This design comes from an exercise in tuning for small area, a short achievable clock period and few clock cycles on the open sky130 flow, not from production work.
The RTL was checked by simulation tests, not by an equivalence proof against the original design.
The series may have gaps, and a smaller design here may also do less where the tests do not look.

File: flow/config.mk
export PLATFORM = sky130hd
export DESIGN_NAME = LASER
export DESIGN_NICKNAME = LASER
export VERILOG_FILES = /design/flow/design.v
export SDC_FILE = /design/flow/constraint.sdc
export NUM_CORES = 4
export LEC_CHECK = 0
export ABC_AREA = 1
export CAP_MARGIN = 20
export CORE_MARGIN = 2
export CORE_UTILIZATION = 40
export SLEW_MARGIN = 20
File: flow/flow/gates.v
// Cell netlists of the per-point blocks and the adders, swapped in for the
// RTL modules of the same names (made by gen/premap.sh from gen/blocks.v).
module laser_fa (input a, input b, input c, output s, output co);
    sky130_fd_sc_hd__fa_1 u (.A(a), .B(b), .CIN(c), .SUM(s), .COUT(co));
endmodule

module laser_ha (input a, input b, output s, output co);
    sky130_fd_sc_hd__ha_1 u (.A(a), .B(b), .SUM(s), .COUT(co));
endmodule

module laser_cls(py, row, g, cl);
  input [3:0] py;
  wire [3:0] py;
  input [3:0] row;
  wire [3:0] row;
  input g;
  wire g;
  output [2:0] cl;
  wire [2:0] cl;
  wire _00_;
  wire _01_;
  wire _02_;
  wire _03_;
  wire _04_;
  wire _05_;
  wire _06_;
  wire _07_;
  wire _08_;
  wire _09_;
  wire _10_;
  wire _11_;
  wire _12_;
  wire _13_;
  wire _14_;
  wire _15_;
  wire _16_;
  wire _17_;
  wire _18_;
  wire _19_;
  wire _20_;
  wire _21_;
  wire _22_;
  wire _23_;
  wire _24_;
  wire _25_;
  wire _26_;
  wire _27_;
  wire _28_;
  wire _29_;
  sky130_fd_sc_hd__clkinv_1 _30_ (
    .A(py[3]),
    .Y(_00_)
  );
  sky130_fd_sc_hd__nand2_1 _31_ (
    .A(_00_),
    .B(row[3]),
    .Y(_01_)
  );
  sky130_fd_sc_hd__clkinv_1 _32_ (
    .A(py[2]),
    .Y(_02_)
  );
  sky130_fd_sc_hd__nor2_1 _33_ (
    .A(row[2]),
    .B(_02_),
    .Y(_03_)
  );
  sky130_fd_sc_hd__nor2_1 _34_ (
    .A(row[3]),
    .B(_00_),
    .Y(_04_)
  );
  sky130_fd_sc_hd__o21ai_0 _35_ (
    .A1(_03_),
    .A2(_04_),
    .B1(_01_),
    .Y(_05_)
  );
  sky130_fd_sc_hd__clkinv_1 _36_ (
    .A(py[1]),
    .Y(_06_)
  );
  sky130_fd_sc_hd__clkinv_1 _37_ (
    .A(row[0]),
    .Y(_07_)
  );
  sky130_fd_sc_hd__nand2_1 _38_ (
    .A(_07_),
    .B(py[0]),
    .Y(_08_)
  );
  sky130_fd_sc_hd__maj3_1 _39_ (
    .A(_06_),
    .B(_08_),
    .C(row[1]),
    .X(_09_)
  );
  sky130_fd_sc_hd__nor2_1 _40_ (
    .A(py[0]),
    .B(_07_),
    .Y(_10_)
  );
  sky130_fd_sc_hd__nor3_1 _41_ (
    .A(_06_),
    .B(row[1]),
    .C(_10_),
    .Y(_11_)
  );
  sky130_fd_sc_hd__a31oi_1 _42_ (
    .A1(_06_),
    .A2(row[1]),
    .A3(_08_),
    .B1(_11_),
    .Y(_12_)
  );
  sky130_fd_sc_hd__clkinv_1 _43_ (
    .A(_12_),
    .Y(_13_)
  );
  sky130_fd_sc_hd__clkinv_1 _44_ (
    .A(_08_),
    .Y(_14_)
  );
  sky130_fd_sc_hd__nor2_1 _45_ (
    .A(_10_),
    .B(_14_),
    .Y(_15_)
  );
  sky130_fd_sc_hd__clkinv_1 _46_ (
    .A(_15_),
    .Y(_16_)
  );
  sky130_fd_sc_hd__nor2_1 _47_ (
    .A(_16_),
    .B(_13_),
    .Y(_17_)
  );
  sky130_fd_sc_hd__clkinv_1 _48_ (
    .A(_17_),
    .Y(_18_)
  );
  sky130_fd_sc_hd__nand2_1 _49_ (
    .A(_02_),
    .B(row[2]),
    .Y(_19_)
  );
  sky130_fd_sc_hd__clkinv_1 _50_ (
    .A(_19_),
    .Y(_20_)
  );
  sky130_fd_sc_hd__o2111ai_1 _51_ (
    .A1(_03_),
    .A2(_20_),
    .B1(_05_),
    .C1(_09_),
    .D1(_18_),
    .Y(_21_)
  );
  sky130_fd_sc_hd__o21ai_0 _52_ (
    .A1(_01_),
    .A2(_03_),
    .B1(g),
    .Y(_22_)
  );
  sky130_fd_sc_hd__a21oi_1 _53_ (
    .A1(_04_),
    .A2(_19_),
    .B1(_22_),
    .Y(_23_)
  );
  sky130_fd_sc_hd__o211ai_1 _54_ (
    .A1(_05_),
    .A2(_09_),
    .B1(_23_),
    .C1(_21_),
    .Y(_24_)
  );
  sky130_fd_sc_hd__nor2_1 _55_ (
    .A(_03_),
    .B(_20_),
    .Y(_25_)
  );
  sky130_fd_sc_hd__nand3_1 _56_ (
    .A(_13_),
    .B(_16_),
    .C(_25_),
    .Y(_26_)
  );
  sky130_fd_sc_hd__o21ai_0 _57_ (
    .A1(_13_),
    .A2(_25_),
    .B1(_26_),
    .Y(_27_)
  );
  sky130_fd_sc_hd__nor2_1 _58_ (
    .A(_27_),
    .B(_24_),
    .Y(cl[1])
  );
  sky130_fd_sc_hd__nand2_1 _59_ (
    .A(_17_),
    .B(_25_),
    .Y(_28_)
  );
  sky130_fd_sc_hd__nand2_1 _60_ (
    .A(_18_),
    .B(_27_),
    .Y(_29_)
  );
  sky130_fd_sc_hd__a21oi_1 _61_ (
    .A1(_28_),
    .A2(_29_),
    .B1(_24_),
    .Y(cl[0])
  );
  sky130_fd_sc_hd__clkinv_1 _62_ (
    .A(_24_),
    .Y(cl[2])
  );
endmodule

module laser_ind(px, cl, ind);
  input [3:0] px;
  wire [3:0] px;
  input [2:0] cl;
  wire [2:0] cl;
  output [11:0] ind;
  wire [11:0] ind;
  wire _00_;
  wire _01_;
  wire _02_;
  wire _03_;
  wire _04_;
  wire _05_;
  wire _06_;
  wire _07_;
  wire _08_;
  wire _09_;
  wire _10_;
  wire _11_;
  wire _12_;
  wire _13_;
  wire _14_;
  wire _15_;
  wire _16_;
  wire _17_;
  wire _18_;
  wire _19_;
  wire _20_;
  wire _21_;
  wire _22_;
  wire _23_;
  wire _24_;
  wire _25_;
  wire _26_;
  wire _27_;
  wire _28_;
  wire _29_;
  wire _30_;
  wire _31_;
  wire _32_;
  wire _33_;
  wire _34_;
  wire _35_;
  wire _36_;
  wire _37_;
  wire _38_;
  wire _39_;
  wire _40_;
  wire _41_;
  wire [31:0] dx;
  wire [31:0] j;
  sky130_fd_sc_hd__clkinv_1 _42_ (
    .A(cl[0]),
    .Y(_00_)
  );
  sky130_fd_sc_hd__clkinv_1 _43_ (
    .A(cl[1]),
    .Y(_01_)
  );
  sky130_fd_sc_hd__clkinv_1 _44_ (
    .A(px[0]),
    .Y(_02_)
  );
  sky130_fd_sc_hd__a21oi_1 _45_ (
    .A1(_00_),
    .A2(_02_),
    .B1(_01_),
    .Y(_03_)
  );
  sky130_fd_sc_hd__nor2_1 _46_ (
    .A(px[2]),
    .B(px[1]),
    .Y(_04_)
  );
  sky130_fd_sc_hd__nor2_1 _47_ (
    .A(cl[0]),
    .B(cl[1]),
    .Y(_05_)
  );
  sky130_fd_sc_hd__a21oi_1 _48_ (
    .A1(_05_),
    .A2(px[1]),
    .B1(_04_),
    .Y(_06_)
  );
  sky130_fd_sc_hd__or2_2 _49_ (
    .A(_03_),
    .B(_06_),
    .X(_07_)
  );
  sky130_fd_sc_hd__clkinv_1 _50_ (
    .A(px[2]),
    .Y(_08_)
  );
  sky130_fd_sc_hd__clkinv_1 _51_ (
    .A(_05_),
    .Y(_09_)
  );
  sky130_fd_sc_hd__a21oi_1 _52_ (
    .A1(px[0]),
    .A2(cl[2]),
    .B1(_09_),
    .Y(_10_)
  );
  sky130_fd_sc_hd__a31oi_1 _53_ (
    .A1(_01_),
    .A2(_08_),
    .A3(_02_),
    .B1(_10_),
    .Y(_11_)
  );
  sky130_fd_sc_hd__a21oi_1 _54_ (
    .A1(_00_),
    .A2(px[0]),
    .B1(_01_),
    .Y(_12_)
  );
  sky130_fd_sc_hd__clkinv_1 _55_ (
    .A(px[1]),
    .Y(_13_)
  );
  sky130_fd_sc_hd__nor2_1 _56_ (
    .A(_08_),
    .B(_13_),
    .Y(_14_)
  );
  sky130_fd_sc_hd__a21oi_1 _57_ (
    .A1(_13_),
    .A2(_05_),
    .B1(_14_),
    .Y(_15_)
  );
  sky130_fd_sc_hd__or2_2 _58_ (
    .A(_12_),
    .B(_15_),
    .X(_16_)
  );
  sky130_fd_sc_hd__o21ai_0 _59_ (
    .A1(_07_),
    .A2(_11_),
    .B1(_16_),
    .Y(_17_)
  );
  sky130_fd_sc_hd__nor2_1 _60_ (
    .A(px[3]),
    .B(_14_),
    .Y(_18_)
  );
  sky130_fd_sc_hd__nor2_1 _61_ (
    .A(px[3]),
    .B(px[0]),
    .Y(_19_)
  );
  sky130_fd_sc_hd__nor3_1 _62_ (
    .A(_18_),
    .B(_19_),
    .C(_17_),
    .Y(ind[9])
  );
  sky130_fd_sc_hd__a21oi_1 _63_ (
    .A1(_02_),
    .A2(cl[2]),
    .B1(_09_),
    .Y(_20_)
  );
  sky130_fd_sc_hd__a31oi_1 _64_ (
    .A1(_01_),
    .A2(px[2]),
    .A3(px[0]),
    .B1(_20_),
    .Y(_21_)
  );
  sky130_fd_sc_hd__o21ai_0 _65_ (
    .A1(_03_),
    .A2(_15_),
    .B1(_21_),
    .Y(_22_)
  );
  sky130_fd_sc_hd__clkinv_1 _66_ (
    .A(px[3]),
    .Y(_23_)
  );
  sky130_fd_sc_hd__nor2_1 _67_ (
    .A(_23_),
    .B(_02_),
    .Y(_24_)
  );
  sky130_fd_sc_hd__a211oi_1 _68_ (
    .A1(_14_),
    .A2(_24_),
    .B1(_18_),
    .C1(_22_),
    .Y(ind[8])
  );
  sky130_fd_sc_hd__a21oi_1 _69_ (
    .A1(px[2]),
    .A2(px[3]),
    .B1(_18_),
    .Y(_25_)
  );
  sky130_fd_sc_hd__a31oi_1 _70_ (
    .A1(cl[1]),
    .A2(px[2]),
    .A3(_13_),
    .B1(_25_),
    .Y(_26_)
  );
  sky130_fd_sc_hd__a21oi_1 _71_ (
    .A1(_00_),
    .A2(px[0]),
    .B1(_19_),
    .Y(_27_)
  );
  sky130_fd_sc_hd__o21bai_1 _72_ (
    .A1(_01_),
    .A2(_13_),
    .B1_N(_04_),
    .Y(_28_)
  );
  sky130_fd_sc_hd__nor2_1 _73_ (
    .A(_27_),
    .B(_28_),
    .Y(_29_)
  );
  sky130_fd_sc_hd__nor3_1 _74_ (
    .A(_10_),
    .B(_29_),
    .C(_26_),
    .Y(ind[7])
  );
  sky130_fd_sc_hd__a21oi_1 _75_ (
    .A1(_00_),
    .A2(_02_),
    .B1(_24_),
    .Y(_30_)
  );
  sky130_fd_sc_hd__nor2_1 _76_ (
    .A(_28_),
    .B(_30_),
    .Y(_31_)
  );
  sky130_fd_sc_hd__nor3_1 _77_ (
    .A(_20_),
    .B(_31_),
    .C(_26_),
    .Y(ind[6])
  );
  sky130_fd_sc_hd__nor2_1 _78_ (
    .A(_23_),
    .B(_04_),
    .Y(_32_)
  );
  sky130_fd_sc_hd__a21oi_1 _79_ (
    .A1(_08_),
    .A2(_23_),
    .B1(_32_),
    .Y(_33_)
  );
  sky130_fd_sc_hd__a31oi_1 _80_ (
    .A1(cl[1]),
    .A2(_08_),
    .A3(px[1]),
    .B1(_33_),
    .Y(_34_)
  );
  sky130_fd_sc_hd__o21bai_1 _81_ (
    .A1(_01_),
    .A2(px[1]),
    .B1_N(_14_),
    .Y(_35_)
  );
  sky130_fd_sc_hd__nor2_1 _82_ (
    .A(_27_),
    .B(_35_),
    .Y(_36_)
  );
  sky130_fd_sc_hd__nor3_1 _83_ (
    .A(_10_),
    .B(_36_),
    .C(_34_),
    .Y(ind[5])
  );
  sky130_fd_sc_hd__nor2_1 _84_ (
    .A(_30_),
    .B(_35_),
    .Y(_37_)
  );
  sky130_fd_sc_hd__nor3_1 _85_ (
    .A(_20_),
    .B(_37_),
    .C(_34_),
    .Y(ind[4])
  );
  sky130_fd_sc_hd__o21ai_0 _86_ (
    .A1(_06_),
    .A2(_12_),
    .B1(_11_),
    .Y(_38_)
  );
  sky130_fd_sc_hd__a211oi_1 _87_ (
    .A1(_04_),
    .A2(_19_),
    .B1(_32_),
    .C1(_38_),
    .Y(ind[3])
  );
  sky130_fd_sc_hd__o21ai_0 _88_ (
    .A1(_21_),
    .A2(_16_),
    .B1(_07_),
    .Y(_39_)
  );
  sky130_fd_sc_hd__nor3_1 _89_ (
    .A(_24_),
    .B(_32_),
    .C(_39_),
    .Y(ind[2])
  );
  sky130_fd_sc_hd__nor2_1 _90_ (
    .A(_23_),
    .B(_39_),
    .Y(ind[10])
  );
  sky130_fd_sc_hd__nor2_1 _91_ (
    .A(px[3]),
    .B(_17_),
    .Y(ind[1])
  );
  sky130_fd_sc_hd__nor2_1 _92_ (
    .A(_19_),
    .B(_18_),
    .Y(_40_)
  );
  sky130_fd_sc_hd__nor2_1 _93_ (
    .A(_40_),
    .B(_22_),
    .Y(ind[0])
  );
  sky130_fd_sc_hd__nor2_1 _94_ (
    .A(_24_),
    .B(_32_),
    .Y(_41_)
  );
  sky130_fd_sc_hd__nor2_1 _95_ (
    .A(_41_),
    .B(_38_),
    .Y(ind[11])
  );
  assign { dx[30:24], dx[22:16], dx[14:12], dx[10:8], dx[6] } = { dx[23], dx[23], dx[15], dx[23], dx[15], dx[15], dx[11], dx[15], dx[15], dx[11], dx[15], dx[11], dx[11], dx[7], dx[11], dx[11], dx[7], dx[7], dx[7], dx[5], dx[5] };
  assign j = 32'd12;
endmodule
File: flow/flow/swap.tcl
# Sourced by ORFS's synthesis (SYNTH_CANONICALIZE_TCL), after reading the
# design: replaces the RTL of the per-point blocks and of the adders with
# their cell netlists in gates.v (the same logic, mapped by gen/premap.sh),
# so that synthesis keeps those cells as they are.  The top module, and so
# every register, is untouched.
foreach m {laser_fa laser_ha laser_cls laser_ind} {
    delete $m
}
read_verilog [file join [file dirname [info script]] gates.v]
hierarchy -check -top $::env(DESIGN_NAME)
File: flow/design.v
module LASER (
input CLK,
input RST,
input [3:0] X,
input [3:0] Y,
output reg [3:0] C1X,
output reg [3:0] C1Y,
output reg [3:0] C2X,
output reg [3:0] C2Y,
output reg DONE
);
localparam NC = 12;
localparam PW = 11;    
localparam [3:0] LASTROW = 4'd5;
integer i;
genvar gj, gk;
function [3:0] nextrow;
    input [3:0] r;
    case (r)
        4'd13: nextrow = 4'd12;
        4'd12: nextrow = 4'd11;
        4'd11: nextrow = 4'd2;
        4'd2:  nextrow = 4'd3;
        4'd3:  nextrow = 4'd4;
        4'd4:  nextrow = 4'd9;
        4'd9:  nextrow = 4'd8;
        4'd8:  nextrow = 4'd7;
        4'd7:  nextrow = 4'd10;
        4'd10: nextrow = 4'd6;
        4'd6:  nextrow = 4'd5;
        default: nextrow = 4'd13;
    endcase
endfunction
reg         ld;          
reg  [5:0]  lcnt;
reg         srun;        
reg         smask;       
reg  [3:0]  row0;
reg         run;         
reg         mcyc;        
reg  [3:0]  row;
reg  [NC-1:0] colsel;
reg  [2:0]  pass;        
reg  [3:0]  gx, gy;
reg  [159:0] RX, RY;
reg  [39:0]  MK;
reg  [119:0] CL;         
wire [39:0]  cov;
wire [39:0]  mk_n = mcyc ? {cov[38:0], cov[39]} : {MK[38:0], MK[39] & ~ld};
wire [3:0]   hx = ld ? X : RX[159:156];
wire [3:0]   hy = ld ? Y : RY[159:156];
wire [159:0] ry_n = {RY[155:0], hy};
always @ (posedge CLK) begin
    RX <= {RX[155:0], hx};
    RY <= ry_n;
    MK <= mk_n;
end
wire [119:0] cl_n;
generate
for (gj = 0; gj < 40; gj = gj + 1) begin : s0
    laser_cls u (.py(ry_n[4*gj +: 4]), .row(row0), .g(~(mk_n[gj] & ~smask)), .cl(cl_n[3*gj +: 3]));
end
endgenerate
always @ (posedge CLK)
    CL <= cl_n;
wire [NC*40-1:0] hit;     
generate
for (gj = 0; gj < 40; gj = gj + 1) begin : s1
    wire [NC-1:0] ind;
    laser_ind u (.px(RX[4*gj +: 4]), .cl(CL[3*gj +: 3]), .ind(ind));
    for (gk = 0; gk < NC; gk = gk + 1) begin : h
        assign hit[gk*40+gj] = ind[gk];
    end
    assign cov[gj] = |(ind & colsel);
end
endgenerate
reg  [PW-1:0] P [0:NC-1];
reg  [3:0]  p1row;
reg         p1v, p1first, p1last;
wire        squash;
generate
for (gj = 0; gj < NC; gj = gj + 1) begin : pa
    wire [PW-1:0] part;
    laser_pc40a u (.in(hit[gj*40+39:gj*40]), .out(part));
    always @ (posedge CLK)
        P[gj] <= part;
end
endgenerate
always @ (posedge CLK)
    p1row <= row;
always @ (posedge CLK or posedge RST)
    if (RST) begin
        p1v <= 1'b0;
        p1first <= 1'b0;
        p1last <= 1'b0;
    end else begin
        p1v <= run & ~squash;
        p1first <= run & (row == 4'd13);
        p1last <= run & (row == LASTROW);
    end
reg  [5:0]  CNT [0:NC-1];
reg  [3:0]  r1row;
reg         r1v, r1first, r1last, r1eq;
generate
for (gj = 0; gj < NC; gj = gj + 1) begin : pb
    wire [5:0] c;
    laser_pc40b u (.in(P[gj]), .cnt(c));
    always @ (posedge CLK)
        CNT[gj] <= c;
end
endgenerate
wire [3:0] oldx = pass[0] ? C2X : C1X;
wire [3:0] oldy = pass[0] ? C2Y : C1Y;
always @ (posedge CLK) begin
    r1row <= p1row;
    r1eq  <= (p1row == oldy);
end
always @ (posedge CLK or posedge RST)
    if (RST) begin
        r1v <= 1'b0;
        r1first <= 1'b0;
        r1last <= 1'b0;
    end else begin
        r1v <= p1v;
        r1first <= p1v & p1first;
        r1last <= p1v & p1last;
    end
function gt6;        
    input [5:0] a, b;
    reg gt;
    integer k;
    begin
        gt = 1'b0;
        for (k = 0; k < 6; k = k + 1)
            gt = (a[k] & ~b[k]) | (~(~a[k] & b[k]) & gt);
        gt6 = gt;
    end
endfunction
wire [5:0] wc [0:5];
wire [3:0] wx [0:5];
generate
for (gj = 0; gj < 6; gj = gj + 1) begin : t1
    wire lo = gt6(CNT[2*gj], CNT[2*gj+1]);
    assign wc[gj] = lo ? CNT[2*gj] : CNT[2*gj+1];
    assign wx[gj] = lo ? (2*gj+2) : (2*gj+3);
end
endgenerate
reg  [5:0]  gmax;
reg         geq, usnap;
reg  [5:0]  win;
reg  [5:0]  bestc;
reg  [3:0]  bestx;
reg         beat;
wire        rowgt = r1row > gy;
integer a, b;
always @ (*) begin
    for (a = 0; a < 6; a = a + 1) begin
        win[a] = 1'b1;
        for (b = 0; b < 6; b = b + 1)
            if (b < a) win[a] = win[a] & ~gt6(wc[b], wc[a]);
            else if (b > a) win[a] = win[a] & gt6(wc[a], wc[b]);
    end
    bestc = 6'd0;
    bestx = 4'd0;
    beat  = 1'b0;
    for (a = 0; a < 6; a = a + 1) begin
        bestc = bestc | ({6{win[a]}} & wc[a]);
        bestx = bestx | ({4{win[a]}} & wx[a]);
        beat  = beat  | (win[a] & (gt6(wc[a], gmax) | rowgt & ~gt6(gmax, wc[a])));
    end
end
wire        upd   = r1v & (r1first | beat);
wire [3:0]  gx_n  = upd ? bestx : gx;
wire [3:0]  gy_n  = upd ? r1row : gy;
wire        geq_n = upd ? (r1eq & (bestx == oldx)) : geq;
always @ (posedge CLK) begin
    if (upd) gmax <= bestc;
    gx  <= gx_n;
    gy  <= gy_n;
    geq <= geq_n;
end
wire pend   = r1v & r1last;     
wire fin    = pend & ((pass == 3'd5) | (pass[2] | pass[1]) & geq_n);
wire miss   = pend & (usnap | upd);   
wire snap   = srun & (row0 == LASTROW);
assign squash = fin | miss;
always @ (posedge CLK) begin
    if (pend & ~pass[0]) begin
        C1X <= gx_n;
        C1Y <= gy_n;
    end
    if (pend & pass[0]) begin
        C2X <= gx_n;
        C2Y <= gy_n;
    end
    if (snap | miss)
        colsel <= 12'd1 << (gx_n - 4'd2);
    usnap <= ~snap & (usnap | upd);
end
always @ (posedge CLK or posedge RST)
    if (RST) begin
        ld    <= 1'b1;
        lcnt  <= 6'd0;
        srun  <= 1'b0;
        smask <= 1'b0;
        row0  <= 4'd13;
        run   <= 1'b0;
        mcyc  <= 1'b0;
        row   <= 4'd13;
        pass  <= 3'd0;
        DONE  <= 1'b0;
    end else begin
        DONE <= fin;
        run  <= (ld & (lcnt == 6'd39)) | (srun & ~squash);
        mcyc <= smask & ~squash;
        row  <= row0;
        if (pend)
            pass <= pass + 3'd1;
        if (DONE) begin
            ld   <= 1'b1;
            lcnt <= 6'd0;
        end else if (ld) begin
            lcnt <= lcnt + 6'd1;
            if (lcnt == 6'd39) begin
                ld   <= 1'b0;
                srun <= 1'b1;
                row0 <= nextrow(4'd13);
                pass <= 3'd0;
            end
        end else if (fin) begin
            srun  <= 1'b0;
            smask <= 1'b0;
            row0  <= 4'd13;
        end else if (miss | snap) begin
            srun  <= 1'b0;
            smask <= 1'b1;
            row0  <= gy_n;
        end else if (smask) begin
            smask <= 1'b0;
            srun  <= 1'b1;
            row0  <= 4'd13;
        end else if (srun)
            row0 <= nextrow(row0);
    end
endmodule
module laser_fa (input a, input b, input c, output s, output co);
    assign s  = a ^ b ^ c;
    assign co = (a & b) | (c & (a ^ b));
endmodule
module laser_ha (input a, input b, output s, output co);
    assign s  = a ^ b;
    assign co = a & b;
endmodule
module laser_cls(py, row, g, cl);
input [3:0] py;
wire [3:0] py;
input [3:0] row;
wire [3:0] row;
input g;
wire g;
output [2:0] cl;
wire [2:0] cl;
wire _00_;
wire _01_;
wire _02_;
wire _03_;
wire _04_;
wire _05_;
wire _06_;
wire _07_;
wire _08_;
wire _09_;
wire _10_;
wire _11_;
wire _12_;
wire _13_;
wire _14_;
wire _15_;
wire _16_;
wire _17_;
wire _18_;
wire _19_;
wire _20_;
wire _21_;
wire _22_;
wire _23_;
wire _24_;
wire _25_;
wire _26_;
wire _27_;
wire _28_;
wire _29_;
  assign _00_ = (~(py[3]));
  assign _01_ = (~(_00_)) | (~(row[3]));
  assign _02_ = (~(py[2]));
  assign _03_ = (~(row[2])&~(_02_));
  assign _04_ = (~(row[3])&~(_00_));
  assign _05_ = (~(_03_)&~(_04_)) | (~(_01_));
  assign _06_ = (~(py[1]));
  assign _07_ = (~(row[0]));
  assign _08_ = (~(_07_)) | (~(py[0]));
  assign _09_ = ((_06_)&(_08_)) | ((_06_)&(row[1])) | ((_08_)&(row[1]));
  assign _10_ = (~(py[0])&~(_07_));
  assign _11_ = (~(_06_)&~(row[1])&~(_10_));
  assign _12_ = (~(_06_)&~(_11_)) | (~(row[1])&~(_11_)) | (~(_08_)&~(_11_));
  assign _13_ = (~(_12_));
  assign _14_ = (~(_08_));
  assign _15_ = (~(_10_)&~(_14_));
  assign _16_ = (~(_15_));
  assign _17_ = (~(_16_)&~(_13_));
  assign _18_ = (~(_17_));
  assign _19_ = (~(_02_)) | (~(row[2]));
  assign _20_ = (~(_19_));
  assign _21_ = (~(_03_)&~(_20_)) | (~(_05_)) | (~(_09_)) | (~(_18_));
  assign _22_ = (~(_01_)&~(_03_)) | (~(g));
  assign _23_ = (~(_04_)&~(_22_)) | (~(_19_)&~(_22_));
  assign _24_ = (~(_05_)&~(_09_)) | (~(_23_)) | (~(_21_));
  assign _25_ = (~(_03_)&~(_20_));
  assign _26_ = (~(_13_)) | (~(_16_)) | (~(_25_));
  assign _27_ = (~(_13_)&~(_25_)) | (~(_26_));
  assign cl[1] = (~(_27_)&~(_24_));
  assign _28_ = (~(_17_)) | (~(_25_));
  assign _29_ = (~(_18_)) | (~(_27_));
  assign cl[0] = (~(_28_)&~(_24_)) | (~(_29_)&~(_24_));
  assign cl[2] = (~(_24_));
endmodule
module laser_ind(px, cl, ind);
input [3:0] px;
wire [3:0] px;
input [2:0] cl;
wire [2:0] cl;
output [11:0] ind;
wire [11:0] ind;
wire _00_;
wire _01_;
wire _02_;
wire _03_;
wire _04_;
wire _05_;
wire _06_;
wire _07_;
wire _08_;
wire _09_;
wire _10_;
wire _11_;
wire _12_;
wire _13_;
wire _14_;
wire _15_;
wire _16_;
wire _17_;
wire _18_;
wire _19_;
wire _20_;
wire _21_;
wire _22_;
wire _23_;
wire _24_;
wire _25_;
wire _26_;
wire _27_;
wire _28_;
wire _29_;
wire _30_;
wire _31_;
wire _32_;
wire _33_;
wire _34_;
wire _35_;
wire _36_;
wire _37_;
wire _38_;
wire _39_;
wire _40_;
wire _41_;
wire [31:0] dx;
wire [31:0] j;
  assign _00_ = (~(cl[0]));
  assign _01_ = (~(cl[1]));
  assign _02_ = (~(px[0]));
  assign _03_ = (~(_00_)&~(_01_)) | (~(_02_)&~(_01_));
  assign _04_ = (~(px[2])&~(px[1]));
  assign _05_ = (~(cl[0])&~(cl[1]));
  assign _06_ = (~(_05_)&~(_04_)) | (~(px[1])&~(_04_));
  assign _07_ = ((_03_)) | ((_06_));
  assign _08_ = (~(px[2]));
  assign _09_ = (~(_05_));
  assign _10_ = (~(px[0])&~(_09_)) | (~(cl[2])&~(_09_));
  assign _11_ = (~(_01_)&~(_10_)) | (~(_08_)&~(_10_)) | (~(_02_)&~(_10_));
  assign _12_ = (~(_00_)&~(_01_)) | (~(px[0])&~(_01_));
  assign _13_ = (~(px[1]));
  assign _14_ = (~(_08_)&~(_13_));
  assign _15_ = (~(_13_)&~(_14_)) | (~(_05_)&~(_14_));
  assign _16_ = ((_12_)) | ((_15_));
  assign _17_ = (~(_07_)&~(_11_)) | (~(_16_));
  assign _18_ = (~(px[3])&~(_14_));
  assign _19_ = (~(px[3])&~(px[0]));
  assign ind[9] = (~(_18_)&~(_19_)&~(_17_));
  assign _20_ = (~(_02_)&~(_09_)) | (~(cl[2])&~(_09_));
  assign _21_ = (~(_01_)&~(_20_)) | (~(px[2])&~(_20_)) | (~(px[0])&~(_20_));
  assign _22_ = (~(_03_)&~(_15_)) | (~(_21_));
  assign _23_ = (~(px[3]));
  assign _24_ = (~(_23_)&~(_02_));
  assign ind[8] = (~(_14_)&~(_18_)&~(_22_)) | (~(_24_)&~(_18_)&~(_22_));
  assign _25_ = (~(px[2])&~(_18_)) | (~(px[3])&~(_18_));
  assign _26_ = (~(cl[1])&~(_25_)) | (~(px[2])&~(_25_)) | (~(_13_)&~(_25_));
  assign _27_ = (~(_00_)&~(_19_)) | (~(px[0])&~(_19_));
  assign _28_ = (~(_01_)&~(_13_)) | ((_04_));
  assign _29_ = (~(_27_)&~(_28_));
  assign ind[7] = (~(_10_)&~(_29_)&~(_26_));
  assign _30_ = (~(_00_)&~(_24_)) | (~(_02_)&~(_24_));
  assign _31_ = (~(_28_)&~(_30_));
  assign ind[6] = (~(_20_)&~(_31_)&~(_26_));
  assign _32_ = (~(_23_)&~(_04_));
  assign _33_ = (~(_08_)&~(_32_)) | (~(_23_)&~(_32_));
  assign _34_ = (~(cl[1])&~(_33_)) | (~(_08_)&~(_33_)) | (~(px[1])&~(_33_));
  assign _35_ = (~(_01_)&~(px[1])) | ((_14_));
  assign _36_ = (~(_27_)&~(_35_));
  assign ind[5] = (~(_10_)&~(_36_)&~(_34_));
  assign _37_ = (~(_30_)&~(_35_));
  assign ind[4] = (~(_20_)&~(_37_)&~(_34_));
  assign _38_ = (~(_06_)&~(_12_)) | (~(_11_));
  assign ind[3] = (~(_04_)&~(_32_)&~(_38_)) | (~(_19_)&~(_32_)&~(_38_));
  assign _39_ = (~(_21_)&~(_16_)) | (~(_07_));
  assign ind[2] = (~(_24_)&~(_32_)&~(_39_));
  assign ind[10] = (~(_23_)&~(_39_));
  assign ind[1] = (~(px[3])&~(_17_));
  assign _40_ = (~(_19_)&~(_18_));
  assign ind[0] = (~(_40_)&~(_22_));
  assign _41_ = (~(_24_)&~(_32_));
  assign ind[11] = (~(_41_)&~(_38_));
assign { dx[30:24], dx[22:16], dx[14:12], dx[10:8], dx[6] } = { dx[23], dx[23], dx[15], dx[23], dx[15], dx[15], dx[11], dx[15], dx[15], dx[11], dx[15], dx[11], dx[11], dx[7], dx[11], dx[11], dx[7], dx[7], dx[7], dx[5], dx[5] };
assign j = 32'd12;
endmodule
module laser_pc40a (input [39:0] in, output [10:0] out);
  wire s0, c0; laser_fa u0 (.a(in[0]), .b(in[1]), .c(in[2]), .s(s0), .co(c0));
  wire s1, c1; laser_fa u1 (.a(in[3]), .b(in[4]), .c(in[5]), .s(s1), .co(c1));
  wire s2, c2; laser_fa u2 (.a(in[6]), .b(in[7]), .c(in[8]), .s(s2), .co(c2));
  wire s3, c3; laser_fa u3 (.a(in[9]), .b(in[10]), .c(in[11]), .s(s3), .co(c3));
  wire s4, c4; laser_fa u4 (.a(in[12]), .b(in[13]), .c(in[14]), .s(s4), .co(c4));
  wire s5, c5; laser_fa u5 (.a(in[15]), .b(in[16]), .c(in[17]), .s(s5), .co(c5));
  wire s6, c6; laser_fa u6 (.a(in[18]), .b(in[19]), .c(in[20]), .s(s6), .co(c6));
  wire s7, c7; laser_fa u7 (.a(in[21]), .b(in[22]), .c(in[23]), .s(s7), .co(c7));
  wire s8, c8; laser_fa u8 (.a(in[24]), .b(in[25]), .c(in[26]), .s(s8), .co(c8));
  wire s9, c9; laser_fa u9 (.a(in[27]), .b(in[28]), .c(in[29]), .s(s9), .co(c9));
  wire s10, c10; laser_fa u10 (.a(in[30]), .b(in[31]), .c(in[32]), .s(s10), .co(c10));
  wire s11, c11; laser_fa u11 (.a(in[33]), .b(in[34]), .c(in[35]), .s(s11), .co(c11));
  wire s12, c12; laser_fa u12 (.a(in[36]), .b(in[37]), .c(in[38]), .s(s12), .co(c12));
  wire s13, c13; laser_fa u13 (.a(s0), .b(s1), .c(s2), .s(s13), .co(c13));
  wire s14, c14; laser_fa u14 (.a(s3), .b(s4), .c(s5), .s(s14), .co(c14));
  wire s15, c15; laser_fa u15 (.a(s6), .b(s7), .c(s8), .s(s15), .co(c15));
  wire s16, c16; laser_fa u16 (.a(s9), .b(s10), .c(s11), .s(s16), .co(c16));
  wire s17, c17; laser_fa u17 (.a(c0), .b(c1), .c(c2), .s(s17), .co(c17));
  wire s18, c18; laser_fa u18 (.a(c3), .b(c4), .c(c5), .s(s18), .co(c18));
  wire s19, c19; laser_fa u19 (.a(c6), .b(c7), .c(c8), .s(s19), .co(c19));
  wire s20, c20; laser_fa u20 (.a(c9), .b(c10), .c(c11), .s(s20), .co(c20));
  wire s21, c21; laser_fa u21 (.a(s13), .b(s14), .c(s15), .s(s21), .co(c21));
  wire s22, c22; laser_fa u22 (.a(s16), .b(s12), .c(in[39]), .s(s22), .co(c22));
  wire s23, c23; laser_fa u23 (.a(c13), .b(c14), .c(c15), .s(s23), .co(c23));
  wire s24, c24; laser_fa u24 (.a(c16), .b(s17), .c(s18), .s(s24), .co(c24));
  wire s25, c25; laser_fa u25 (.a(s19), .b(s20), .c(c12), .s(s25), .co(c25));
  wire s26, c26; laser_fa u26 (.a(c17), .b(c18), .c(c19), .s(s26), .co(c26));
  wire s27, c27; laser_fa u27 (.a(c21), .b(c22), .c(s23), .s(s27), .co(c27));
  wire s28, c28; laser_fa u28 (.a(c23), .b(c24), .c(c25), .s(s28), .co(c28));
  assign out[0] = s21;    
  assign out[1] = s22;    
  assign out[2] = s27;    
  assign out[3] = s24;    
  assign out[4] = s25;    
  assign out[5] = c27;    
  assign out[6] = s28;    
  assign out[7] = s26;    
  assign out[8] = c20;    
  assign out[9] = c28;    
  assign out[10] = c26;    
endmodule
module laser_pc40b (input [10:0] in, output [5:0] cnt);
  wire s0, c0; laser_fa u0 (.a(in[2]), .b(in[3]), .c(in[4]), .s(s0), .co(c0));
  wire s1, c1; laser_fa u1 (.a(in[5]), .b(in[6]), .c(in[7]), .s(s1), .co(c1));
  wire s2, c2; laser_fa u2 (.a(c0), .b(s1), .c(in[8]), .s(s2), .co(c2));
  wire s3, c3; laser_fa u3 (.a(c1), .b(in[9]), .c(in[10]), .s(s3), .co(c3));
  wire s4, c4; laser_ha u4 (.a(in[0]), .b(in[1]), .s(s4), .co(c4));
  wire s5, c5; laser_ha u5 (.a(s0), .b(c4), .s(s5), .co(c5));
  wire s6, c6; laser_ha u6 (.a(s2), .b(c5), .s(s6), .co(c6));
  wire s7, c7; laser_fa u7 (.a(c2), .b(s3), .c(c6), .s(s7), .co(c7));
  wire s8, c8; laser_ha u8 (.a(c3), .b(c7), .s(s8), .co(c8));
  assign cnt[0] = s4;
  assign cnt[1] = s5;
  assign cnt[2] = s6;
  assign cnt[3] = s7;
  assign cnt[4] = s8;
  assign cnt[5] = c8;
endmodule
File: flow/flow/run.sh
#!/bin/bash
# The standard layout (standard.sh), except that
#  * synthesis swaps in cell netlists for the per-point blocks and the
#    adders (swap.tcl), and
#  * ORFS's timing repair (after floorplan, CTS and global routing) works
#    towards a setup slack of MARGIN ns at the design's clock period,
#    instead of only to a slack of 0, so that it sizes up the cells of the
#    longest paths.
set -euo pipefail
MARGIN=8.9
here=$(cd "$(dirname "$0")" && pwd)
work=$(dirname "$here")
cd "$work"
sed "s#^make -C #make SYNTH_CANONICALIZE_TCL=$here/swap.tcl SETUP_SLACK_MARGIN=$MARGIN MATCH_CELL_FOOTPRINT=0 -C #" standard.sh > swapped_standard.sh
grep -q "SYNTH_CANONICALIZE_TCL=" swapped_standard.sh
bash swapped_standard.sh > make.log 2>&1
File: flow/constraint.sdc
create_clock -name core_clock -period 13.0 [get_ports {CLK}]
set_input_delay 2.6000 -clock core_clock [delete_from_list [all_inputs] [get_ports {CLK}]]
set_output_delay 2.6000 -clock core_clock [all_outputs]
set_load 0.01 [all_outputs]
File: flow/standard.sh
#!/bin/bash
# synth_recipe.tcl (not shown) runs the flow's synth.tcl, then flattens the netlist and writes it again
# the make line also repeats each setting of config.mk as NAME=value (left out here)
make -C /OpenROAD-flow-scripts/flow DESIGN_CONFIG=/design/flow/config.mk WORK_HOME=/design/flow/orfs CLKGATE_MAP_FILE= SYNTH_SCRIPT=/design/flow/synth_recipe.tcl "${@:-finish}"
Figure 1. Congestion heat map (run 1).
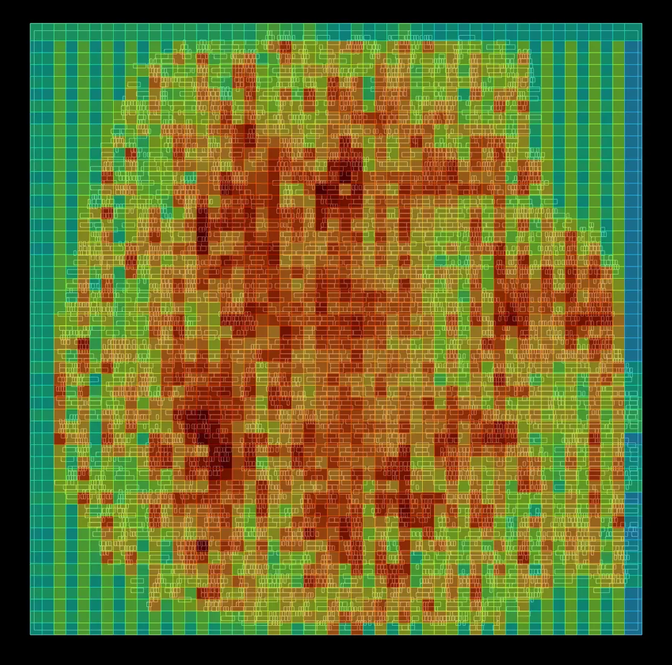
WL/cell: 21.3 um
met2 Use GR: 43.1%
total track usage: 27.2%
Core Util, Final: 45.1%

Figure 2. M4 wires (run 1).
Supply wires on this layer in grey.
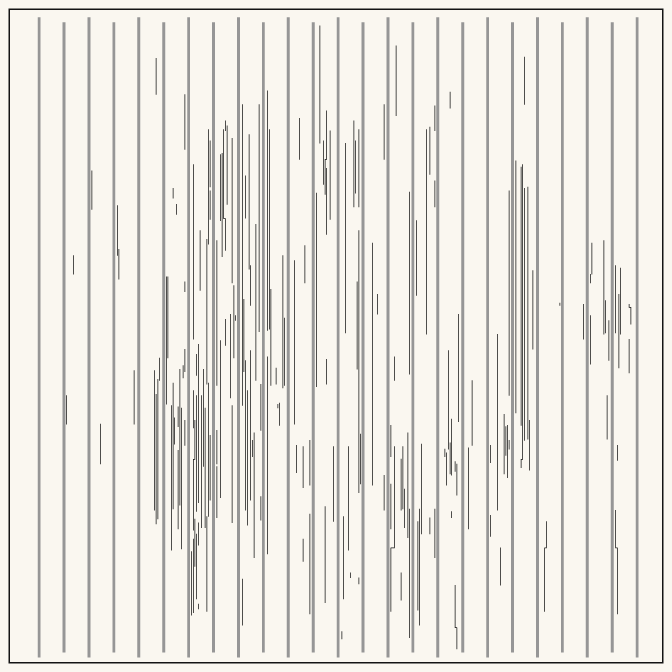
The layer holds 4.8% of the routed length. The longest straight run is 164 um. 142 nets have wire on it.

Figure 3. Metal 3 (run 1).
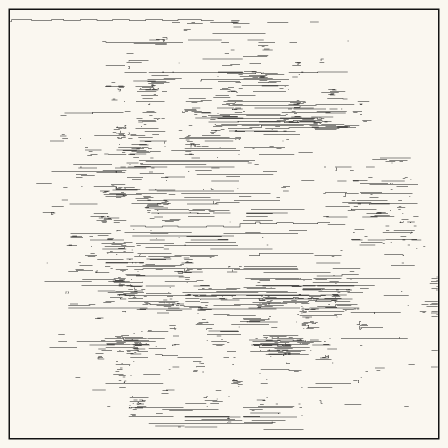
The layer carries 14800 um of wire. 834 nets have wire on it. The longest straight run is 103 um. The layer holds 8.5% of the routed length.

Figure 4. Clock wires, drivers and flops (run 1).
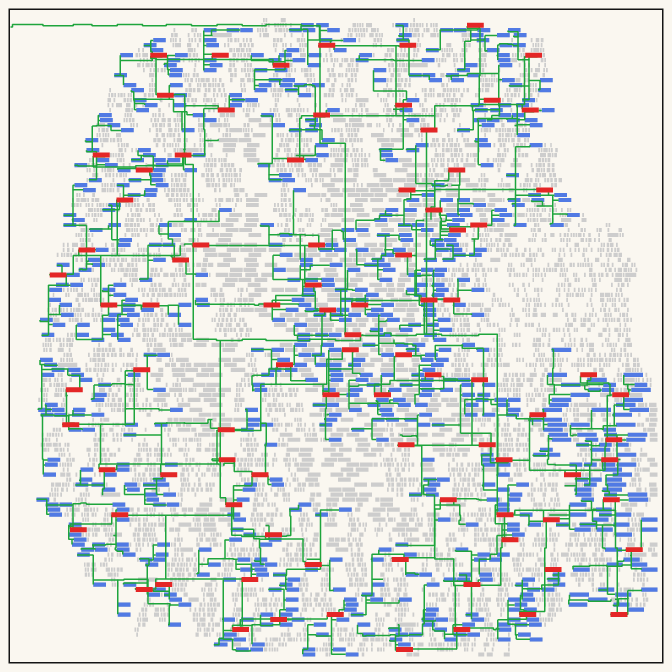
flip-flops: in blue, count 766. clock wires: in green, length 10600 um. clock drivers: in red, count 88.
There are 89 routed clock nets. Position of the flops: widely spread.

-- run 1: placed cells by master (no fill, tap or decap), types with 80 or more instances in the layout --
| cell | count |
|---|---|
| fa_1 | 406 |
| nand2_1 | 946 |
| a31oi_1 | 212 |
| inv_1 | 172 |
| or2_2 | 84 |
| clkinv_1 | 681 |
| o21ai_0 | 309 |
| nor2_1 | 1053 |
| nor3_1 | 276 |
| a211oi_1 | 92 |
| nand3_1 | 141 |
| dfxtp_1 | 699 |
| clkbuf_16 | 90 |
| a21oi_1 | 527 |
| o21bai_1 | 80 |
-- run 1: metal layers --
| metal | wire length, um | vias to the layer above | GRT usage [%] |
|---|---|---|---|
| met5 | 0 | - | 0 |
| met4 | 8370 | 0 | 12.0 |
| met3 | 14800 | 409 | 4.90 |
| met2 | 77500 | 2267 | 43.1 |
| met1 | 74000 | 21700 | 36.3 |
| li1 | - | 21800 | - |
-- run 1: worst max-delay path by stage --
stage                 to  cells past startpoint
6_report         P[7][2]                     10
3_3_place_gp   colsel[6]                     33
4_1_cts          P[6][2]                     10
2_1_floorplan    row0[1]                     11
5_1_grt        colsel[4]                     34
3_5_place_dp   colsel[6]                     34
-- run 1: cell families (layout without fill, tap and decap cells) --
group	count (synthesis)	after routing	share of synthesized area, %
adders and majority gates	510	510	19.0
DFF	766	766	32.1
muxes	1	1	0.0203
AOI/OAI and AO/OA	1536	1537	19.0
xor gates and xnor gates	6	6	0.145
and+or+nand+nor	2645	2646	22.4
other	0	1	0
buffers and inverters	958	1103	7.35
-- run 1: per-stage QoR --
step | setup WS (ns) | std cells | hold slack (ns) | area (um^2)
floorplan | 9.05 | 6422 | 0.338 | 49300
global placement | 8.62 | 8024 | 0.343 | 51500
detailed placement | 8.53 | 8024 | 0.344 | 51500
CTS | 8.89 | 8185 | 0.345 | 54700
global route | 8.87 | 8194 | 0.359 | 55000
finish | 9.01 | 8195 | 0.349 | 55000
-- run 1: repair_timing --
item	4_1_cts	5_1_grt
gates cloned	0	2
resized for setup	34	81
buffers inserted	3	7
endpoints found under the setup margin	32	36
pin swaps	1	7
==> results.ini, run 1 <==
[status]
run_status = no timing/DRC/antenna violations

[clocking]
cts_tree = built
clkTransAtPathRegs_ns = 0.06
htree_levels = 3
clk_latency_ns = 0.68
clock_path_buffers = 3

[sta]
finalHoldViolCount = 0
tightest_slew_ns = 0.958

[logic_synthesis]
syn_nets = 6902
synth_common_cells = nor2_1 (1070), nand2_1 (964), dfxtp_1 (703)
yosysSeqAreaShare_pct = 32.1

[detailed_routing]
dr_total_vias = 46100
first_pass_iters = 7
drt_iter0_drc = 5017

[die]
start_util_pct = 40.4

[setup_path]
worstPathCellList = clkinv_1 -> nor2_1 -> nor2_1 -> a21oi_1 -> a31oi_1 -> nor3_1 -> fa_1 -> fa_1 -> fa_1 -> fa_1
worst_r2r_path_depth = 10

[global_route]
grt_pass1_vias = 43300
grt_pass1_wl_um = 263000

[final_layout]
clock_tree_area_fraction_pct = 5.63

[min_path]
min_to = RY[130]

Testbench counts for the RTL of run 1, summed over its fixed seeds: cycles 11,210.
==> inputs of run 2 (changes only) <==
--- a/flow/design.v
+++ b/flow/design.v
@@ -11,7 +11,7 @@
 );
 localparam NC = 12;
 localparam PW = 11;    
-localparam [3:0] LASTROW = 4'd5;
+localparam [3:0] LASTROW = 4'd7;
 integer i;
 genvar gj, gk;
 function [3:0] nextrow;
@@ -19,15 +19,15 @@
     case (r)
         4'd13: nextrow = 4'd12;
         4'd12: nextrow = 4'd11;
-        4'd11: nextrow = 4'd2;
-        4'd2:  nextrow = 4'd3;
-        4'd3:  nextrow = 4'd4;
-        4'd4:  nextrow = 4'd9;
+        4'd11: nextrow = 4'd10;
+        4'd10: nextrow = 4'd9;
         4'd9:  nextrow = 4'd8;
-        4'd8:  nextrow = 4'd7;
-        4'd7:  nextrow = 4'd10;
-        4'd10: nextrow = 4'd6;
-        4'd6:  nextrow = 4'd5;
+        4'd8:  nextrow = 4'd6;
+        4'd6:  nextrow = 4'd3;
+        4'd3:  nextrow = 4'd2;
+        4'd2:  nextrow = 4'd5;
+        4'd5:  nextrow = 4'd4;
+        4'd4:  nextrow = 4'd7;
         default: nextrow = 4'd13;
     endcase
 endfunction
--- a/flow/flow/run.sh
+++ b/flow/flow/run.sh
@@ -7,7 +7,7 @@
 #    instead of only to a slack of 0, so that it sizes up the cells of the
 #    longest paths.
 set -euo pipefail
-MARGIN=8.9
+MARGIN=9.5
 here=$(cd "$(dirname "$0")" && pwd)
 work=$(dirname "$here")
 cd "$work"
Figure 5. Sequential cells coloured by netlist name (run 2).
Other sequential cells in the stronger grey, the rest of the logic in the fainter grey.
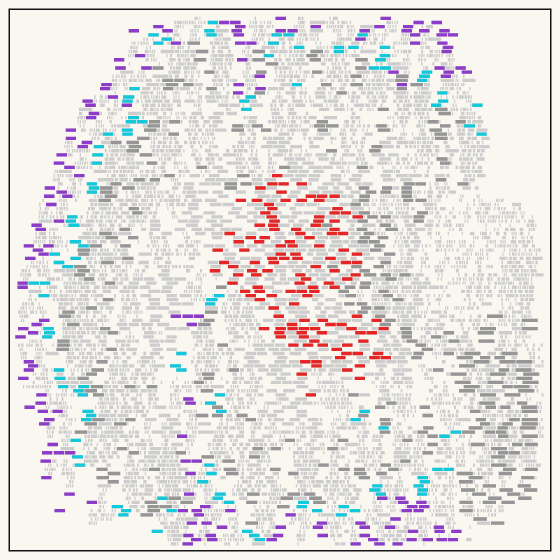
P: in red, sequential cells 132, where centre. RY: in purple, sequential cells 160, where widely spread. CL: in cyan, sequential cells 120, where widely spread.
Another 354 sequential cells are not coloured.

Figure 6. Supply voltage drop heat map (run 2).
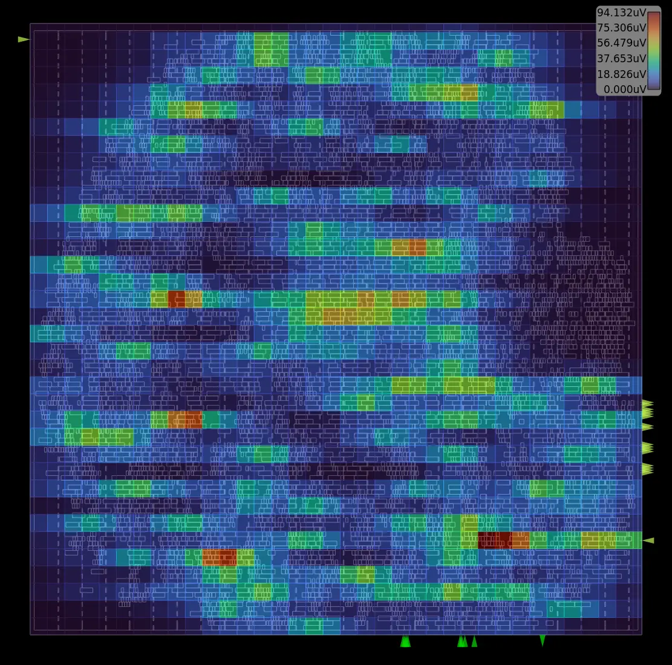

==> run 2 against run 1 <==
  * Die area hardly changed
  * Via count is 3.8% higher
  * Area after synthesis about the same
  * First-iteration DRC count fell by 0.44%
  * Critical endpoint is now C1X[1]
  * Clock skew is 0.0078 ns higher
  * Sequential share of layout area decreased by 2.9 points
  * Non-clock buffer count increased by 196
  * Final cell count up 2.4%
  * Core utilization is 6.5 points higher
  * Still clean on timing, DRC and antenna
  * Global-route usage up 1.1 points
==> results.ini, run 2 <==
[final_layout]
final_cell_mix = nand2_1 (865), nor2_1 (780), dfxtp_1 (523)
fin_cells = 8390  ; +2.4%
mostFrequentLayoutCell = nand2_1

[detailed_routing]
wl_met3_um = 14000  ; -5.5%
dr_total_vias = 47900  ; +3.8%
first_pass_iters = 7  ; unchanged
drt-met1-wl_um = 78700  ; +6.3%
via_per_inst = 5.71
drt_iter0_drc = 4995  ; -0.44%
post_drt_wl_per_cell_um = 22.3  ; +4.5%
dr_wl_met2_um = 83600  ; +7.8%
top_layer_used = met4

[placement]
dpl.hpwl_um = 138000
placed_cells_incl_taps = 8008  ; -0.20%

[global_route]
use_met2_pct = 44.8  ; +1.6 points
grt_max_degree = 58
grt_pass1_vias = 45200  ; +4.3%
grt.busiest_layer = met2
track_usage_pct = 28.4  ; +1.1 points
gr-usage-met1_pct = 37.5  ; +1.2 points
groute.layer.met3.usage_pct = 4.65  ; -0.25 points
grt_pass1_wl_um = 273000  ; +4.0%

[clocking]
root_buffer = clkbuf_16
clock_sinks = 766
holdBufCountCts = 0
htree_levels = 3  ; unchanged
clk_latency_ns = 0.72  ; +0.04 ns
clock_path_buffers = 3  ; unchanged
cts_tree = built
clkTransAtPathRegs_ns = 0.06  ; about the same

[logic_synthesis]
yosys.area.top_type = dfxtp_1
yosysSeqAreaShare_pct = 32.1  ; about the same
synth_common_cells = nor2_1 (1064), nand2_1 (940), dfxtp_1 (703)
yosys_warnings = 5
synth-seq-cells = 766
yosysUniqueCellTypes = 58
synth.top_cell.area_share_pct = 28.6
syn_nets = 6895  ; -0.10%
synth_most_common_cell = nor2_1
synth_area_leaders = dfxtp_1 (29%), fa_1 (17%), nor2_1 (8.1%), nand2_1 (7.2%), a21oi_1 (5.5%)

[die]
start_util_pct = 40.4  ; about the same

[sta]
tns_ns = 0
tightest_slew_ns = 1.03  ; +0.0719 ns
max_freq_ghz = 0.259
finalHoldViolCount = 0  ; unchanged

[setup_path]
path_max_fanout = 2
end_kind = primary output
worstPathCellList = clkbuf_2
critPathMaxStageDelay_ns = 0.40
cp.arrival_ns = 1.26
crit_type = reg2out

[flow_run]
maxCapViolations = 0

[status]
run_status = no timing/DRC/antenna violations

Testbench counts for the RTL of run 2, summed over its fixed seeds: cycles 11,144.
run 2: metrics by stage:
step / cell area [um^2] / hold slack [ns] / util (%) / worst slack, ns
3_3_place_gp: 51500 / 0.342 / 42.2 / 8.48
3_5_place_dp: 51500 / 0.343 / 42.2 / 8.36
6_report: 62900 / 0.338 / 51.6 / 9.14
2_1_floorplan: 49300 / 0.338 / - / 9.31
5_1_grt: 62900 / 0.345 / 51.6 / 9.04
4_1_cts: 57800 / 0.340 / 47.4 / 9.08
run 2: repair_timing:
item / in CTS / in global routing
gates cloned: 2 / 6
resized for setup: 889 / 1130
pin swaps: 97 / 276
setup buffers: 78 / 131
setup endpoints to repair: 140 / 128
run 2: worst reg2reg max path: cells and delay by family, from the launching register on:
family | cells | cell delay, ns
compound gates | 3 | 0.46
xor+xnor | 1 | 0.12
fa+ha+maj | 1 | 0.18
buf+inv | 8 | 0.64
flops | 1 | 0.33
simple gates | 20 | 1.90
run 2: final cells by class:
cell class | count | area, um^2 | share of cell area, %
well taps | 1625 | 2030 | 3.23
multi-input cells | 4688 | 35800 | 56.8
flip-flops and latches | 766 | 16300 | 25.9
clock inverters | 49 | 636 | 1.01
inverters | 889 | 3590 | 5.71
clock buffers | 116 | 2500 | 3.97
repair buffers | 257 | 2150 | 3.41
run 2: logic make-up (layout without fill, tap and decap cells):
kind of cell | after synthesis | in the layout | synth area share, %
flops | 766 | 766 | 32.1
compound gates | 1571 | 1571 | 19.3
buf+inv | 965 | 1311 | 7.45
simple gates | 2591 | 2598 | 21.9
fa+ha+maj | 513 | 513 | 19.0
xor+xnor | 6 | 6 | 0.145
run 2: final timing paths:
| path | from | to | slack (ns) | depth (start not counted) |
|---|---|---|---|---|
| worst max-delay path | C1X[1] | C1X[1] | 9.14 | 1 |
| worst min-delay path | RY[101] | RY[105] | 0.34 | 0 |
| worst max register to register | CNT[4][1] | colsel[4] | 9.23 | 33 |
| worst min register to register | RY[101] | RY[105] | 0.34 | 0 |
| max in group asynchronous | RST | row0[1] | 10.28 | 2 |
| min in group asynchronous | RST | r1v | 2.28 | 2 |
==> inputs of run 3 (changes only) <==
--- a/flow/flow/run.sh
+++ b/flow/flow/run.sh
@@ -7,7 +7,7 @@
 #    instead of only to a slack of 0, so that it sizes up the cells of the
 #    longest paths.
 set -euo pipefail
-MARGIN=9.5
+MARGIN=9.2
 here=$(cd "$(dirname "$0")" && pwd)
 work=$(dirname "$here")
 cd "$work"
Figure 7. Sequential cells coloured by netlist name (run 3).
Other sequential cells in the stronger grey, the rest of the logic in the fainter grey.
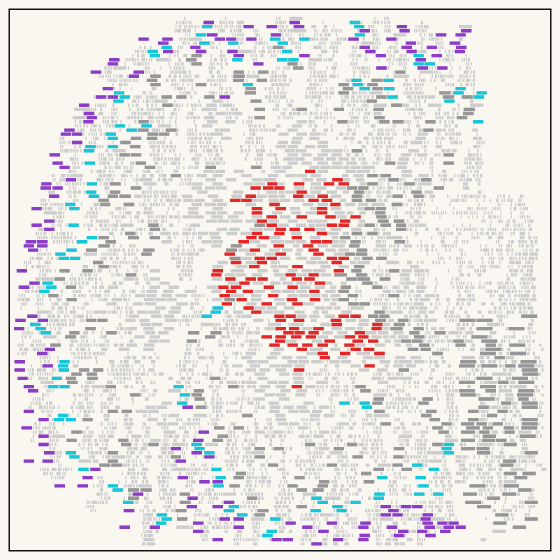
RY: in purple, sequential cells 160, where widely spread. CL: in cyan, sequential cells 120, where widely spread. P: in red, sequential cells 132, where centre.
Another 354 sequential cells are not coloured.

Figure 8. Clock wires, drivers and flops (run 3).
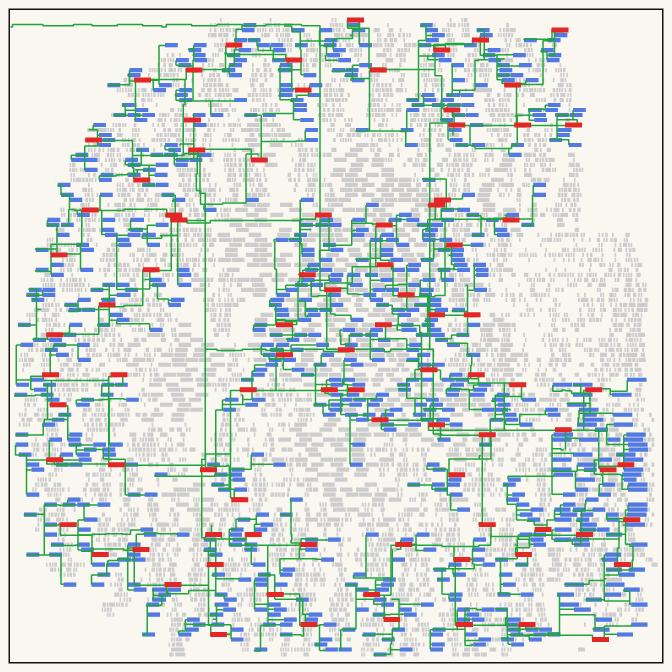
flip-flops: in blue, count 766. clock wires: in green, length 10700 um. clock drivers: in red, count 88.
There are 89 routed clock nets.

==> run 3 against run 2 <==
  * Critical path type unchanged
  * Worst setup slack gained 0.037 ns
  * Non-clock buffer count down 141
  * Design area decreased by 9.8%
  * Wire length shrank 4.1%
  * Highest routed layer unchanged
  * Sequential share of layout area increased by 2.2 points
  * Register-to-register slack lost 0.06 ns
==> results.ini, run 3 <==
[status]
run_status = no timing/DRC/antenna violations

[clocking]
clk_latency_ns = 0.69  ; -0.03 ns
clkTransAtPathRegs_ns = 0.06  ; about the same
htree_levels = 3  ; unchanged
clock_path_buffers = 3  ; unchanged
root_buffer = clkbuf_16
holdBufCountCts = 0  ; unchanged
clock_sinks = 766  ; unchanged

[setup_path]
path_max_fanout = 2  ; unchanged
crit_type = reg2out
cp.arrival_ns = 1.23  ; -0.03 ns
end_kind = primary output
worstPathCellList = buf_6

[sta]
tightest_slew_ns = 1.08  ; +0.0487 ns
tns_ns = 0  ; unchanged
max_freq_ghz = 0.261  ; +0.96%
finalHoldViolCount = 0  ; unchanged

[global_route]
grt_max_degree = 59  ; +1.7%
grt_pass1_vias = 43500  ; -3.8%
track_usage_pct = 27.7  ; -0.65 points
grt_pass1_wl_um = 266000  ; -2.8%

[final_layout]
regArea_mm2 = 0.0159  ; -2.3%
post-route-util_pct = 46.5  ; -5.1 points
final_cell_mix = nor2_1 (1010), nand2_1 (892), clkinv_1 (663)
mostFrequentLayoutCell = nor2_1

[detailed_routing]
first_pass_iters = 6  ; -1
drt_iter0_drc = 4838  ; -3.1%
via_per_inst = 5.62  ; -1.5%
dr_total_vias = 46300  ; -3.2%

[logic_synthesis]
synth-seq-cells = 766  ; unchanged
synthMuxAreaShare_pct = 0  ; unchanged
yosys_warnings = 5  ; unchanged
synth_area_leaders = dfxtp_1 (29%), fa_1 (17%), nor2_1 (8.1%), nand2_1 (7.2%), a21oi_1 (5.5%)
synth_common_cells = nor2_1 (1064), nand2_1 (940), dfxtp_1 (703)
synth-xor-area-share_pct = 0.145  ; unchanged
yosysSeqAreaShare_pct = 32.1  ; unchanged
synth_most_common_cell = nor2_1
yosysUniqueCellTypes = 58  ; unchanged
synth.top_cell.area_share_pct = 28.6  ; unchanged
yosys.area.top_type = dfxtp_1
yosys.area_share.simple_pct = 21.9  ; unchanged
synth_top_family_by_area = simple AND/OR/NAND/NOR gates
syn_nets = 6895  ; unchanged
synth-compound-area-share_pct = 19.3  ; unchanged

[die]
start_util_pct = 40.4  ; unchanged

[placement]
placed_cells_incl_taps = 8012  ; +0.050%
dpl.hpwl_um = 139000  ; +0.78%
placed_cell_area_mm2 = 0.0514  ; about the same

run 3: cell types whose count changed in the layout (fill, tap and decap cells not counted), moves of 92 or more:
cell	delta
buf_4	-118
nor2_4	-92
inv_2	-120
dfxtp_1	+134
nor2_1	+230
nor2_2	-138
clkinv_1	+159
run 3: timing repair:
item                                    4_1_cts  5_1_grt
cloned                                        1        2
setup buffers                                19       46
pin swaps                                    11       66
gates resized for setup                     200      406
endpoints found under the setup margin       93      106
run 3: kinds of logic (layout without fill, tap and decap cells):
kind of cell,after synthesis,after routing
AOI/OAI and AO/OA,1571,1572
adders and majority gates,513,513
buffers and inverters,965,1166
DFF,766,766
and+or+nand+nor,2591,2593
xor gates and xnor gates,6,6
run 3: final cells by class:
type                       instances  share of cell area (%)
multi-input combinational       4684                    55.7
sequential                       766                    28.0
inverter                         889                    5.96
clock buffer                     122                    4.39
tap                             1625                    3.58
timing repair buffer             116                    1.53
clock inverter                    39                   0.787
run 3: final timing paths:
check                           slack, ns   start      end  cells after the start
worst min register to register       0.35  RY[53]   RY[57]                      0
worst max register to register       9.17  RX[38]  P[2][2]                     10
worst max-delay path                 9.17    DONE     DONE                      1
min in group asynchronous            2.30     RST  pass[1]                      3
max in group asynchronous           10.39     RST   row[0]                      3
worst min-delay path                 0.35  RY[53]   RY[57]                      0
run 3: per-layer routing:
metal  vias up  wire length [um]  global-route usage [%]
met4         0              8830                    12.6
met3       428             14100                    5.26
met2      2093             79900                    43.7
met5         -                 0                       0
li1      21900                 -                       -
met1     21900             76300                    36.8
run 3: worst register-to-register path: stages, from the launching register on:
cell	delay, ns
dfxtp_2	0.40
clkinv_1	0.17
nor2_2	0.24
a21oi_1	0.08
or2_2	0.29
o21ai_0	0.28
nor3_1	0.15
fa_1	0.62
fa_2	0.52
fa_1	0.46
fa_1	0.49
run 3: through the flow:
stage,hold WS (ns),setup slack (ns)
4_1_cts,0.351,9.11
3_3_place_gp,0.343,8.45
5_1_grt,0.353,8.95
2_1_floorplan,0.338,9.22
3_5_place_dp,0.346,8.30
6_report,0.351,9.17
--- run 4 (changed files replaced; the others as in run 3) ---
==> flow/design.v <==
module LASER (
input CLK,
input RST,
input [3:0] X,
input [3:0] Y,
output reg [3:0] C1X,
output reg [3:0] C1Y,
output reg [3:0] C2X,
output reg [3:0] C2Y,
output reg DONE
);
localparam NC = 12;
localparam PW = 11;    
localparam [3:0] LASTROW = 4'd7;
integer i;
genvar gj, gk;
function [3:0] nextrow;
    input [3:0] r;
    case (r)
        4'd13: nextrow = 4'd12;
        4'd12: nextrow = 4'd11;
        4'd11: nextrow = 4'd10;
        4'd10: nextrow = 4'd9;
        4'd9:  nextrow = 4'd8;
        4'd8:  nextrow = 4'd6;
        4'd6:  nextrow = 4'd3;
        4'd3:  nextrow = 4'd2;
        4'd2:  nextrow = 4'd5;
        4'd5:  nextrow = 4'd4;
        4'd4:  nextrow = 4'd7;
        default: nextrow = 4'd13;
    endcase
endfunction
reg         ld;          
reg  [5:0]  lcnt;
reg         srun;        
reg         smask;       
reg  [3:0]  row0;
reg         run;         
reg         mcyc;        
reg  [3:0]  row;
reg  [NC-1:0] colsel;
reg  [2:0]  pass;        
reg  [3:0]  gx, gy;
reg  [159:0] RX, RY;
reg  [39:0]  MK;
reg  [119:0] CL;         
wire [39:0]  cov;
wire [39:0]  mk_n = mcyc ? {cov[38:0], cov[39]} : {MK[38:0], MK[39] & ~ld};
wire [3:0]   hx = ld ? (X ^ {1'b0, X[3:1]}) : RX[159:156];    
wire [3:0]   hy = ld ? Y : RY[159:156];
wire [159:0] ry_n = {RY[155:0], hy};
always @ (posedge CLK) begin
    RX <= {RX[155:0], hx};
    RY <= ry_n;
    MK <= mk_n;
end
wire [119:0] cl_n;
generate
for (gj = 0; gj < 40; gj = gj + 1) begin : s0
    laser_cls u (.py(ry_n[4*gj +: 4]), .row(row0), .g(~(mk_n[gj] & ~smask)), .cl(cl_n[3*gj +: 3]));
end
endgenerate
always @ (posedge CLK)
    CL <= cl_n;
wire [NC*40-1:0] hit;     
generate
for (gj = 0; gj < 40; gj = gj + 1) begin : s1
    wire [NC-1:0] ind;
    laser_ind u (.e(RX[4*gj +: 4]), .cl(CL[3*gj +: 3]), .ind(ind));
    for (gk = 0; gk < NC; gk = gk + 1) begin : h
        assign hit[gk*40+gj] = ind[gk];
    end
    assign cov[gj] = |(ind & colsel);
end
endgenerate
reg  [PW-1:0] P [0:NC-1];
reg  [3:0]  p1row;
reg         p1v, p1first, p1last;
wire        squash;
generate
for (gj = 0; gj < NC; gj = gj + 1) begin : pa
    wire [PW-1:0] part;
    laser_pc40a u (.in(hit[gj*40+39:gj*40]), .out(part));
    always @ (posedge CLK)
        P[gj] <= part;
end
endgenerate
always @ (posedge CLK)
    p1row <= row;
always @ (posedge CLK or posedge RST)
    if (RST) begin
        p1v <= 1'b0;
        p1first <= 1'b0;
        p1last <= 1'b0;
    end else begin
        p1v <= run & ~squash;
        p1first <= run & (row == 4'd13);
        p1last <= run & (row == LASTROW);
    end
reg  [5:0]  CNT [0:NC-1];
reg  [3:0]  r1row;
reg         r1v, r1first, r1last, r1eq;
generate
for (gj = 0; gj < NC; gj = gj + 1) begin : pb
    wire [5:0] c;
    laser_pc40b u (.in(P[gj]), .cnt(c));
    always @ (posedge CLK)
        CNT[gj] <= c;
end
endgenerate
wire [3:0] oldx = pass[0] ? C2X : C1X;
wire [3:0] oldy = pass[0] ? C2Y : C1Y;
always @ (posedge CLK) begin
    r1row <= p1row;
    r1eq  <= (p1row == oldy);
end
always @ (posedge CLK or posedge RST)
    if (RST) begin
        r1v <= 1'b0;
        r1first <= 1'b0;
        r1last <= 1'b0;
    end else begin
        r1v <= p1v;
        r1first <= p1v & p1first;
        r1last <= p1v & p1last;
    end
function gt6;        
    input [5:0] a, b;
    reg gt;
    integer k;
    begin
        gt = 1'b0;
        for (k = 0; k < 6; k = k + 1)
            gt = (a[k] & ~b[k]) | (~(~a[k] & b[k]) & gt);
        gt6 = gt;
    end
endfunction
wire [5:0] wc [0:5];
wire [3:0] wx [0:5];
generate
for (gj = 0; gj < 6; gj = gj + 1) begin : t1
    wire lo = gt6(CNT[2*gj], CNT[2*gj+1]);
    assign wc[gj] = lo ? CNT[2*gj] : CNT[2*gj+1];
    assign wx[gj] = lo ? (2*gj+2) : (2*gj+3);
end
endgenerate
reg  [5:0]  gmax;
reg         geq, usnap;
reg  [5:0]  win;
reg  [5:0]  bestc;
reg  [3:0]  bestx;
reg         beat;
wire        rowgt = r1row > gy;
integer a, b;
always @ (*) begin
    for (a = 0; a < 6; a = a + 1) begin
        win[a] = 1'b1;
        for (b = 0; b < 6; b = b + 1)
            if (b < a) win[a] = win[a] & ~gt6(wc[b], wc[a]);
            else if (b > a) win[a] = win[a] & gt6(wc[a], wc[b]);
    end
    bestc = 6'd0;
    bestx = 4'd0;
    beat  = 1'b0;
    for (a = 0; a < 6; a = a + 1) begin
        bestc = bestc | ({6{win[a]}} & wc[a]);
        bestx = bestx | ({4{win[a]}} & wx[a]);
        beat  = beat  | (win[a] & (gt6(wc[a], gmax) | rowgt & ~gt6(gmax, wc[a])));
    end
end
wire        upd   = r1v & (r1first | beat);
wire [3:0]  gx_n  = upd ? bestx : gx;
wire [3:0]  gy_n  = upd ? r1row : gy;
wire        geq_n = upd ? (r1eq & (bestx == oldx)) : geq;
always @ (posedge CLK) begin
    if (upd) gmax <= bestc;
    gx  <= gx_n;
    gy  <= gy_n;
    geq <= geq_n;
end
wire pend   = r1v & r1last;     
wire fin    = pend & ((pass == 3'd5) | (pass[2] | pass[1]) & geq_n);
wire miss   = pend & (usnap | upd);   
wire snap   = srun & (row0 == LASTROW);
assign squash = fin | miss;
always @ (posedge CLK) begin
    if (pend & ~pass[0]) begin
        C1X <= gx_n;
        C1Y <= gy_n;
    end
    if (pend & pass[0]) begin
        C2X <= gx_n;
        C2Y <= gy_n;
    end
    if (snap | miss)
        colsel <= 12'd1 << (gx_n - 4'd2);
    usnap <= ~snap & (usnap | upd);
end
always @ (posedge CLK or posedge RST)
    if (RST) begin
        ld    <= 1'b1;
        lcnt  <= 6'd0;
        srun  <= 1'b0;
        smask <= 1'b0;
        row0  <= 4'd13;
        run   <= 1'b0;
        mcyc  <= 1'b0;
        row   <= 4'd13;
        pass  <= 3'd0;
        DONE  <= 1'b0;
    end else begin
        DONE <= fin;
        run  <= (ld & (lcnt == 6'd39)) | (srun & ~squash);
        mcyc <= smask & ~squash;
        row  <= row0;
        if (pend)
            pass <= pass + 3'd1;
        if (DONE) begin
            ld   <= 1'b1;
            lcnt <= 6'd0;
        end else if (ld) begin
            lcnt <= lcnt + 6'd1;
            if (lcnt == 6'd39) begin
                ld   <= 1'b0;
                srun <= 1'b1;
                row0 <= nextrow(4'd13);
                pass <= 3'd0;
            end
        end else if (fin) begin
            srun  <= 1'b0;
            smask <= 1'b0;
            row0  <= 4'd13;
        end else if (miss | snap) begin
            srun  <= 1'b0;
            smask <= 1'b1;
            row0  <= gy_n;
        end else if (smask) begin
            smask <= 1'b0;
            srun  <= 1'b1;
            row0  <= 4'd13;
        end else if (srun)
            row0 <= nextrow(row0);
    end
endmodule
module laser_fa (input a, input b, input c, output s, output co);
    assign s  = a ^ b ^ c;
    assign co = (a & b) | (c & (a ^ b));
endmodule
module laser_ha (input a, input b, output s, output co);
    assign s  = a ^ b;
    assign co = a & b;
endmodule
module laser_cls(py, row, g, cl);
input [3:0] py;
wire [3:0] py;
input [3:0] row;
wire [3:0] row;
input g;
wire g;
output [2:0] cl;
wire [2:0] cl;
wire _00_;
wire _01_;
wire _02_;
wire _03_;
wire _04_;
wire _05_;
wire _06_;
wire _07_;
wire _08_;
wire _09_;
wire _10_;
wire _11_;
wire _12_;
wire _13_;
wire _14_;
wire _15_;
wire _16_;
wire _17_;
wire _18_;
wire _19_;
wire _20_;
wire _21_;
wire _22_;
wire _23_;
wire _24_;
wire _25_;
wire _26_;
wire _27_;
wire _28_;
wire _29_;
  assign _00_ = (~(py[3]));
  assign _01_ = (~(_00_)) | (~(row[3]));
  assign _02_ = (~(py[2]));
  assign _03_ = (~(row[2])&~(_02_));
  assign _04_ = (~(row[3])&~(_00_));
  assign _05_ = (~(_03_)&~(_04_)) | (~(_01_));
  assign _06_ = (~(py[1]));
  assign _07_ = (~(row[0]));
  assign _08_ = (~(_07_)) | (~(py[0]));
  assign _09_ = ((_06_)&(_08_)) | ((_06_)&(row[1])) | ((_08_)&(row[1]));
  assign _10_ = (~(py[0])&~(_07_));
  assign _11_ = (~(_06_)&~(row[1])&~(_10_));
  assign _12_ = (~(_06_)&~(_11_)) | (~(row[1])&~(_11_)) | (~(_08_)&~(_11_));
  assign _13_ = (~(_12_));
  assign _14_ = (~(_08_));
  assign _15_ = (~(_10_)&~(_14_));
  assign _16_ = (~(_15_));
  assign _17_ = (~(_16_)&~(_13_));
  assign _18_ = (~(_17_));
  assign _19_ = (~(_02_)) | (~(row[2]));
  assign _20_ = (~(_19_));
  assign _21_ = (~(_03_)&~(_20_)) | (~(_05_)) | (~(_09_)) | (~(_18_));
  assign _22_ = (~(_01_)&~(_03_)) | (~(g));
  assign _23_ = (~(_04_)&~(_22_)) | (~(_19_)&~(_22_));
  assign _24_ = (~(_05_)&~(_09_)) | (~(_23_)) | (~(_21_));
  assign _25_ = (~(_03_)&~(_20_));
  assign _26_ = (~(_13_)) | (~(_16_)) | (~(_25_));
  assign _27_ = (~(_13_)&~(_25_)) | (~(_26_));
  assign cl[1] = (~(_27_)&~(_24_));
  assign _28_ = (~(_17_)) | (~(_25_));
  assign _29_ = (~(_18_)) | (~(_27_));
  assign cl[0] = (~(_28_)&~(_24_)) | (~(_29_)&~(_24_));
  assign cl[2] = (~(_24_));
endmodule
module laser_ind(e, cl, ind);
input [3:0] e;
wire [3:0] e;
input [2:0] cl;
wire [2:0] cl;
output [11:0] ind;
wire [11:0] ind;
wire _00_;
wire _01_;
wire _02_;
wire _03_;
wire _04_;
wire _05_;
wire _06_;
wire _07_;
wire _08_;
wire _09_;
wire _10_;
wire _11_;
wire _12_;
wire _13_;
wire _14_;
wire _15_;
wire _16_;
wire _17_;
wire _18_;
wire _19_;
wire _20_;
wire _21_;
wire _22_;
wire _23_;
wire _24_;
wire _25_;
wire _26_;
wire _27_;
wire _28_;
wire _29_;
wire _30_;
wire _31_;
wire _32_;
  assign _00_ = (~(e[3]));
  assign _01_ = (~(e[2]));
  assign _02_ = (~(cl[0]));
  assign _03_ = (~(e[0]));
  assign _04_ = (~(_03_)) | (~(_02_));
  assign _05_ = (~(_04_)&~(cl[1])) | (~(e[1])&~(cl[1]));
  assign _06_ = (~(e[1])&~(e[0]));
  assign _07_ = (~(_02_)&~(_05_)) | (~(_06_)&~(_05_));
  assign _08_ = (~(e[1]));
  assign _09_ = (~(cl[1]));
  assign _10_ = (~(_03_)&~(_02_));
  assign _11_ = (~(_10_));
  assign _12_ = (~(e[0])&~(_11_)) | (~(e[0])&~(_08_)) | (~(_09_)&~(_11_)) | (~(_09_)&~(_08_));
  assign _13_ = (~(_11_)) | (~(_09_));
  assign _14_ = (~(_13_)&~(_12_)) | (~(cl[2]));
  assign _15_ = (~(_01_)&~(_07_)) | ((_14_));
  assign ind[10] = (~(_00_)&~(_15_));
  assign _16_ = (~(e[2])&~(_07_)) | ((_14_));
  assign _17_ = (~(_08_)) | (~(_03_)) | (~(e[2])) | (~(cl[0]));
  assign ind[9] = (~(_00_)&~(_16_)) | (~(_17_)&~(_16_));
  assign _18_ = (~(cl[2]));
  assign _19_ = (~(_05_)&~(_18_)) | (~(_02_)&~(_18_));
  assign _20_ = (~(e[2])&~(_12_)) | (~(_19_));
  assign _21_ = (~(_02_)&~(_09_)) | (~(e[0])&~(_09_));
  assign _22_ = (~(_21_)) | (~(e[2])) | (~(_08_));
  assign ind[8] = (~(_00_)&~(_20_)) | (~(_22_)&~(_20_));
  assign _23_ = (~(_01_)&~(_09_));
  assign _24_ = (~(_03_)&~(_23_)) | (~(_08_)&~(_10_));
  assign _25_ = (~(_22_)) | (~(_03_)) | (~(_02_));
  assign _26_ = (~(_08_)&~(_23_)) | (~(_25_));
  assign _27_ = (~(_26_)) | (~(_02_));
  assign _28_ = (~(_01_)&~(_18_));
  assign _29_ = (~(e[1])&~(_27_)) | (~(e[1])&~(_28_)) | (~(cl[2])&~(_27_)) | (~(_21_)&~(_27_)) | (~(cl[2])&~(_28_)) | (~(_21_)&~(_28_));
  assign ind[7] = (~(_00_)&~(_29_)) | (~(_24_)&~(_29_));
  assign _30_ = (~(e[0])&~(_08_)&~(_02_)&~(_18_));
  assign _31_ = (~(_06_)&~(_13_)) | (~(_28_)&~(_30_));
  assign ind[6] = (~(_26_)&~(_31_)) | (~(_00_)&~(_31_));
  assign ind[5] = (~(_26_)&~(_31_)) | (~(e[3])&~(_31_));
  assign ind[4] = (~(e[3])&~(_29_)) | (~(_24_)&~(_29_));
  assign ind[3] = (~(e[3])&~(_20_)) | (~(_22_)&~(_20_));
  assign ind[2] = (~(e[3])&~(_16_)) | (~(_17_)&~(_16_));
  assign ind[1] = (~(e[3])&~(_15_));
  assign _32_ = (~(_01_)&~(_12_)) | (~(_19_));
  assign ind[0] = (~(e[3])&~(_32_));
  assign ind[11] = (~(_00_)&~(_32_));
endmodule
module laser_pc40a (input [39:0] in, output [10:0] out);
  wire s0, c0; laser_fa u0 (.a(in[0]), .b(in[1]), .c(in[2]), .s(s0), .co(c0));
  wire s1, c1; laser_fa u1 (.a(in[3]), .b(in[4]), .c(in[5]), .s(s1), .co(c1));
  wire s2, c2; laser_fa u2 (.a(in[6]), .b(in[7]), .c(in[8]), .s(s2), .co(c2));
  wire s3, c3; laser_fa u3 (.a(in[9]), .b(in[10]), .c(in[11]), .s(s3), .co(c3));
  wire s4, c4; laser_fa u4 (.a(in[12]), .b(in[13]), .c(in[14]), .s(s4), .co(c4));
  wire s5, c5; laser_fa u5 (.a(in[15]), .b(in[16]), .c(in[17]), .s(s5), .co(c5));
  wire s6, c6; laser_fa u6 (.a(in[18]), .b(in[19]), .c(in[20]), .s(s6), .co(c6));
  wire s7, c7; laser_fa u7 (.a(in[21]), .b(in[22]), .c(in[23]), .s(s7), .co(c7));
  wire s8, c8; laser_fa u8 (.a(in[24]), .b(in[25]), .c(in[26]), .s(s8), .co(c8));
  wire s9, c9; laser_fa u9 (.a(in[27]), .b(in[28]), .c(in[29]), .s(s9), .co(c9));
  wire s10, c10; laser_fa u10 (.a(in[30]), .b(in[31]), .c(in[32]), .s(s10), .co(c10));
  wire s11, c11; laser_fa u11 (.a(in[33]), .b(in[34]), .c(in[35]), .s(s11), .co(c11));
  wire s12, c12; laser_fa u12 (.a(in[36]), .b(in[37]), .c(in[38]), .s(s12), .co(c12));
  wire s13, c13; laser_fa u13 (.a(s0), .b(s1), .c(s2), .s(s13), .co(c13));
  wire s14, c14; laser_fa u14 (.a(s3), .b(s4), .c(s5), .s(s14), .co(c14));
  wire s15, c15; laser_fa u15 (.a(s6), .b(s7), .c(s8), .s(s15), .co(c15));
  wire s16, c16; laser_fa u16 (.a(s9), .b(s10), .c(s11), .s(s16), .co(c16));
  wire s17, c17; laser_fa u17 (.a(c0), .b(c1), .c(c2), .s(s17), .co(c17));
  wire s18, c18; laser_fa u18 (.a(c3), .b(c4), .c(c5), .s(s18), .co(c18));
  wire s19, c19; laser_fa u19 (.a(c6), .b(c7), .c(c8), .s(s19), .co(c19));
  wire s20, c20; laser_fa u20 (.a(c9), .b(c10), .c(c11), .s(s20), .co(c20));
  wire s21, c21; laser_fa u21 (.a(s13), .b(s14), .c(s15), .s(s21), .co(c21));
  wire s22, c22; laser_fa u22 (.a(s16), .b(s12), .c(in[39]), .s(s22), .co(c22));
  wire s23, c23; laser_fa u23 (.a(c13), .b(c14), .c(c15), .s(s23), .co(c23));
  wire s24, c24; laser_fa u24 (.a(c16), .b(s17), .c(s18), .s(s24), .co(c24));
  wire s25, c25; laser_fa u25 (.a(s19), .b(s20), .c(c12), .s(s25), .co(c25));
  wire s26, c26; laser_fa u26 (.a(c17), .b(c18), .c(c19), .s(s26), .co(c26));
  wire s27, c27; laser_fa u27 (.a(c21), .b(c22), .c(s23), .s(s27), .co(c27));
  wire s28, c28; laser_fa u28 (.a(c23), .b(c24), .c(c25), .s(s28), .co(c28));
  assign out[0] = s21;    
  assign out[1] = s22;    
  assign out[2] = s27;    
  assign out[3] = s24;    
  assign out[4] = s25;    
  assign out[5] = c27;    
  assign out[6] = s28;    
  assign out[7] = s26;    
  assign out[8] = c20;    
  assign out[9] = c28;    
  assign out[10] = c26;    
endmodule
module laser_pc40b (input [10:0] in, output [5:0] cnt);
  wire s0, c0; laser_fa u0 (.a(in[2]), .b(in[3]), .c(in[4]), .s(s0), .co(c0));
  wire s1, c1; laser_fa u1 (.a(in[5]), .b(in[6]), .c(in[7]), .s(s1), .co(c1));
  wire s2, c2; laser_fa u2 (.a(c0), .b(s1), .c(in[8]), .s(s2), .co(c2));
  wire s3, c3; laser_fa u3 (.a(c1), .b(in[9]), .c(in[10]), .s(s3), .co(c3));
  wire s4, c4; laser_ha u4 (.a(in[0]), .b(in[1]), .s(s4), .co(c4));
  wire s5, c5; laser_ha u5 (.a(s0), .b(c4), .s(s5), .co(c5));
  wire s6, c6; laser_ha u6 (.a(s2), .b(c5), .s(s6), .co(c6));
  wire s7, c7; laser_fa u7 (.a(c2), .b(s3), .c(c6), .s(s7), .co(c7));
  wire s8, c8; laser_ha u8 (.a(c3), .b(c7), .s(s8), .co(c8));
  assign cnt[0] = s4;
  assign cnt[1] = s5;
  assign cnt[2] = s6;
  assign cnt[3] = s7;
  assign cnt[4] = s8;
  assign cnt[5] = c8;
endmodule
==> flow/flow/gates.v <==
// Cell netlists of the per-point blocks and the adders, swapped in for the
// RTL modules of the same names (made by gen/premap.sh from gen/blocks.v).
module laser_fa (input a, input b, input c, output s, output co);
    sky130_fd_sc_hd__fa_1 u (.A(a), .B(b), .CIN(c), .SUM(s), .COUT(co));
endmodule

module laser_ha (input a, input b, output s, output co);
    sky130_fd_sc_hd__ha_1 u (.A(a), .B(b), .SUM(s), .COUT(co));
endmodule

module laser_cls(py, row, g, cl);
  input [3:0] py;
  wire [3:0] py;
  input [3:0] row;
  wire [3:0] row;
  input g;
  wire g;
  output [2:0] cl;
  wire [2:0] cl;
  wire _00_;
  wire _01_;
  wire _02_;
  wire _03_;
  wire _04_;
  wire _05_;
  wire _06_;
  wire _07_;
  wire _08_;
  wire _09_;
  wire _10_;
  wire _11_;
  wire _12_;
  wire _13_;
  wire _14_;
  wire _15_;
  wire _16_;
  wire _17_;
  wire _18_;
  wire _19_;
  wire _20_;
  wire _21_;
  wire _22_;
  wire _23_;
  wire _24_;
  wire _25_;
  wire _26_;
  wire _27_;
  wire _28_;
  wire _29_;
  sky130_fd_sc_hd__clkinv_1 _30_ (
    .A(py[3]),
    .Y(_00_)
  );
  sky130_fd_sc_hd__nand2_1 _31_ (
    .A(_00_),
    .B(row[3]),
    .Y(_01_)
  );
  sky130_fd_sc_hd__clkinv_1 _32_ (
    .A(py[2]),
    .Y(_02_)
  );
  sky130_fd_sc_hd__nor2_1 _33_ (
    .A(row[2]),
    .B(_02_),
    .Y(_03_)
  );
  sky130_fd_sc_hd__nor2_1 _34_ (
    .A(row[3]),
    .B(_00_),
    .Y(_04_)
  );
  sky130_fd_sc_hd__o21ai_0 _35_ (
    .A1(_03_),
    .A2(_04_),
    .B1(_01_),
    .Y(_05_)
  );
  sky130_fd_sc_hd__clkinv_1 _36_ (
    .A(py[1]),
    .Y(_06_)
  );
  sky130_fd_sc_hd__clkinv_1 _37_ (
    .A(row[0]),
    .Y(_07_)
  );
  sky130_fd_sc_hd__nand2_1 _38_ (
    .A(_07_),
    .B(py[0]),
    .Y(_08_)
  );
  sky130_fd_sc_hd__maj3_1 _39_ (
    .A(_06_),
    .B(_08_),
    .C(row[1]),
    .X(_09_)
  );
  sky130_fd_sc_hd__nor2_1 _40_ (
    .A(py[0]),
    .B(_07_),
    .Y(_10_)
  );
  sky130_fd_sc_hd__nor3_1 _41_ (
    .A(_06_),
    .B(row[1]),
    .C(_10_),
    .Y(_11_)
  );
  sky130_fd_sc_hd__a31oi_1 _42_ (
    .A1(_06_),
    .A2(row[1]),
    .A3(_08_),
    .B1(_11_),
    .Y(_12_)
  );
  sky130_fd_sc_hd__clkinv_1 _43_ (
    .A(_12_),
    .Y(_13_)
  );
  sky130_fd_sc_hd__clkinv_1 _44_ (
    .A(_08_),
    .Y(_14_)
  );
  sky130_fd_sc_hd__nor2_1 _45_ (
    .A(_10_),
    .B(_14_),
    .Y(_15_)
  );
  sky130_fd_sc_hd__clkinv_1 _46_ (
    .A(_15_),
    .Y(_16_)
  );
  sky130_fd_sc_hd__nor2_1 _47_ (
    .A(_16_),
    .B(_13_),
    .Y(_17_)
  );
  sky130_fd_sc_hd__clkinv_1 _48_ (
    .A(_17_),
    .Y(_18_)
  );
  sky130_fd_sc_hd__nand2_1 _49_ (
    .A(_02_),
    .B(row[2]),
    .Y(_19_)
  );
  sky130_fd_sc_hd__clkinv_1 _50_ (
    .A(_19_),
    .Y(_20_)
  );
  sky130_fd_sc_hd__o2111ai_1 _51_ (
    .A1(_03_),
    .A2(_20_),
    .B1(_05_),
    .C1(_09_),
    .D1(_18_),
    .Y(_21_)
  );
  sky130_fd_sc_hd__o21ai_0 _52_ (
    .A1(_01_),
    .A2(_03_),
    .B1(g),
    .Y(_22_)
  );
  sky130_fd_sc_hd__a21oi_1 _53_ (
    .A1(_04_),
    .A2(_19_),
    .B1(_22_),
    .Y(_23_)
  );
  sky130_fd_sc_hd__o211ai_1 _54_ (
    .A1(_05_),
    .A2(_09_),
    .B1(_23_),
    .C1(_21_),
    .Y(_24_)
  );
  sky130_fd_sc_hd__nor2_1 _55_ (
    .A(_03_),
    .B(_20_),
    .Y(_25_)
  );
  sky130_fd_sc_hd__nand3_1 _56_ (
    .A(_13_),
    .B(_16_),
    .C(_25_),
    .Y(_26_)
  );
  sky130_fd_sc_hd__o21ai_0 _57_ (
    .A1(_13_),
    .A2(_25_),
    .B1(_26_),
    .Y(_27_)
  );
  sky130_fd_sc_hd__nor2_1 _58_ (
    .A(_27_),
    .B(_24_),
    .Y(cl[1])
  );
  sky130_fd_sc_hd__nand2_1 _59_ (
    .A(_17_),
    .B(_25_),
    .Y(_28_)
  );
  sky130_fd_sc_hd__nand2_1 _60_ (
    .A(_18_),
    .B(_27_),
    .Y(_29_)
  );
  sky130_fd_sc_hd__a21oi_1 _61_ (
    .A1(_28_),
    .A2(_29_),
    .B1(_24_),
    .Y(cl[0])
  );
  sky130_fd_sc_hd__clkinv_1 _62_ (
    .A(_24_),
    .Y(cl[2])
  );
endmodule

module laser_ind(e, cl, ind);
  input [3:0] e;
  wire [3:0] e;
  input [2:0] cl;
  wire [2:0] cl;
  output [11:0] ind;
  wire [11:0] ind;
  wire _00_;
  wire _01_;
  wire _02_;
  wire _03_;
  wire _04_;
  wire _05_;
  wire _06_;
  wire _07_;
  wire _08_;
  wire _09_;
  wire _10_;
  wire _11_;
  wire _12_;
  wire _13_;
  wire _14_;
  wire _15_;
  wire _16_;
  wire _17_;
  wire _18_;
  wire _19_;
  wire _20_;
  wire _21_;
  wire _22_;
  wire _23_;
  wire _24_;
  wire _25_;
  wire _26_;
  wire _27_;
  wire _28_;
  wire _29_;
  wire _30_;
  wire _31_;
  wire _32_;
  sky130_fd_sc_hd__clkinv_1 _33_ (
    .A(e[3]),
    .Y(_00_)
  );
  sky130_fd_sc_hd__clkinv_1 _34_ (
    .A(e[2]),
    .Y(_01_)
  );
  sky130_fd_sc_hd__clkinv_1 _35_ (
    .A(cl[0]),
    .Y(_02_)
  );
  sky130_fd_sc_hd__clkinv_1 _36_ (
    .A(e[0]),
    .Y(_03_)
  );
  sky130_fd_sc_hd__nand2_1 _37_ (
    .A(_03_),
    .B(_02_),
    .Y(_04_)
  );
  sky130_fd_sc_hd__a21oi_1 _38_ (
    .A1(_04_),
    .A2(e[1]),
    .B1(cl[1]),
    .Y(_05_)
  );
  sky130_fd_sc_hd__nor2_1 _39_ (
    .A(e[1]),
    .B(e[0]),
    .Y(_06_)
  );
  sky130_fd_sc_hd__a21oi_1 _40_ (
    .A1(_02_),
    .A2(_06_),
    .B1(_05_),
    .Y(_07_)
  );
  sky130_fd_sc_hd__clkinv_1 _41_ (
    .A(e[1]),
    .Y(_08_)
  );
  sky130_fd_sc_hd__clkinv_1 _42_ (
    .A(cl[1]),
    .Y(_09_)
  );
  sky130_fd_sc_hd__nor2_1 _43_ (
    .A(_03_),
    .B(_02_),
    .Y(_10_)
  );
  sky130_fd_sc_hd__clkinv_1 _44_ (
    .A(_10_),
    .Y(_11_)
  );
  sky130_fd_sc_hd__a22oi_1 _45_ (
    .A1(e[0]),
    .A2(_09_),
    .B1(_11_),
    .B2(_08_),
    .Y(_12_)
  );
  sky130_fd_sc_hd__nand2_1 _46_ (
    .A(_11_),
    .B(_09_),
    .Y(_13_)
  );
  sky130_fd_sc_hd__o21ai_0 _47_ (
    .A1(_13_),
    .A2(_12_),
    .B1(cl[2]),
    .Y(_14_)
  );
  sky130_fd_sc_hd__o21bai_1 _48_ (
    .A1(_01_),
    .A2(_07_),
    .B1_N(_14_),
    .Y(_15_)
  );
  sky130_fd_sc_hd__nor2_1 _49_ (
    .A(_00_),
    .B(_15_),
    .Y(ind[10])
  );
  sky130_fd_sc_hd__o21bai_1 _50_ (
    .A1(e[2]),
    .A2(_07_),
    .B1_N(_14_),
    .Y(_16_)
  );
  sky130_fd_sc_hd__nand4_1 _51_ (
    .A(_08_),
    .B(_03_),
    .C(e[2]),
    .D(cl[0]),
    .Y(_17_)
  );
  sky130_fd_sc_hd__a21oi_1 _52_ (
    .A1(_00_),
    .A2(_17_),
    .B1(_16_),
    .Y(ind[9])
  );
  sky130_fd_sc_hd__clkinv_1 _53_ (
    .A(cl[2]),
    .Y(_18_)
  );
  sky130_fd_sc_hd__a21oi_1 _54_ (
    .A1(_05_),
    .A2(_02_),
    .B1(_18_),
    .Y(_19_)
  );
  sky130_fd_sc_hd__o21ai_0 _55_ (
    .A1(e[2]),
    .A2(_12_),
    .B1(_19_),
    .Y(_20_)
  );
  sky130_fd_sc_hd__a21oi_1 _56_ (
    .A1(_02_),
    .A2(e[0]),
    .B1(_09_),
    .Y(_21_)
  );
  sky130_fd_sc_hd__nand3_1 _57_ (
    .A(_21_),
    .B(e[2]),
    .C(_08_),
    .Y(_22_)
  );
  sky130_fd_sc_hd__a21oi_1 _58_ (
    .A1(_00_),
    .A2(_22_),
    .B1(_20_),
    .Y(ind[8])
  );
  sky130_fd_sc_hd__nor2_1 _59_ (
    .A(_01_),
    .B(_09_),
    .Y(_23_)
  );
  sky130_fd_sc_hd__o22ai_1 _60_ (
    .A1(_08_),
    .A2(_10_),
    .B1(_03_),
    .B2(_23_),
    .Y(_24_)
  );
  sky130_fd_sc_hd__nand3_1 _61_ (
    .A(_22_),
    .B(_03_),
    .C(_02_),
    .Y(_25_)
  );
  sky130_fd_sc_hd__o21ai_0 _62_ (
    .A1(_08_),
    .A2(_23_),
    .B1(_25_),
    .Y(_26_)
  );
  sky130_fd_sc_hd__nand2_1 _63_ (
    .A(_26_),
    .B(_02_),
    .Y(_27_)
  );
  sky130_fd_sc_hd__nor2_1 _64_ (
    .A(_01_),
    .B(_18_),
    .Y(_28_)
  );
  sky130_fd_sc_hd__a32oi_1 _65_ (
    .A1(e[1]),
    .A2(cl[2]),
    .A3(_21_),
    .B1(_27_),
    .B2(_28_),
    .Y(_29_)
  );
  sky130_fd_sc_hd__a21oi_1 _66_ (
    .A1(_00_),
    .A2(_24_),
    .B1(_29_),
    .Y(ind[7])
  );
  sky130_fd_sc_hd__nor4_1 _67_ (
    .A(e[0]),
    .B(_08_),
    .C(_02_),
    .D(_18_),
    .Y(_30_)
  );
  sky130_fd_sc_hd__o22ai_1 _68_ (
    .A1(_28_),
    .A2(_30_),
    .B1(_06_),
    .B2(_13_),
    .Y(_31_)
  );
  sky130_fd_sc_hd__a21oi_1 _69_ (
    .A1(_26_),
    .A2(_00_),
    .B1(_31_),
    .Y(ind[6])
  );
  sky130_fd_sc_hd__a21oi_1 _70_ (
    .A1(_26_),
    .A2(e[3]),
    .B1(_31_),
    .Y(ind[5])
  );
  sky130_fd_sc_hd__a21oi_1 _71_ (
    .A1(e[3]),
    .A2(_24_),
    .B1(_29_),
    .Y(ind[4])
  );
  sky130_fd_sc_hd__a21oi_1 _72_ (
    .A1(e[3]),
    .A2(_22_),
    .B1(_20_),
    .Y(ind[3])
  );
  sky130_fd_sc_hd__a21oi_1 _73_ (
    .A1(e[3]),
    .A2(_17_),
    .B1(_16_),
    .Y(ind[2])
  );
  sky130_fd_sc_hd__nor2_1 _74_ (
    .A(e[3]),
    .B(_15_),
    .Y(ind[1])
  );
  sky130_fd_sc_hd__o21ai_0 _75_ (
    .A1(_01_),
    .A2(_12_),
    .B1(_19_),
    .Y(_32_)
  );
  sky130_fd_sc_hd__nor2_1 _76_ (
    .A(e[3]),
    .B(_32_),
    .Y(ind[0])
  );
  sky130_fd_sc_hd__nor2_1 _77_ (
    .A(_00_),
    .B(_32_),
    .Y(ind[11])
  );
endmodule
Figure 9. Supply voltage drop heat map (run 4).
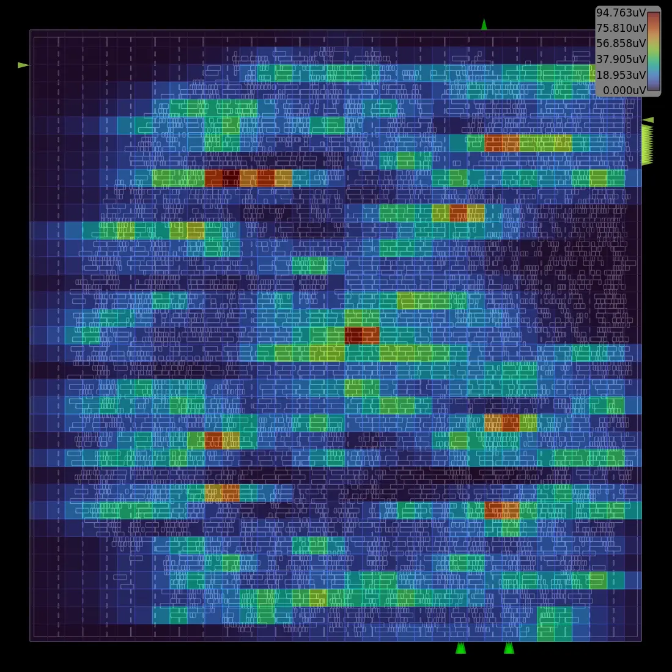

Figure 10. Congestion heat map (run 4).
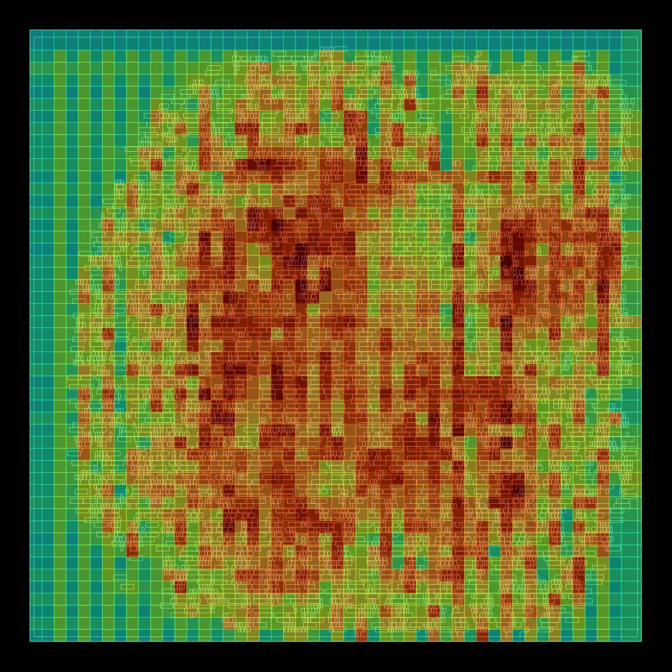
met3 global-route usage: 4.77%
met1 Use GR: 35.4%
WL/cell: 21.7 um

==> run 4 against run 3 <==
  * Critical endpoint is now P[7][2]
  * Final cell count down 5.6%
  * Wire length down 6.0%
  * Count of clock-buffer cells in the layout is 10 lower
  * Register-to-register slack barely moved
  * Worst setup slack got worse by 0.012 ns
  * Clock skew increased by 0.0049 ns
==> results.ini, run 4 <==
[status]
run_status = no timing/DRC/antenna violations

[logic_synthesis]
yosys_warnings = 5  ; unchanged
synth_common_cells = nand2_1 (1033), clkinv_1 (721), nor2_1 (706)
syn_area_mm2 = 0.0478
yosysSeqAreaShare_pct = 33.1  ; +1.0 points
synth-seq-cells = 766  ; unchanged
synth_most_common_cell = nand2_1
yosysUniqueCellTypes = 62  ; +6.9%
synth_area_leaders = dfxtp_1 (29%), fa_1 (17%), nand2_1 (8.1%), a21oi_1 (6.3%), clkinv_1 (5.7%)
syn_nets = 6512  ; -5.6%
synth.top_cell.area_share_pct = 29.5  ; +0.90 points
yosys.area.top_type = dfxtp_1

[final_layout]
fin_nets = 6653
antennaDiodeCount = 0
largestRegisters = RX (160), RY (160), P (132)
mostFrequentLayoutCell = nand2_1
design_area_mm2 = 0.0555

[setup_path]
r2r_slack_ns = 9.16  ; about the same
cp.arrival_ns = 4.37  ; +3.14 ns
crit_type = reg2reg
end_kind = register
path_max_fanout = 7  ; +5

[sta]
period_minus_slack_ns = 3.84
max_freq_ghz = 0.260  ; -0.32%
tns_ns = 0  ; unchanged
tightest_slew_ns = 0.959  ; -0.120 ns
finalHoldViolCount = 0  ; unchanged

[detailed_routing]
top_layer_used = met4
dr_total_vias = 44000  ; -5.0%
dr_wl_met2_um = 75200  ; -5.9%
via_per_inst = 5.65  ; +0.60%
drt-met1-wl_um = 71500  ; -6.3%
first_pass_iters = 6  ; unchanged
routed_wl_um = 168000
wl_met3_um = 13100  ; -7.3%
drt_iter0_drc = 4294  ; -11%

[global_route]
antenna_found_initial = 1
grt_pass1_vias = 41200  ; -5.2%
grt.busiest_layer = met2
use_met2_pct = 42.7  ; -0.97 points
track_usage_pct = 26.8  ; -0.88 points
grt_max_degree = 65  ; +10%
grt_pass1_wl_um = 249000  ; -6.2%

[placement]
placed_cell_area_mm2 = 0.0498  ; -3.1%
dpl.hpwl_um = 128000  ; -7.7%

[clocking]
htree_levels = 3  ; unchanged
cts-buffers-inserted = 88
clkTransAtPathRegs_ns = 0.06  ; about the same
clk_latency_ns = 0.69  ; about the same
root_buffer = clkbuf_16
clock_path_buffers = 3  ; unchanged
clock_sinks = 766  ; unchanged

[die]
die_y_um = 350
start_util_pct = 40.4  ; about the same

Testbench counts for the RTL of run 4, summed over its fixed seeds: cycles 11,144.
run 4: cell count changes in the layout (fill, tap and decap cells not counted), sizes merged, moves of 83 or more:
cell,before,now
nand2,978,1077
or2,88,5
nor2,1069,715
a31oi,214,55
nand3,126,216
nor3,290,46
run 4: cells by family after synthesis:
kind of cell             share of synthesized area (%)
AO/OA/AOI/OAI                                     20.0
buffers and inverters                             7.92
AND/OR/NAND/NOR                                   19.1
adder cells (fa/ha/maj)                           19.6
XOR/XNOR                                         0.204
flip-flops                                        33.1
run 4: final cells by class:
cell class | count | area [um^2] | area share, %
clock inverters | 52 | 642 | 1.16
multi-input cells | 4277 | 30100 | 54.2
flip-flops and latches | 766 | 15900 | 28.7
repair buffers | 117 | 922 | 1.66
well taps | 1536 | 1920 | 3.46
inverters | 920 | 3550 | 6.39
clock buffers | 112 | 2460 | 4.44
run 4: per-stage QoR:
| stage | std cells | hold slack (ns) | utilization, % | setup slack [ns] |
|---|---|---|---|---|
| floorplan | 6029 | 0.338 | - | 9.22 |
| global placement | 7543 | 0.344 | 42.1 | 8.53 |
| detailed placement | 7543 | 0.345 | 42.1 | 8.50 |
| CTS | 7717 | 0.336 | 45.3 | 9.13 |
| global route | 7780 | 0.350 | 46.9 | 8.93 |
| finish | 7780 | 0.338 | 46.9 | 9.16 |
run 4: worst max-delay path, cell delays in order (launching register included):
cell	delay, ns
dfxtp_1	0.38
clkinvlp_4	0.18
a21oi_2	0.24
nand3_2	0.14
nand3_1	0.09
o21ai_0	0.22
nand2_1	0.14
a32oi_2	0.08
a21oi_2	0.21
fa_1	0.53
fa_2	0.55
fa_1	0.45
fa_1	0.47
run 4: final timing paths:
| kind | depth (start not counted) | start | end |
|---|---|---|---|
| min in group asynchronous | 3 | RST | pass[2] |
| min reg2reg | 0 | RY[115] | RY[119] |
| max reg2reg | 12 | CL[30] | P[7][2] |
| min | 0 | RY[115] | RY[119] |
| max | 12 | CL[30] | P[7][2] |
| max in group asynchronous | 3 | RST | ld |
run 4: what timing repair did:
item                                    CTS  global route
pin swaps                                 7            42
setup buffers                             9            57
hold buffers                              0             0
cloned                                    1             6
gates resized for setup                 239           405
endpoints found under the setup margin   91           101
==> inputs of run 5 (changes only) <==
--- a/flow/flow/run.sh
+++ b/flow/flow/run.sh
@@ -7,7 +7,7 @@
 #    instead of only to a slack of 0, so that it sizes up the cells of the
 #    longest paths.
 set -euo pipefail
-MARGIN=9.2
+MARGIN=9.35
 here=$(cd "$(dirname "$0")" && pwd)
 work=$(dirname "$here")
 cd "$work"
--- a/flow/config.mk
+++ b/flow/config.mk
@@ -9,4 +9,6 @@
 export CAP_MARGIN = 20
 export CORE_MARGIN = 2
 export CORE_UTILIZATION = 40
+export CTS_CLUSTER_DIAMETER = 100
+export CTS_CLUSTER_SIZE = 22
 export SLEW_MARGIN = 20
Figure 11. M4 wires (run 5).
Supply wires on this layer in grey.
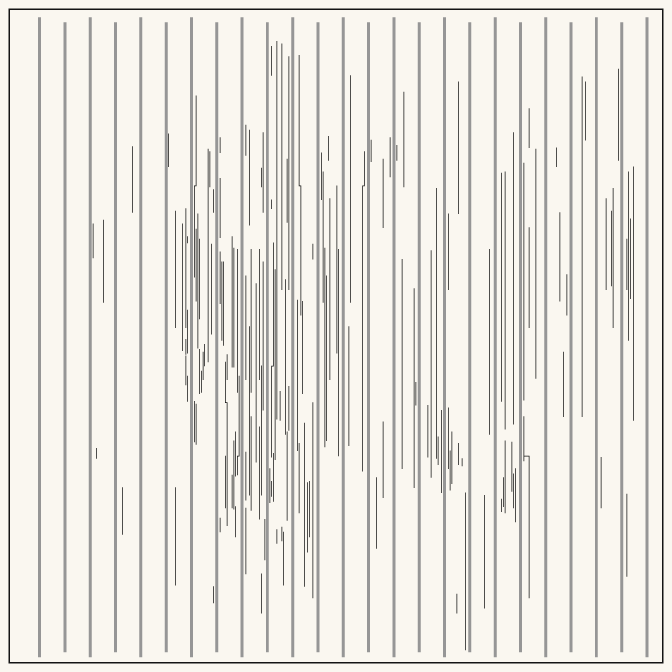
The layer holds 4.8% of the routed length. The layer carries 8210 um of wire. The longest straight run is 203 um. The wires run mostly vertical.

Figure 12. Metal 3 (run 5).
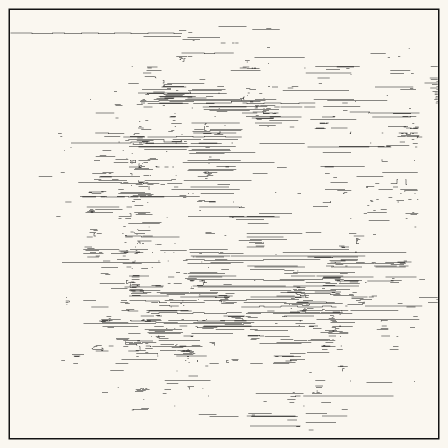
The layer holds 7.5% of the routed length. The longest straight run is 110 um. The wires run mostly horizontal.

==> run 5 against run 4 <==
  * Still clean
  * Final cell count down 0.26%
  * Fmax is 0.86% higher
  * Die area unchanged
  * First-iteration DRC count increased by 9.3%
  * Via count down 0.28%
  * Core utilization barely moved
  * Critical path type is now reg2out
==> results.ini, run 5 <==
[status]
run_status = no timing/DRC/antenna violations

[logic_synthesis]
yosys.area.top_type = dfxtp_1
synth_area_leaders = dfxtp_1 (29%), fa_1 (17%), nand2_1 (8.1%), a21oi_1 (6.3%), clkinv_1 (5.7%)
yosysSeqAreaShare_pct = 33.1  ; unchanged

[global_route]
grt_pass1_vias = 40700  ; -1.2%
grt_max_degree = 58  ; -11%

[sta]
tightest_slew_ns = 0.973  ; +0.0139 ns
worst_slack_ns = 9.19  ; +0.0329 ns
period_minus_slack_ns = 3.81  ; -0.0329 ns
holdWs_ns = 0.354  ; +0.0161 ns

[clocking]
cts-buffers-inserted = 44  ; -50%
clkTransAtPathRegs_ns = 0.09  ; +0.03 ns
root_buffer = clkbuf_16

[final_layout]
fin_nets = 6689  ; +0.54%
antennaDiodeCount = 0  ; unchanged
largestRegisters = RX (160), RY (160), P (132)
fin_cells = 7760  ; -0.26%

[placement]
dpl.hpwl_um = 129000  ; +0.67%

[die]
die_y_um = 350  ; unchanged

[setup_path]
crit_buf_inv = 1  ; unchanged
path_max_fanout = 2  ; -5

[detailed_routing]
first_pass_iters = 8  ; +2
drt_iter0_drc = 4694  ; +9.3%
post_drt_wl_per_cell_um = 21.8  ; +0.89%

## run 5: routing by layer
metal	up-vias	global-route usage (%)	part of all wire, %
li1	20700	-	-
met1	20900	36.1	43
met2	1871	42.7	45
met3	349	4.59	7.5
met4	0	11.5	4.8
met5	-	0	0
## run 5: timing repair
item	CTS	global route
setup buffers	49	96
gates resized for setup	514	575
cloned	4	5
pin swaps	43	131
setup endpoints to repair	114	109
## run 5: cell families (layout without fill, tap and decap cells)
kind of cell	after synthesis	in the layout	synth area share, %
xor gates and xnor gates	9	9	0.204
DFF	766	766	33.1
and+or+nand+nor	2180	2188	19.1
AOI/OAI and AO/OA	1568	1569	20.0
adders and majority gates	513	513	19.6
buffers and inverters	993	1179	7.92
## run 5: cell type report
cell class | instances | area (um^2)
repair buffers | 195 | 1540
well taps | 1536 | 1920
fillers | 11300 | 62700
multi-input cells | 4279 | 31100
clock inverters | 11 | 145
flip-flops and latches | 766 | 16100
inverters | 920 | 3600
clock buffers | 53 | 1180
## run 5: final timing paths
check / startpoint / endpoint / slack, ns / cells past startpoint
max: C2Y[3] / C2Y[3] / 9.19 / 1
min: RY[91] / RY[95] / 0.35 / 0
max reg2reg: CNT[11][1] / colsel[7] / 9.23 / 32
min reg2reg: RY[91] / RY[95] / 0.35 / 0
max in group asynchronous: RST / row[3] / 10.35 / 3
min in group asynchronous: RST / p1v / 2.34 / 3
## run 5: stage by stage
step | area (um^2)
6_report | 55500
5_1_grt | 55500
4_1_cts | 53000
3_5_place_dp | 49800
3_3_place_gp | 49800
2_1_floorplan | 47800
==> inputs of run 6 (changes only) <==
--- a/flow/flow/run.sh
+++ b/flow/flow/run.sh
@@ -7,7 +7,7 @@
 #    instead of only to a slack of 0, so that it sizes up the cells of the
 #    longest paths.
 set -euo pipefail
-MARGIN=9.35
+MARGIN=9.2
 here=$(cd "$(dirname "$0")" && pwd)
 work=$(dirname "$here")
 cd "$work"
Figure 13. Supply voltage drop heat map (run 6).
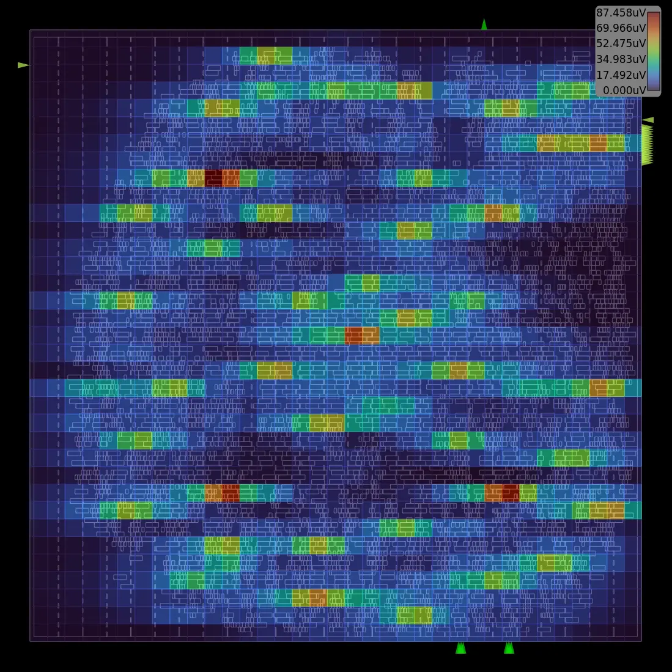

Figure 14. Clock wires, drivers and flops (run 6).
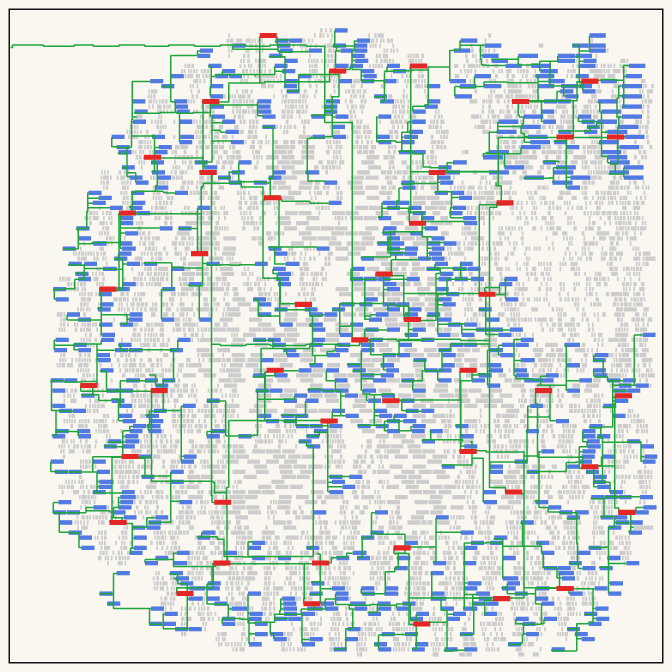
clock wires: in green, length 9930 um. flip-flops: in blue, count 766. clock drivers: in red, count 45.
There are 46 routed clock nets. Position of the flops: widely spread.

==> run 6 against run 5 <==
  * Global-route usage is 0.33 points lower
  * Design area fell by 2.7%
  * Sequential cell count is the same
  * Synthesized cell count did not move
  * Via count down 0.67%
  * Core utilization down 1.2 points
==> results.ini, run 6 <==
[logic_synthesis]
synth-compound-area-share_pct = 20.0  ; unchanged
synthMuxAreaShare_pct = 0  ; unchanged
synth_top_family_by_area = compound AO/OA/AOI/OAI gates
synth-xor-area-share_pct = 0.204  ; unchanged
yosysSeqAreaShare_pct = 33.1  ; unchanged
synthAdderAreaFrac_pct = 19.6  ; unchanged
yosys.area.top_type = dfxtp_1
synthArstFlopShare_pct = 3.79
yosys.area_share.simple_pct = 19.1  ; unchanged
yosys_warnings = 5

[final_layout]
largestRegisters = RX (160), RY (160), P (132)
antennaDiodeCount = 0  ; unchanged
fin_nets = 6635  ; -0.81%

[detailed_routing]
via_per_inst = 5.65
drt_iter0_drc = 4196  ; -11%
post_drt_wl_per_cell_um = 21.6  ; -0.92%
first_pass_iters = 8  ; unchanged

[clocking]
clkTransAtPathRegs_ns = 0.09  ; about the same
clock_sinks = 766
root_buffer = clkbuf_16
cts-buffers-inserted = 45  ; +2.3%

[setup_path]
path_max_fanout = 5  ; +3
r2r_slack_ns = 9.12  ; -0.11 ns

[sta]
finalHoldViolCount = 0
period_minus_slack_ns = 3.88  ; +0.0785 ns
tightest_slew_ns = 1.04  ; +0.0682 ns

[die]
rows = 126
die_y_um = 350  ; unchanged

[global_route]
grt_pass1_wl_um = 247000
grt_pass1_vias = 40600  ; -0.27%
grt_max_degree = 65  ; +12%

[flow_run]
maxCapViolations = 0

[placement]
place_congestion = 1.05

[status]
run_status = no timing/DRC/antenna violations

==> run 6: cell counts after synthesis <==
Identical to the previous run, type by type.
==> run 6: layer usage <==
metal	track usage, %	routed length (um)	vias to the layer above
met2	42.3	74500	1893
met3	4.19	12300	372
li1	-	-	20600
met5	0	0	-
met1	35.3	71500	20700
met4	12.5	8640	0
==> run 6: area by class of cell <==
type / instances / area, um^2
repair buffers: 143 / 1110
flip-flops and latches: 766 / 15900
well taps: 1536 / 1920
clock inverters: 16 / 248
fillers: 11500 / 64200
inverters: 920 / 3590
clock buffers: 54 / 1220
multi-input cells: 4276 / 30000
==> run 6: worst paths after layout <==
kind,from,depth (start not counted),end
worst max-delay path,CL[90],12,P[4][2]
worst min-delay path,RY[115],0,RY[119]
max in group asynchronous,RST,3,row[3]
worst max register to register,CL[90],12,P[4][2]
worst min register to register,RY[115],0,RY[119]
min in group asynchronous,RST,3,pass[0]
==> run 6: what timing repair did <==
| action | 4_1_cts | 5_1_grt |
|---|---|---|
| buffers inserted | 9 | 83 |
| hold buffers | 0 | 0 |
| endpoints found under the setup margin | 92 | 103 |
| pin swaps | 6 | 40 |
| gates resized for setup | 219 | 441 |
| cloned | 1 | 5 |
==> run 6: through the flow <==
step / setup slack [ns] / hold WS, ns / instance area [um^2] / instances / util (%)
6_report: 9.12 / 0.353 / 54100 / 7711 / 45.7
5_1_grt: 9.00 / 0.360 / 54100 / 7711 / 45.7
4_1_cts: 9.14 / 0.347 / 51900 / 7623 / 43.9
3_5_place_dp: 8.50 / 0.345 / 49800 / 7543 / 42.1
3_3_place_gp: 8.53 / 0.344 / 49800 / 7543 / 42.1
2_1_floorplan: 9.22 / 0.338 / 47800 / 6029 / -
==> run 6: worst max-delay path: cells and delay by family (launching register included) <==
family / cells / cell delay, ns
AO/OA/AOI/OAI: 4 / 0.80
adder cells (fa/ha/maj): 4 / 1.99
buffers and inverters: 1 / 0.15
flip-flops: 1 / 0.40
AND/OR/NAND/NOR: 3 / 0.43
==> inputs of run 7 (changes only) <==
--- a/flow/config.mk
+++ b/flow/config.mk
@@ -8,7 +8,7 @@
 export ABC_AREA = 1
 export CAP_MARGIN = 20
 export CORE_MARGIN = 2
-export CORE_UTILIZATION = 40
+export CORE_UTILIZATION = 60
 export CTS_CLUSTER_DIAMETER = 100
 export CTS_CLUSTER_SIZE = 22
 export SLEW_MARGIN = 20
Figure 15. Metal 3 (run 7).
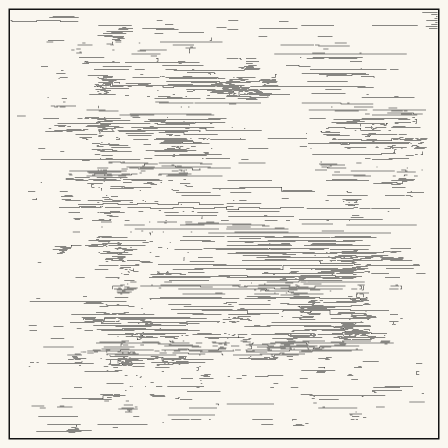
The longest straight run is 122 um. The layer carries 16300 um of wire. The layer holds 10% of the routed length.

Figure 16. Sequential cells coloured by netlist name (run 7).
Other sequential cells in the stronger grey, the rest of the logic in the fainter grey.
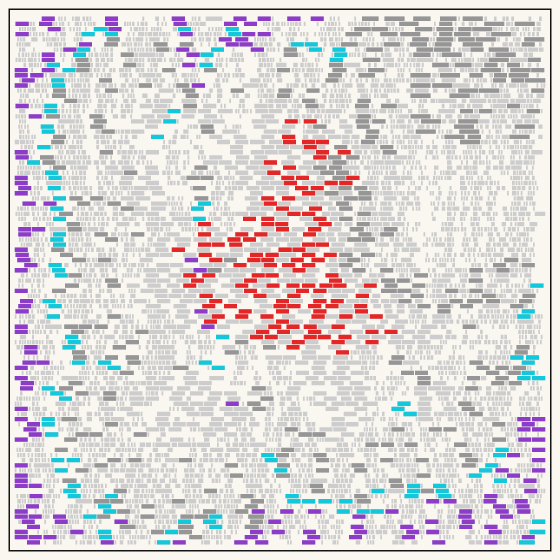
P: in red, sequential cells 132, where centre. CL: in cyan, sequential cells 120, where widely spread. RY: in purple, sequential cells 160, where widely spread.
Another 354 sequential cells are not coloured.

==> run 7 against run 6 <==
  * Critical path depth decreased by 1
  * Wire length decreased by 2.4%
  * Critical endpoint unchanged
  * Still clean
  * Worst setup slack improved by 0.038 ns
  * Clock skew increased by 0.025 ns
  * Count of clock-buffer cells in the layout decreased by 5
==> results.ini, run 7 <==
[global_route]
grt_pass1_wl_um = 241000  ; -2.5%
grt_max_degree = 65  ; unchanged
grt_pass1_vias = 41300  ; +1.6%

[final_layout]
fin_cells = 7246  ; -6.0%
fill_cells = 6451  ; -44%
antennaDiodeCount = 0  ; unchanged
fin_nets = 6669  ; +0.51%

[logic_synthesis]
yosys.area.top_type = dfxtp_1
yosysSeqAreaShare_pct = 33.1  ; unchanged
synthArstFlopShare_pct = 3.79  ; unchanged
yosys_warnings = 5  ; unchanged

[clocking]
holdBufCountCts = 0  ; unchanged
cts-buffers-inserted = 43  ; -4.4%
clkTransAtPathRegs_ns = 0.09  ; about the same
clock_sinks = 766  ; unchanged

[placement]
place_congestion = 1.06  ; +1.2%
post-place-ws_ns = 8.65  ; +0.147 ns

[sta]
finalHoldViolCount = 0  ; unchanged
worst_slack_ns = 9.15  ; +0.0383 ns
tightest_slew_ns = 1.01  ; -0.0353 ns
period_minus_slack_ns = 3.85  ; -0.0383 ns

[setup_path]
path_max_fanout = 6  ; +1
r2r_slack_ns = 9.15  ; +0.04 ns

[detailed_routing]
via_per_inst = 6.17  ; +9.1%
post_drt_wl_per_cell_um = 22.5  ; +3.9%
first_pass_iters = 9  ; +1
drt_iter0_drc = 5449  ; +30%

[flow_run]
maxCapViolations = 0  ; unchanged

[status]
run_status = no timing/DRC/antenna violations

[die]
rows = 103  ; -18%
die_y_um = 286  ; -18%

[run 7: worst max-delay path: stages (launching register included)]
cell and delay, ns:
dfxtp_2 0.42, clkinvlp_4 0.17, nand3_1 0.18, nand3_1 0.09, o21ai_0 0.19, nand2_1 0.16
a32oi_2 0.28, a21oi_2 0.11, fa_1 0.66, fa_2 0.51, fa_1 0.44, fa_1 0.49
[run 7: worst paths after layout]
kind | from | end | cells past startpoint
hold / removal | RY[114] | RY[118] | 0
max in group asynchronous | RST | ld | 3
setup reg to reg | RX[37] | P[4][2] | 11
min in group asynchronous | RST | run | 3
hold reg to reg | RY[114] | RY[118] | 0
setup / recovery | RX[37] | P[4][2] | 11
[run 7: per-stage QoR]
| stage | hold slack, ns | utilization, % | instance area (um^2) |
|---|---|---|---|
| floorplan | 0.338 | - | 47800 |
| global placement | 0.343 | 62.4 | 49200 |
| detailed placement | 0.344 | 62.4 | 49200 |
| CTS | 0.354 | 65.0 | 51300 |
| global route | 0.359 | 68.4 | 54000 |
| finish | 0.357 | 68.4 | 54000 |
[run 7: layer usage]
metal	wire length [um]	GRT usage, %	up-vias	part of all wire [%]
met1	65600	51.7	20900	40
met5	0	0	-	0
li1	-	-	20600	-
met4	10200	20.0	0	6.2
met2	70900	59.0	2611	44
met3	16300	7.73	554	10
[run 7: layout make-up]
class / count / area (um^2) / share of cell area, %
inverters: 920 / 3590 / 6.65
repair buffers: 178 / 1360 / 2.52
well taps: 1050 / 1310 / 2.44
flip-flops and latches: 766 / 16000 / 29.6
clock inverters: 6 / 111 / 0.206
multi-input cells: 4277 / 30500 / 56.5
clock buffers: 49 / 1140 / 2.11
[run 7: cells by family (layout without fill, tap and decap cells)]
group	Yosys count	in the layout	synth area share (%)
flops	766	766	33.1
xor+xnor	9	9	0.204
simple gates	2180	2186	19.1
compound gates	1568	1569	20.0
fa+ha+maj	513	513	19.6
buf+inv	993	1153	7.92
[run 7: timing repair]
item | 4_1_cts | 5_1_grt
gates cloned | 0 | 7
pin swaps | 11 | 84
endpoints found under the setup margin | 82 | 100
buffers inserted | 29 | 98
resized for setup | 211 | 590

## Gallery

M4 wires.
Supply wires on this layer in grey.
(a)
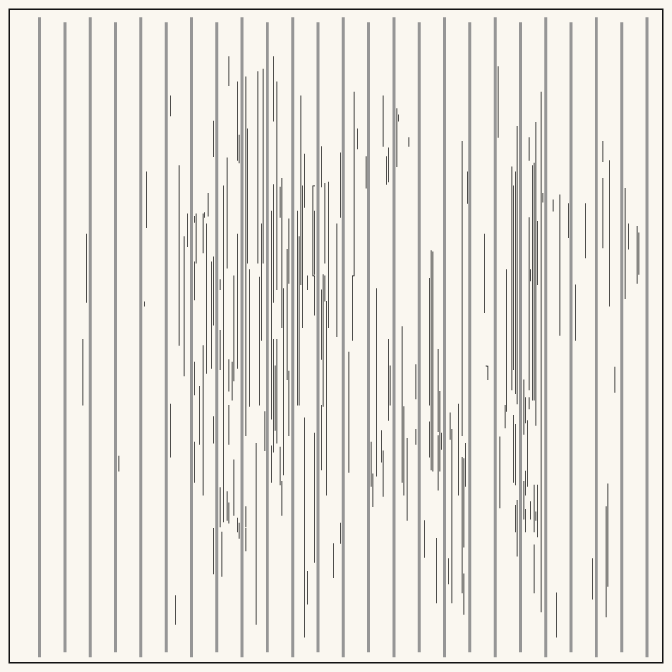
(b)
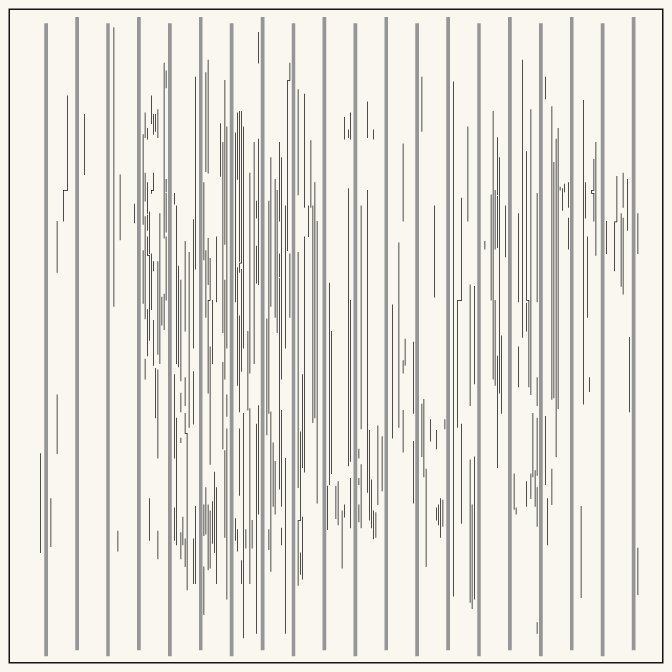
(c)
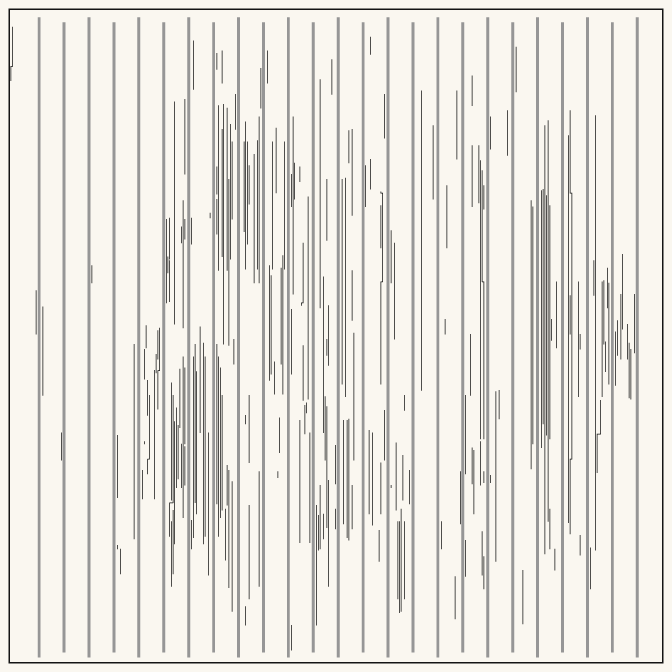
| from | picture |
|---|---|
| run 2 | (c) |
| run 4 | (a) |
| run 7 | (b) |


==> notes/layouts.md <==
Pictures saved along the way, in no particular order.

Congestion heat map.
panel A
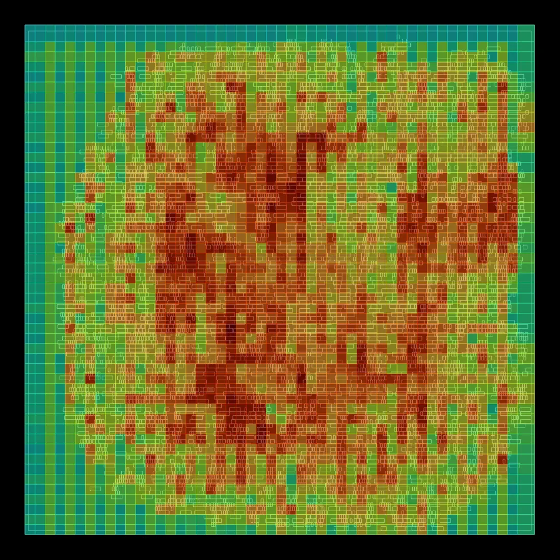
panel B
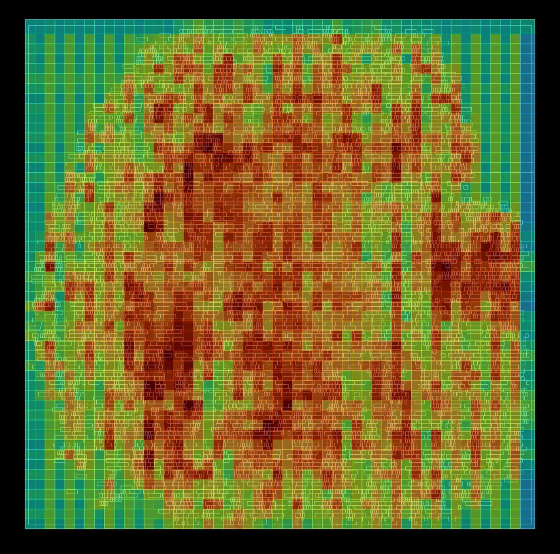
- panel A = run 5
- panel B = run 2

-- what the ideal ports hide --
The flow's constraints put no driver on any port. The routed layouts listed below were extracted and timed again, unchanged, in two steps. Step 1: set_driving_cell puts a clkbuf_16 on CLK and a buf_2 on each other input, an assumption about the parent block. Step 2, shift: input delay + t, output delay - t, t = (earliest + latest rising clock arrival at the registers) / 2. This alone moves slack from input paths to output paths. a / b / c = no drivers / after step 1 / after step 2; a / b = the first two.
| run | t (ns) | slack for setup (ns) | worst setup path after step 2 |
|---|---|---|---|
| run 1 | 0.746 | 9.012 / 9.012 / 8.634 | input to register |
| run 2 | 0.775 | 9.137 / 9.062 / 8.839 | input to register |
| run 3 | 0.747 | 9.173 / 9.095 / 8.604 | input to register |
| run 4 | 0.750 | 9.161 / 9.092 / 8.657 | input to register |
| run 5 | 0.719 | 9.194 / 9.117 / 8.808 | input to register |
| run 6 | 0.736 | 9.115 / 9.100 / 8.662 | input to register |
| run 7 | 0.685 | 9.154 / 9.147 / 8.758 | input to register |
After both steps every run listed still meets setup and hold. The setup slack of run 3, which loses most, moves by -0.078 ns with the drivers and by -0.569 ns with both steps.
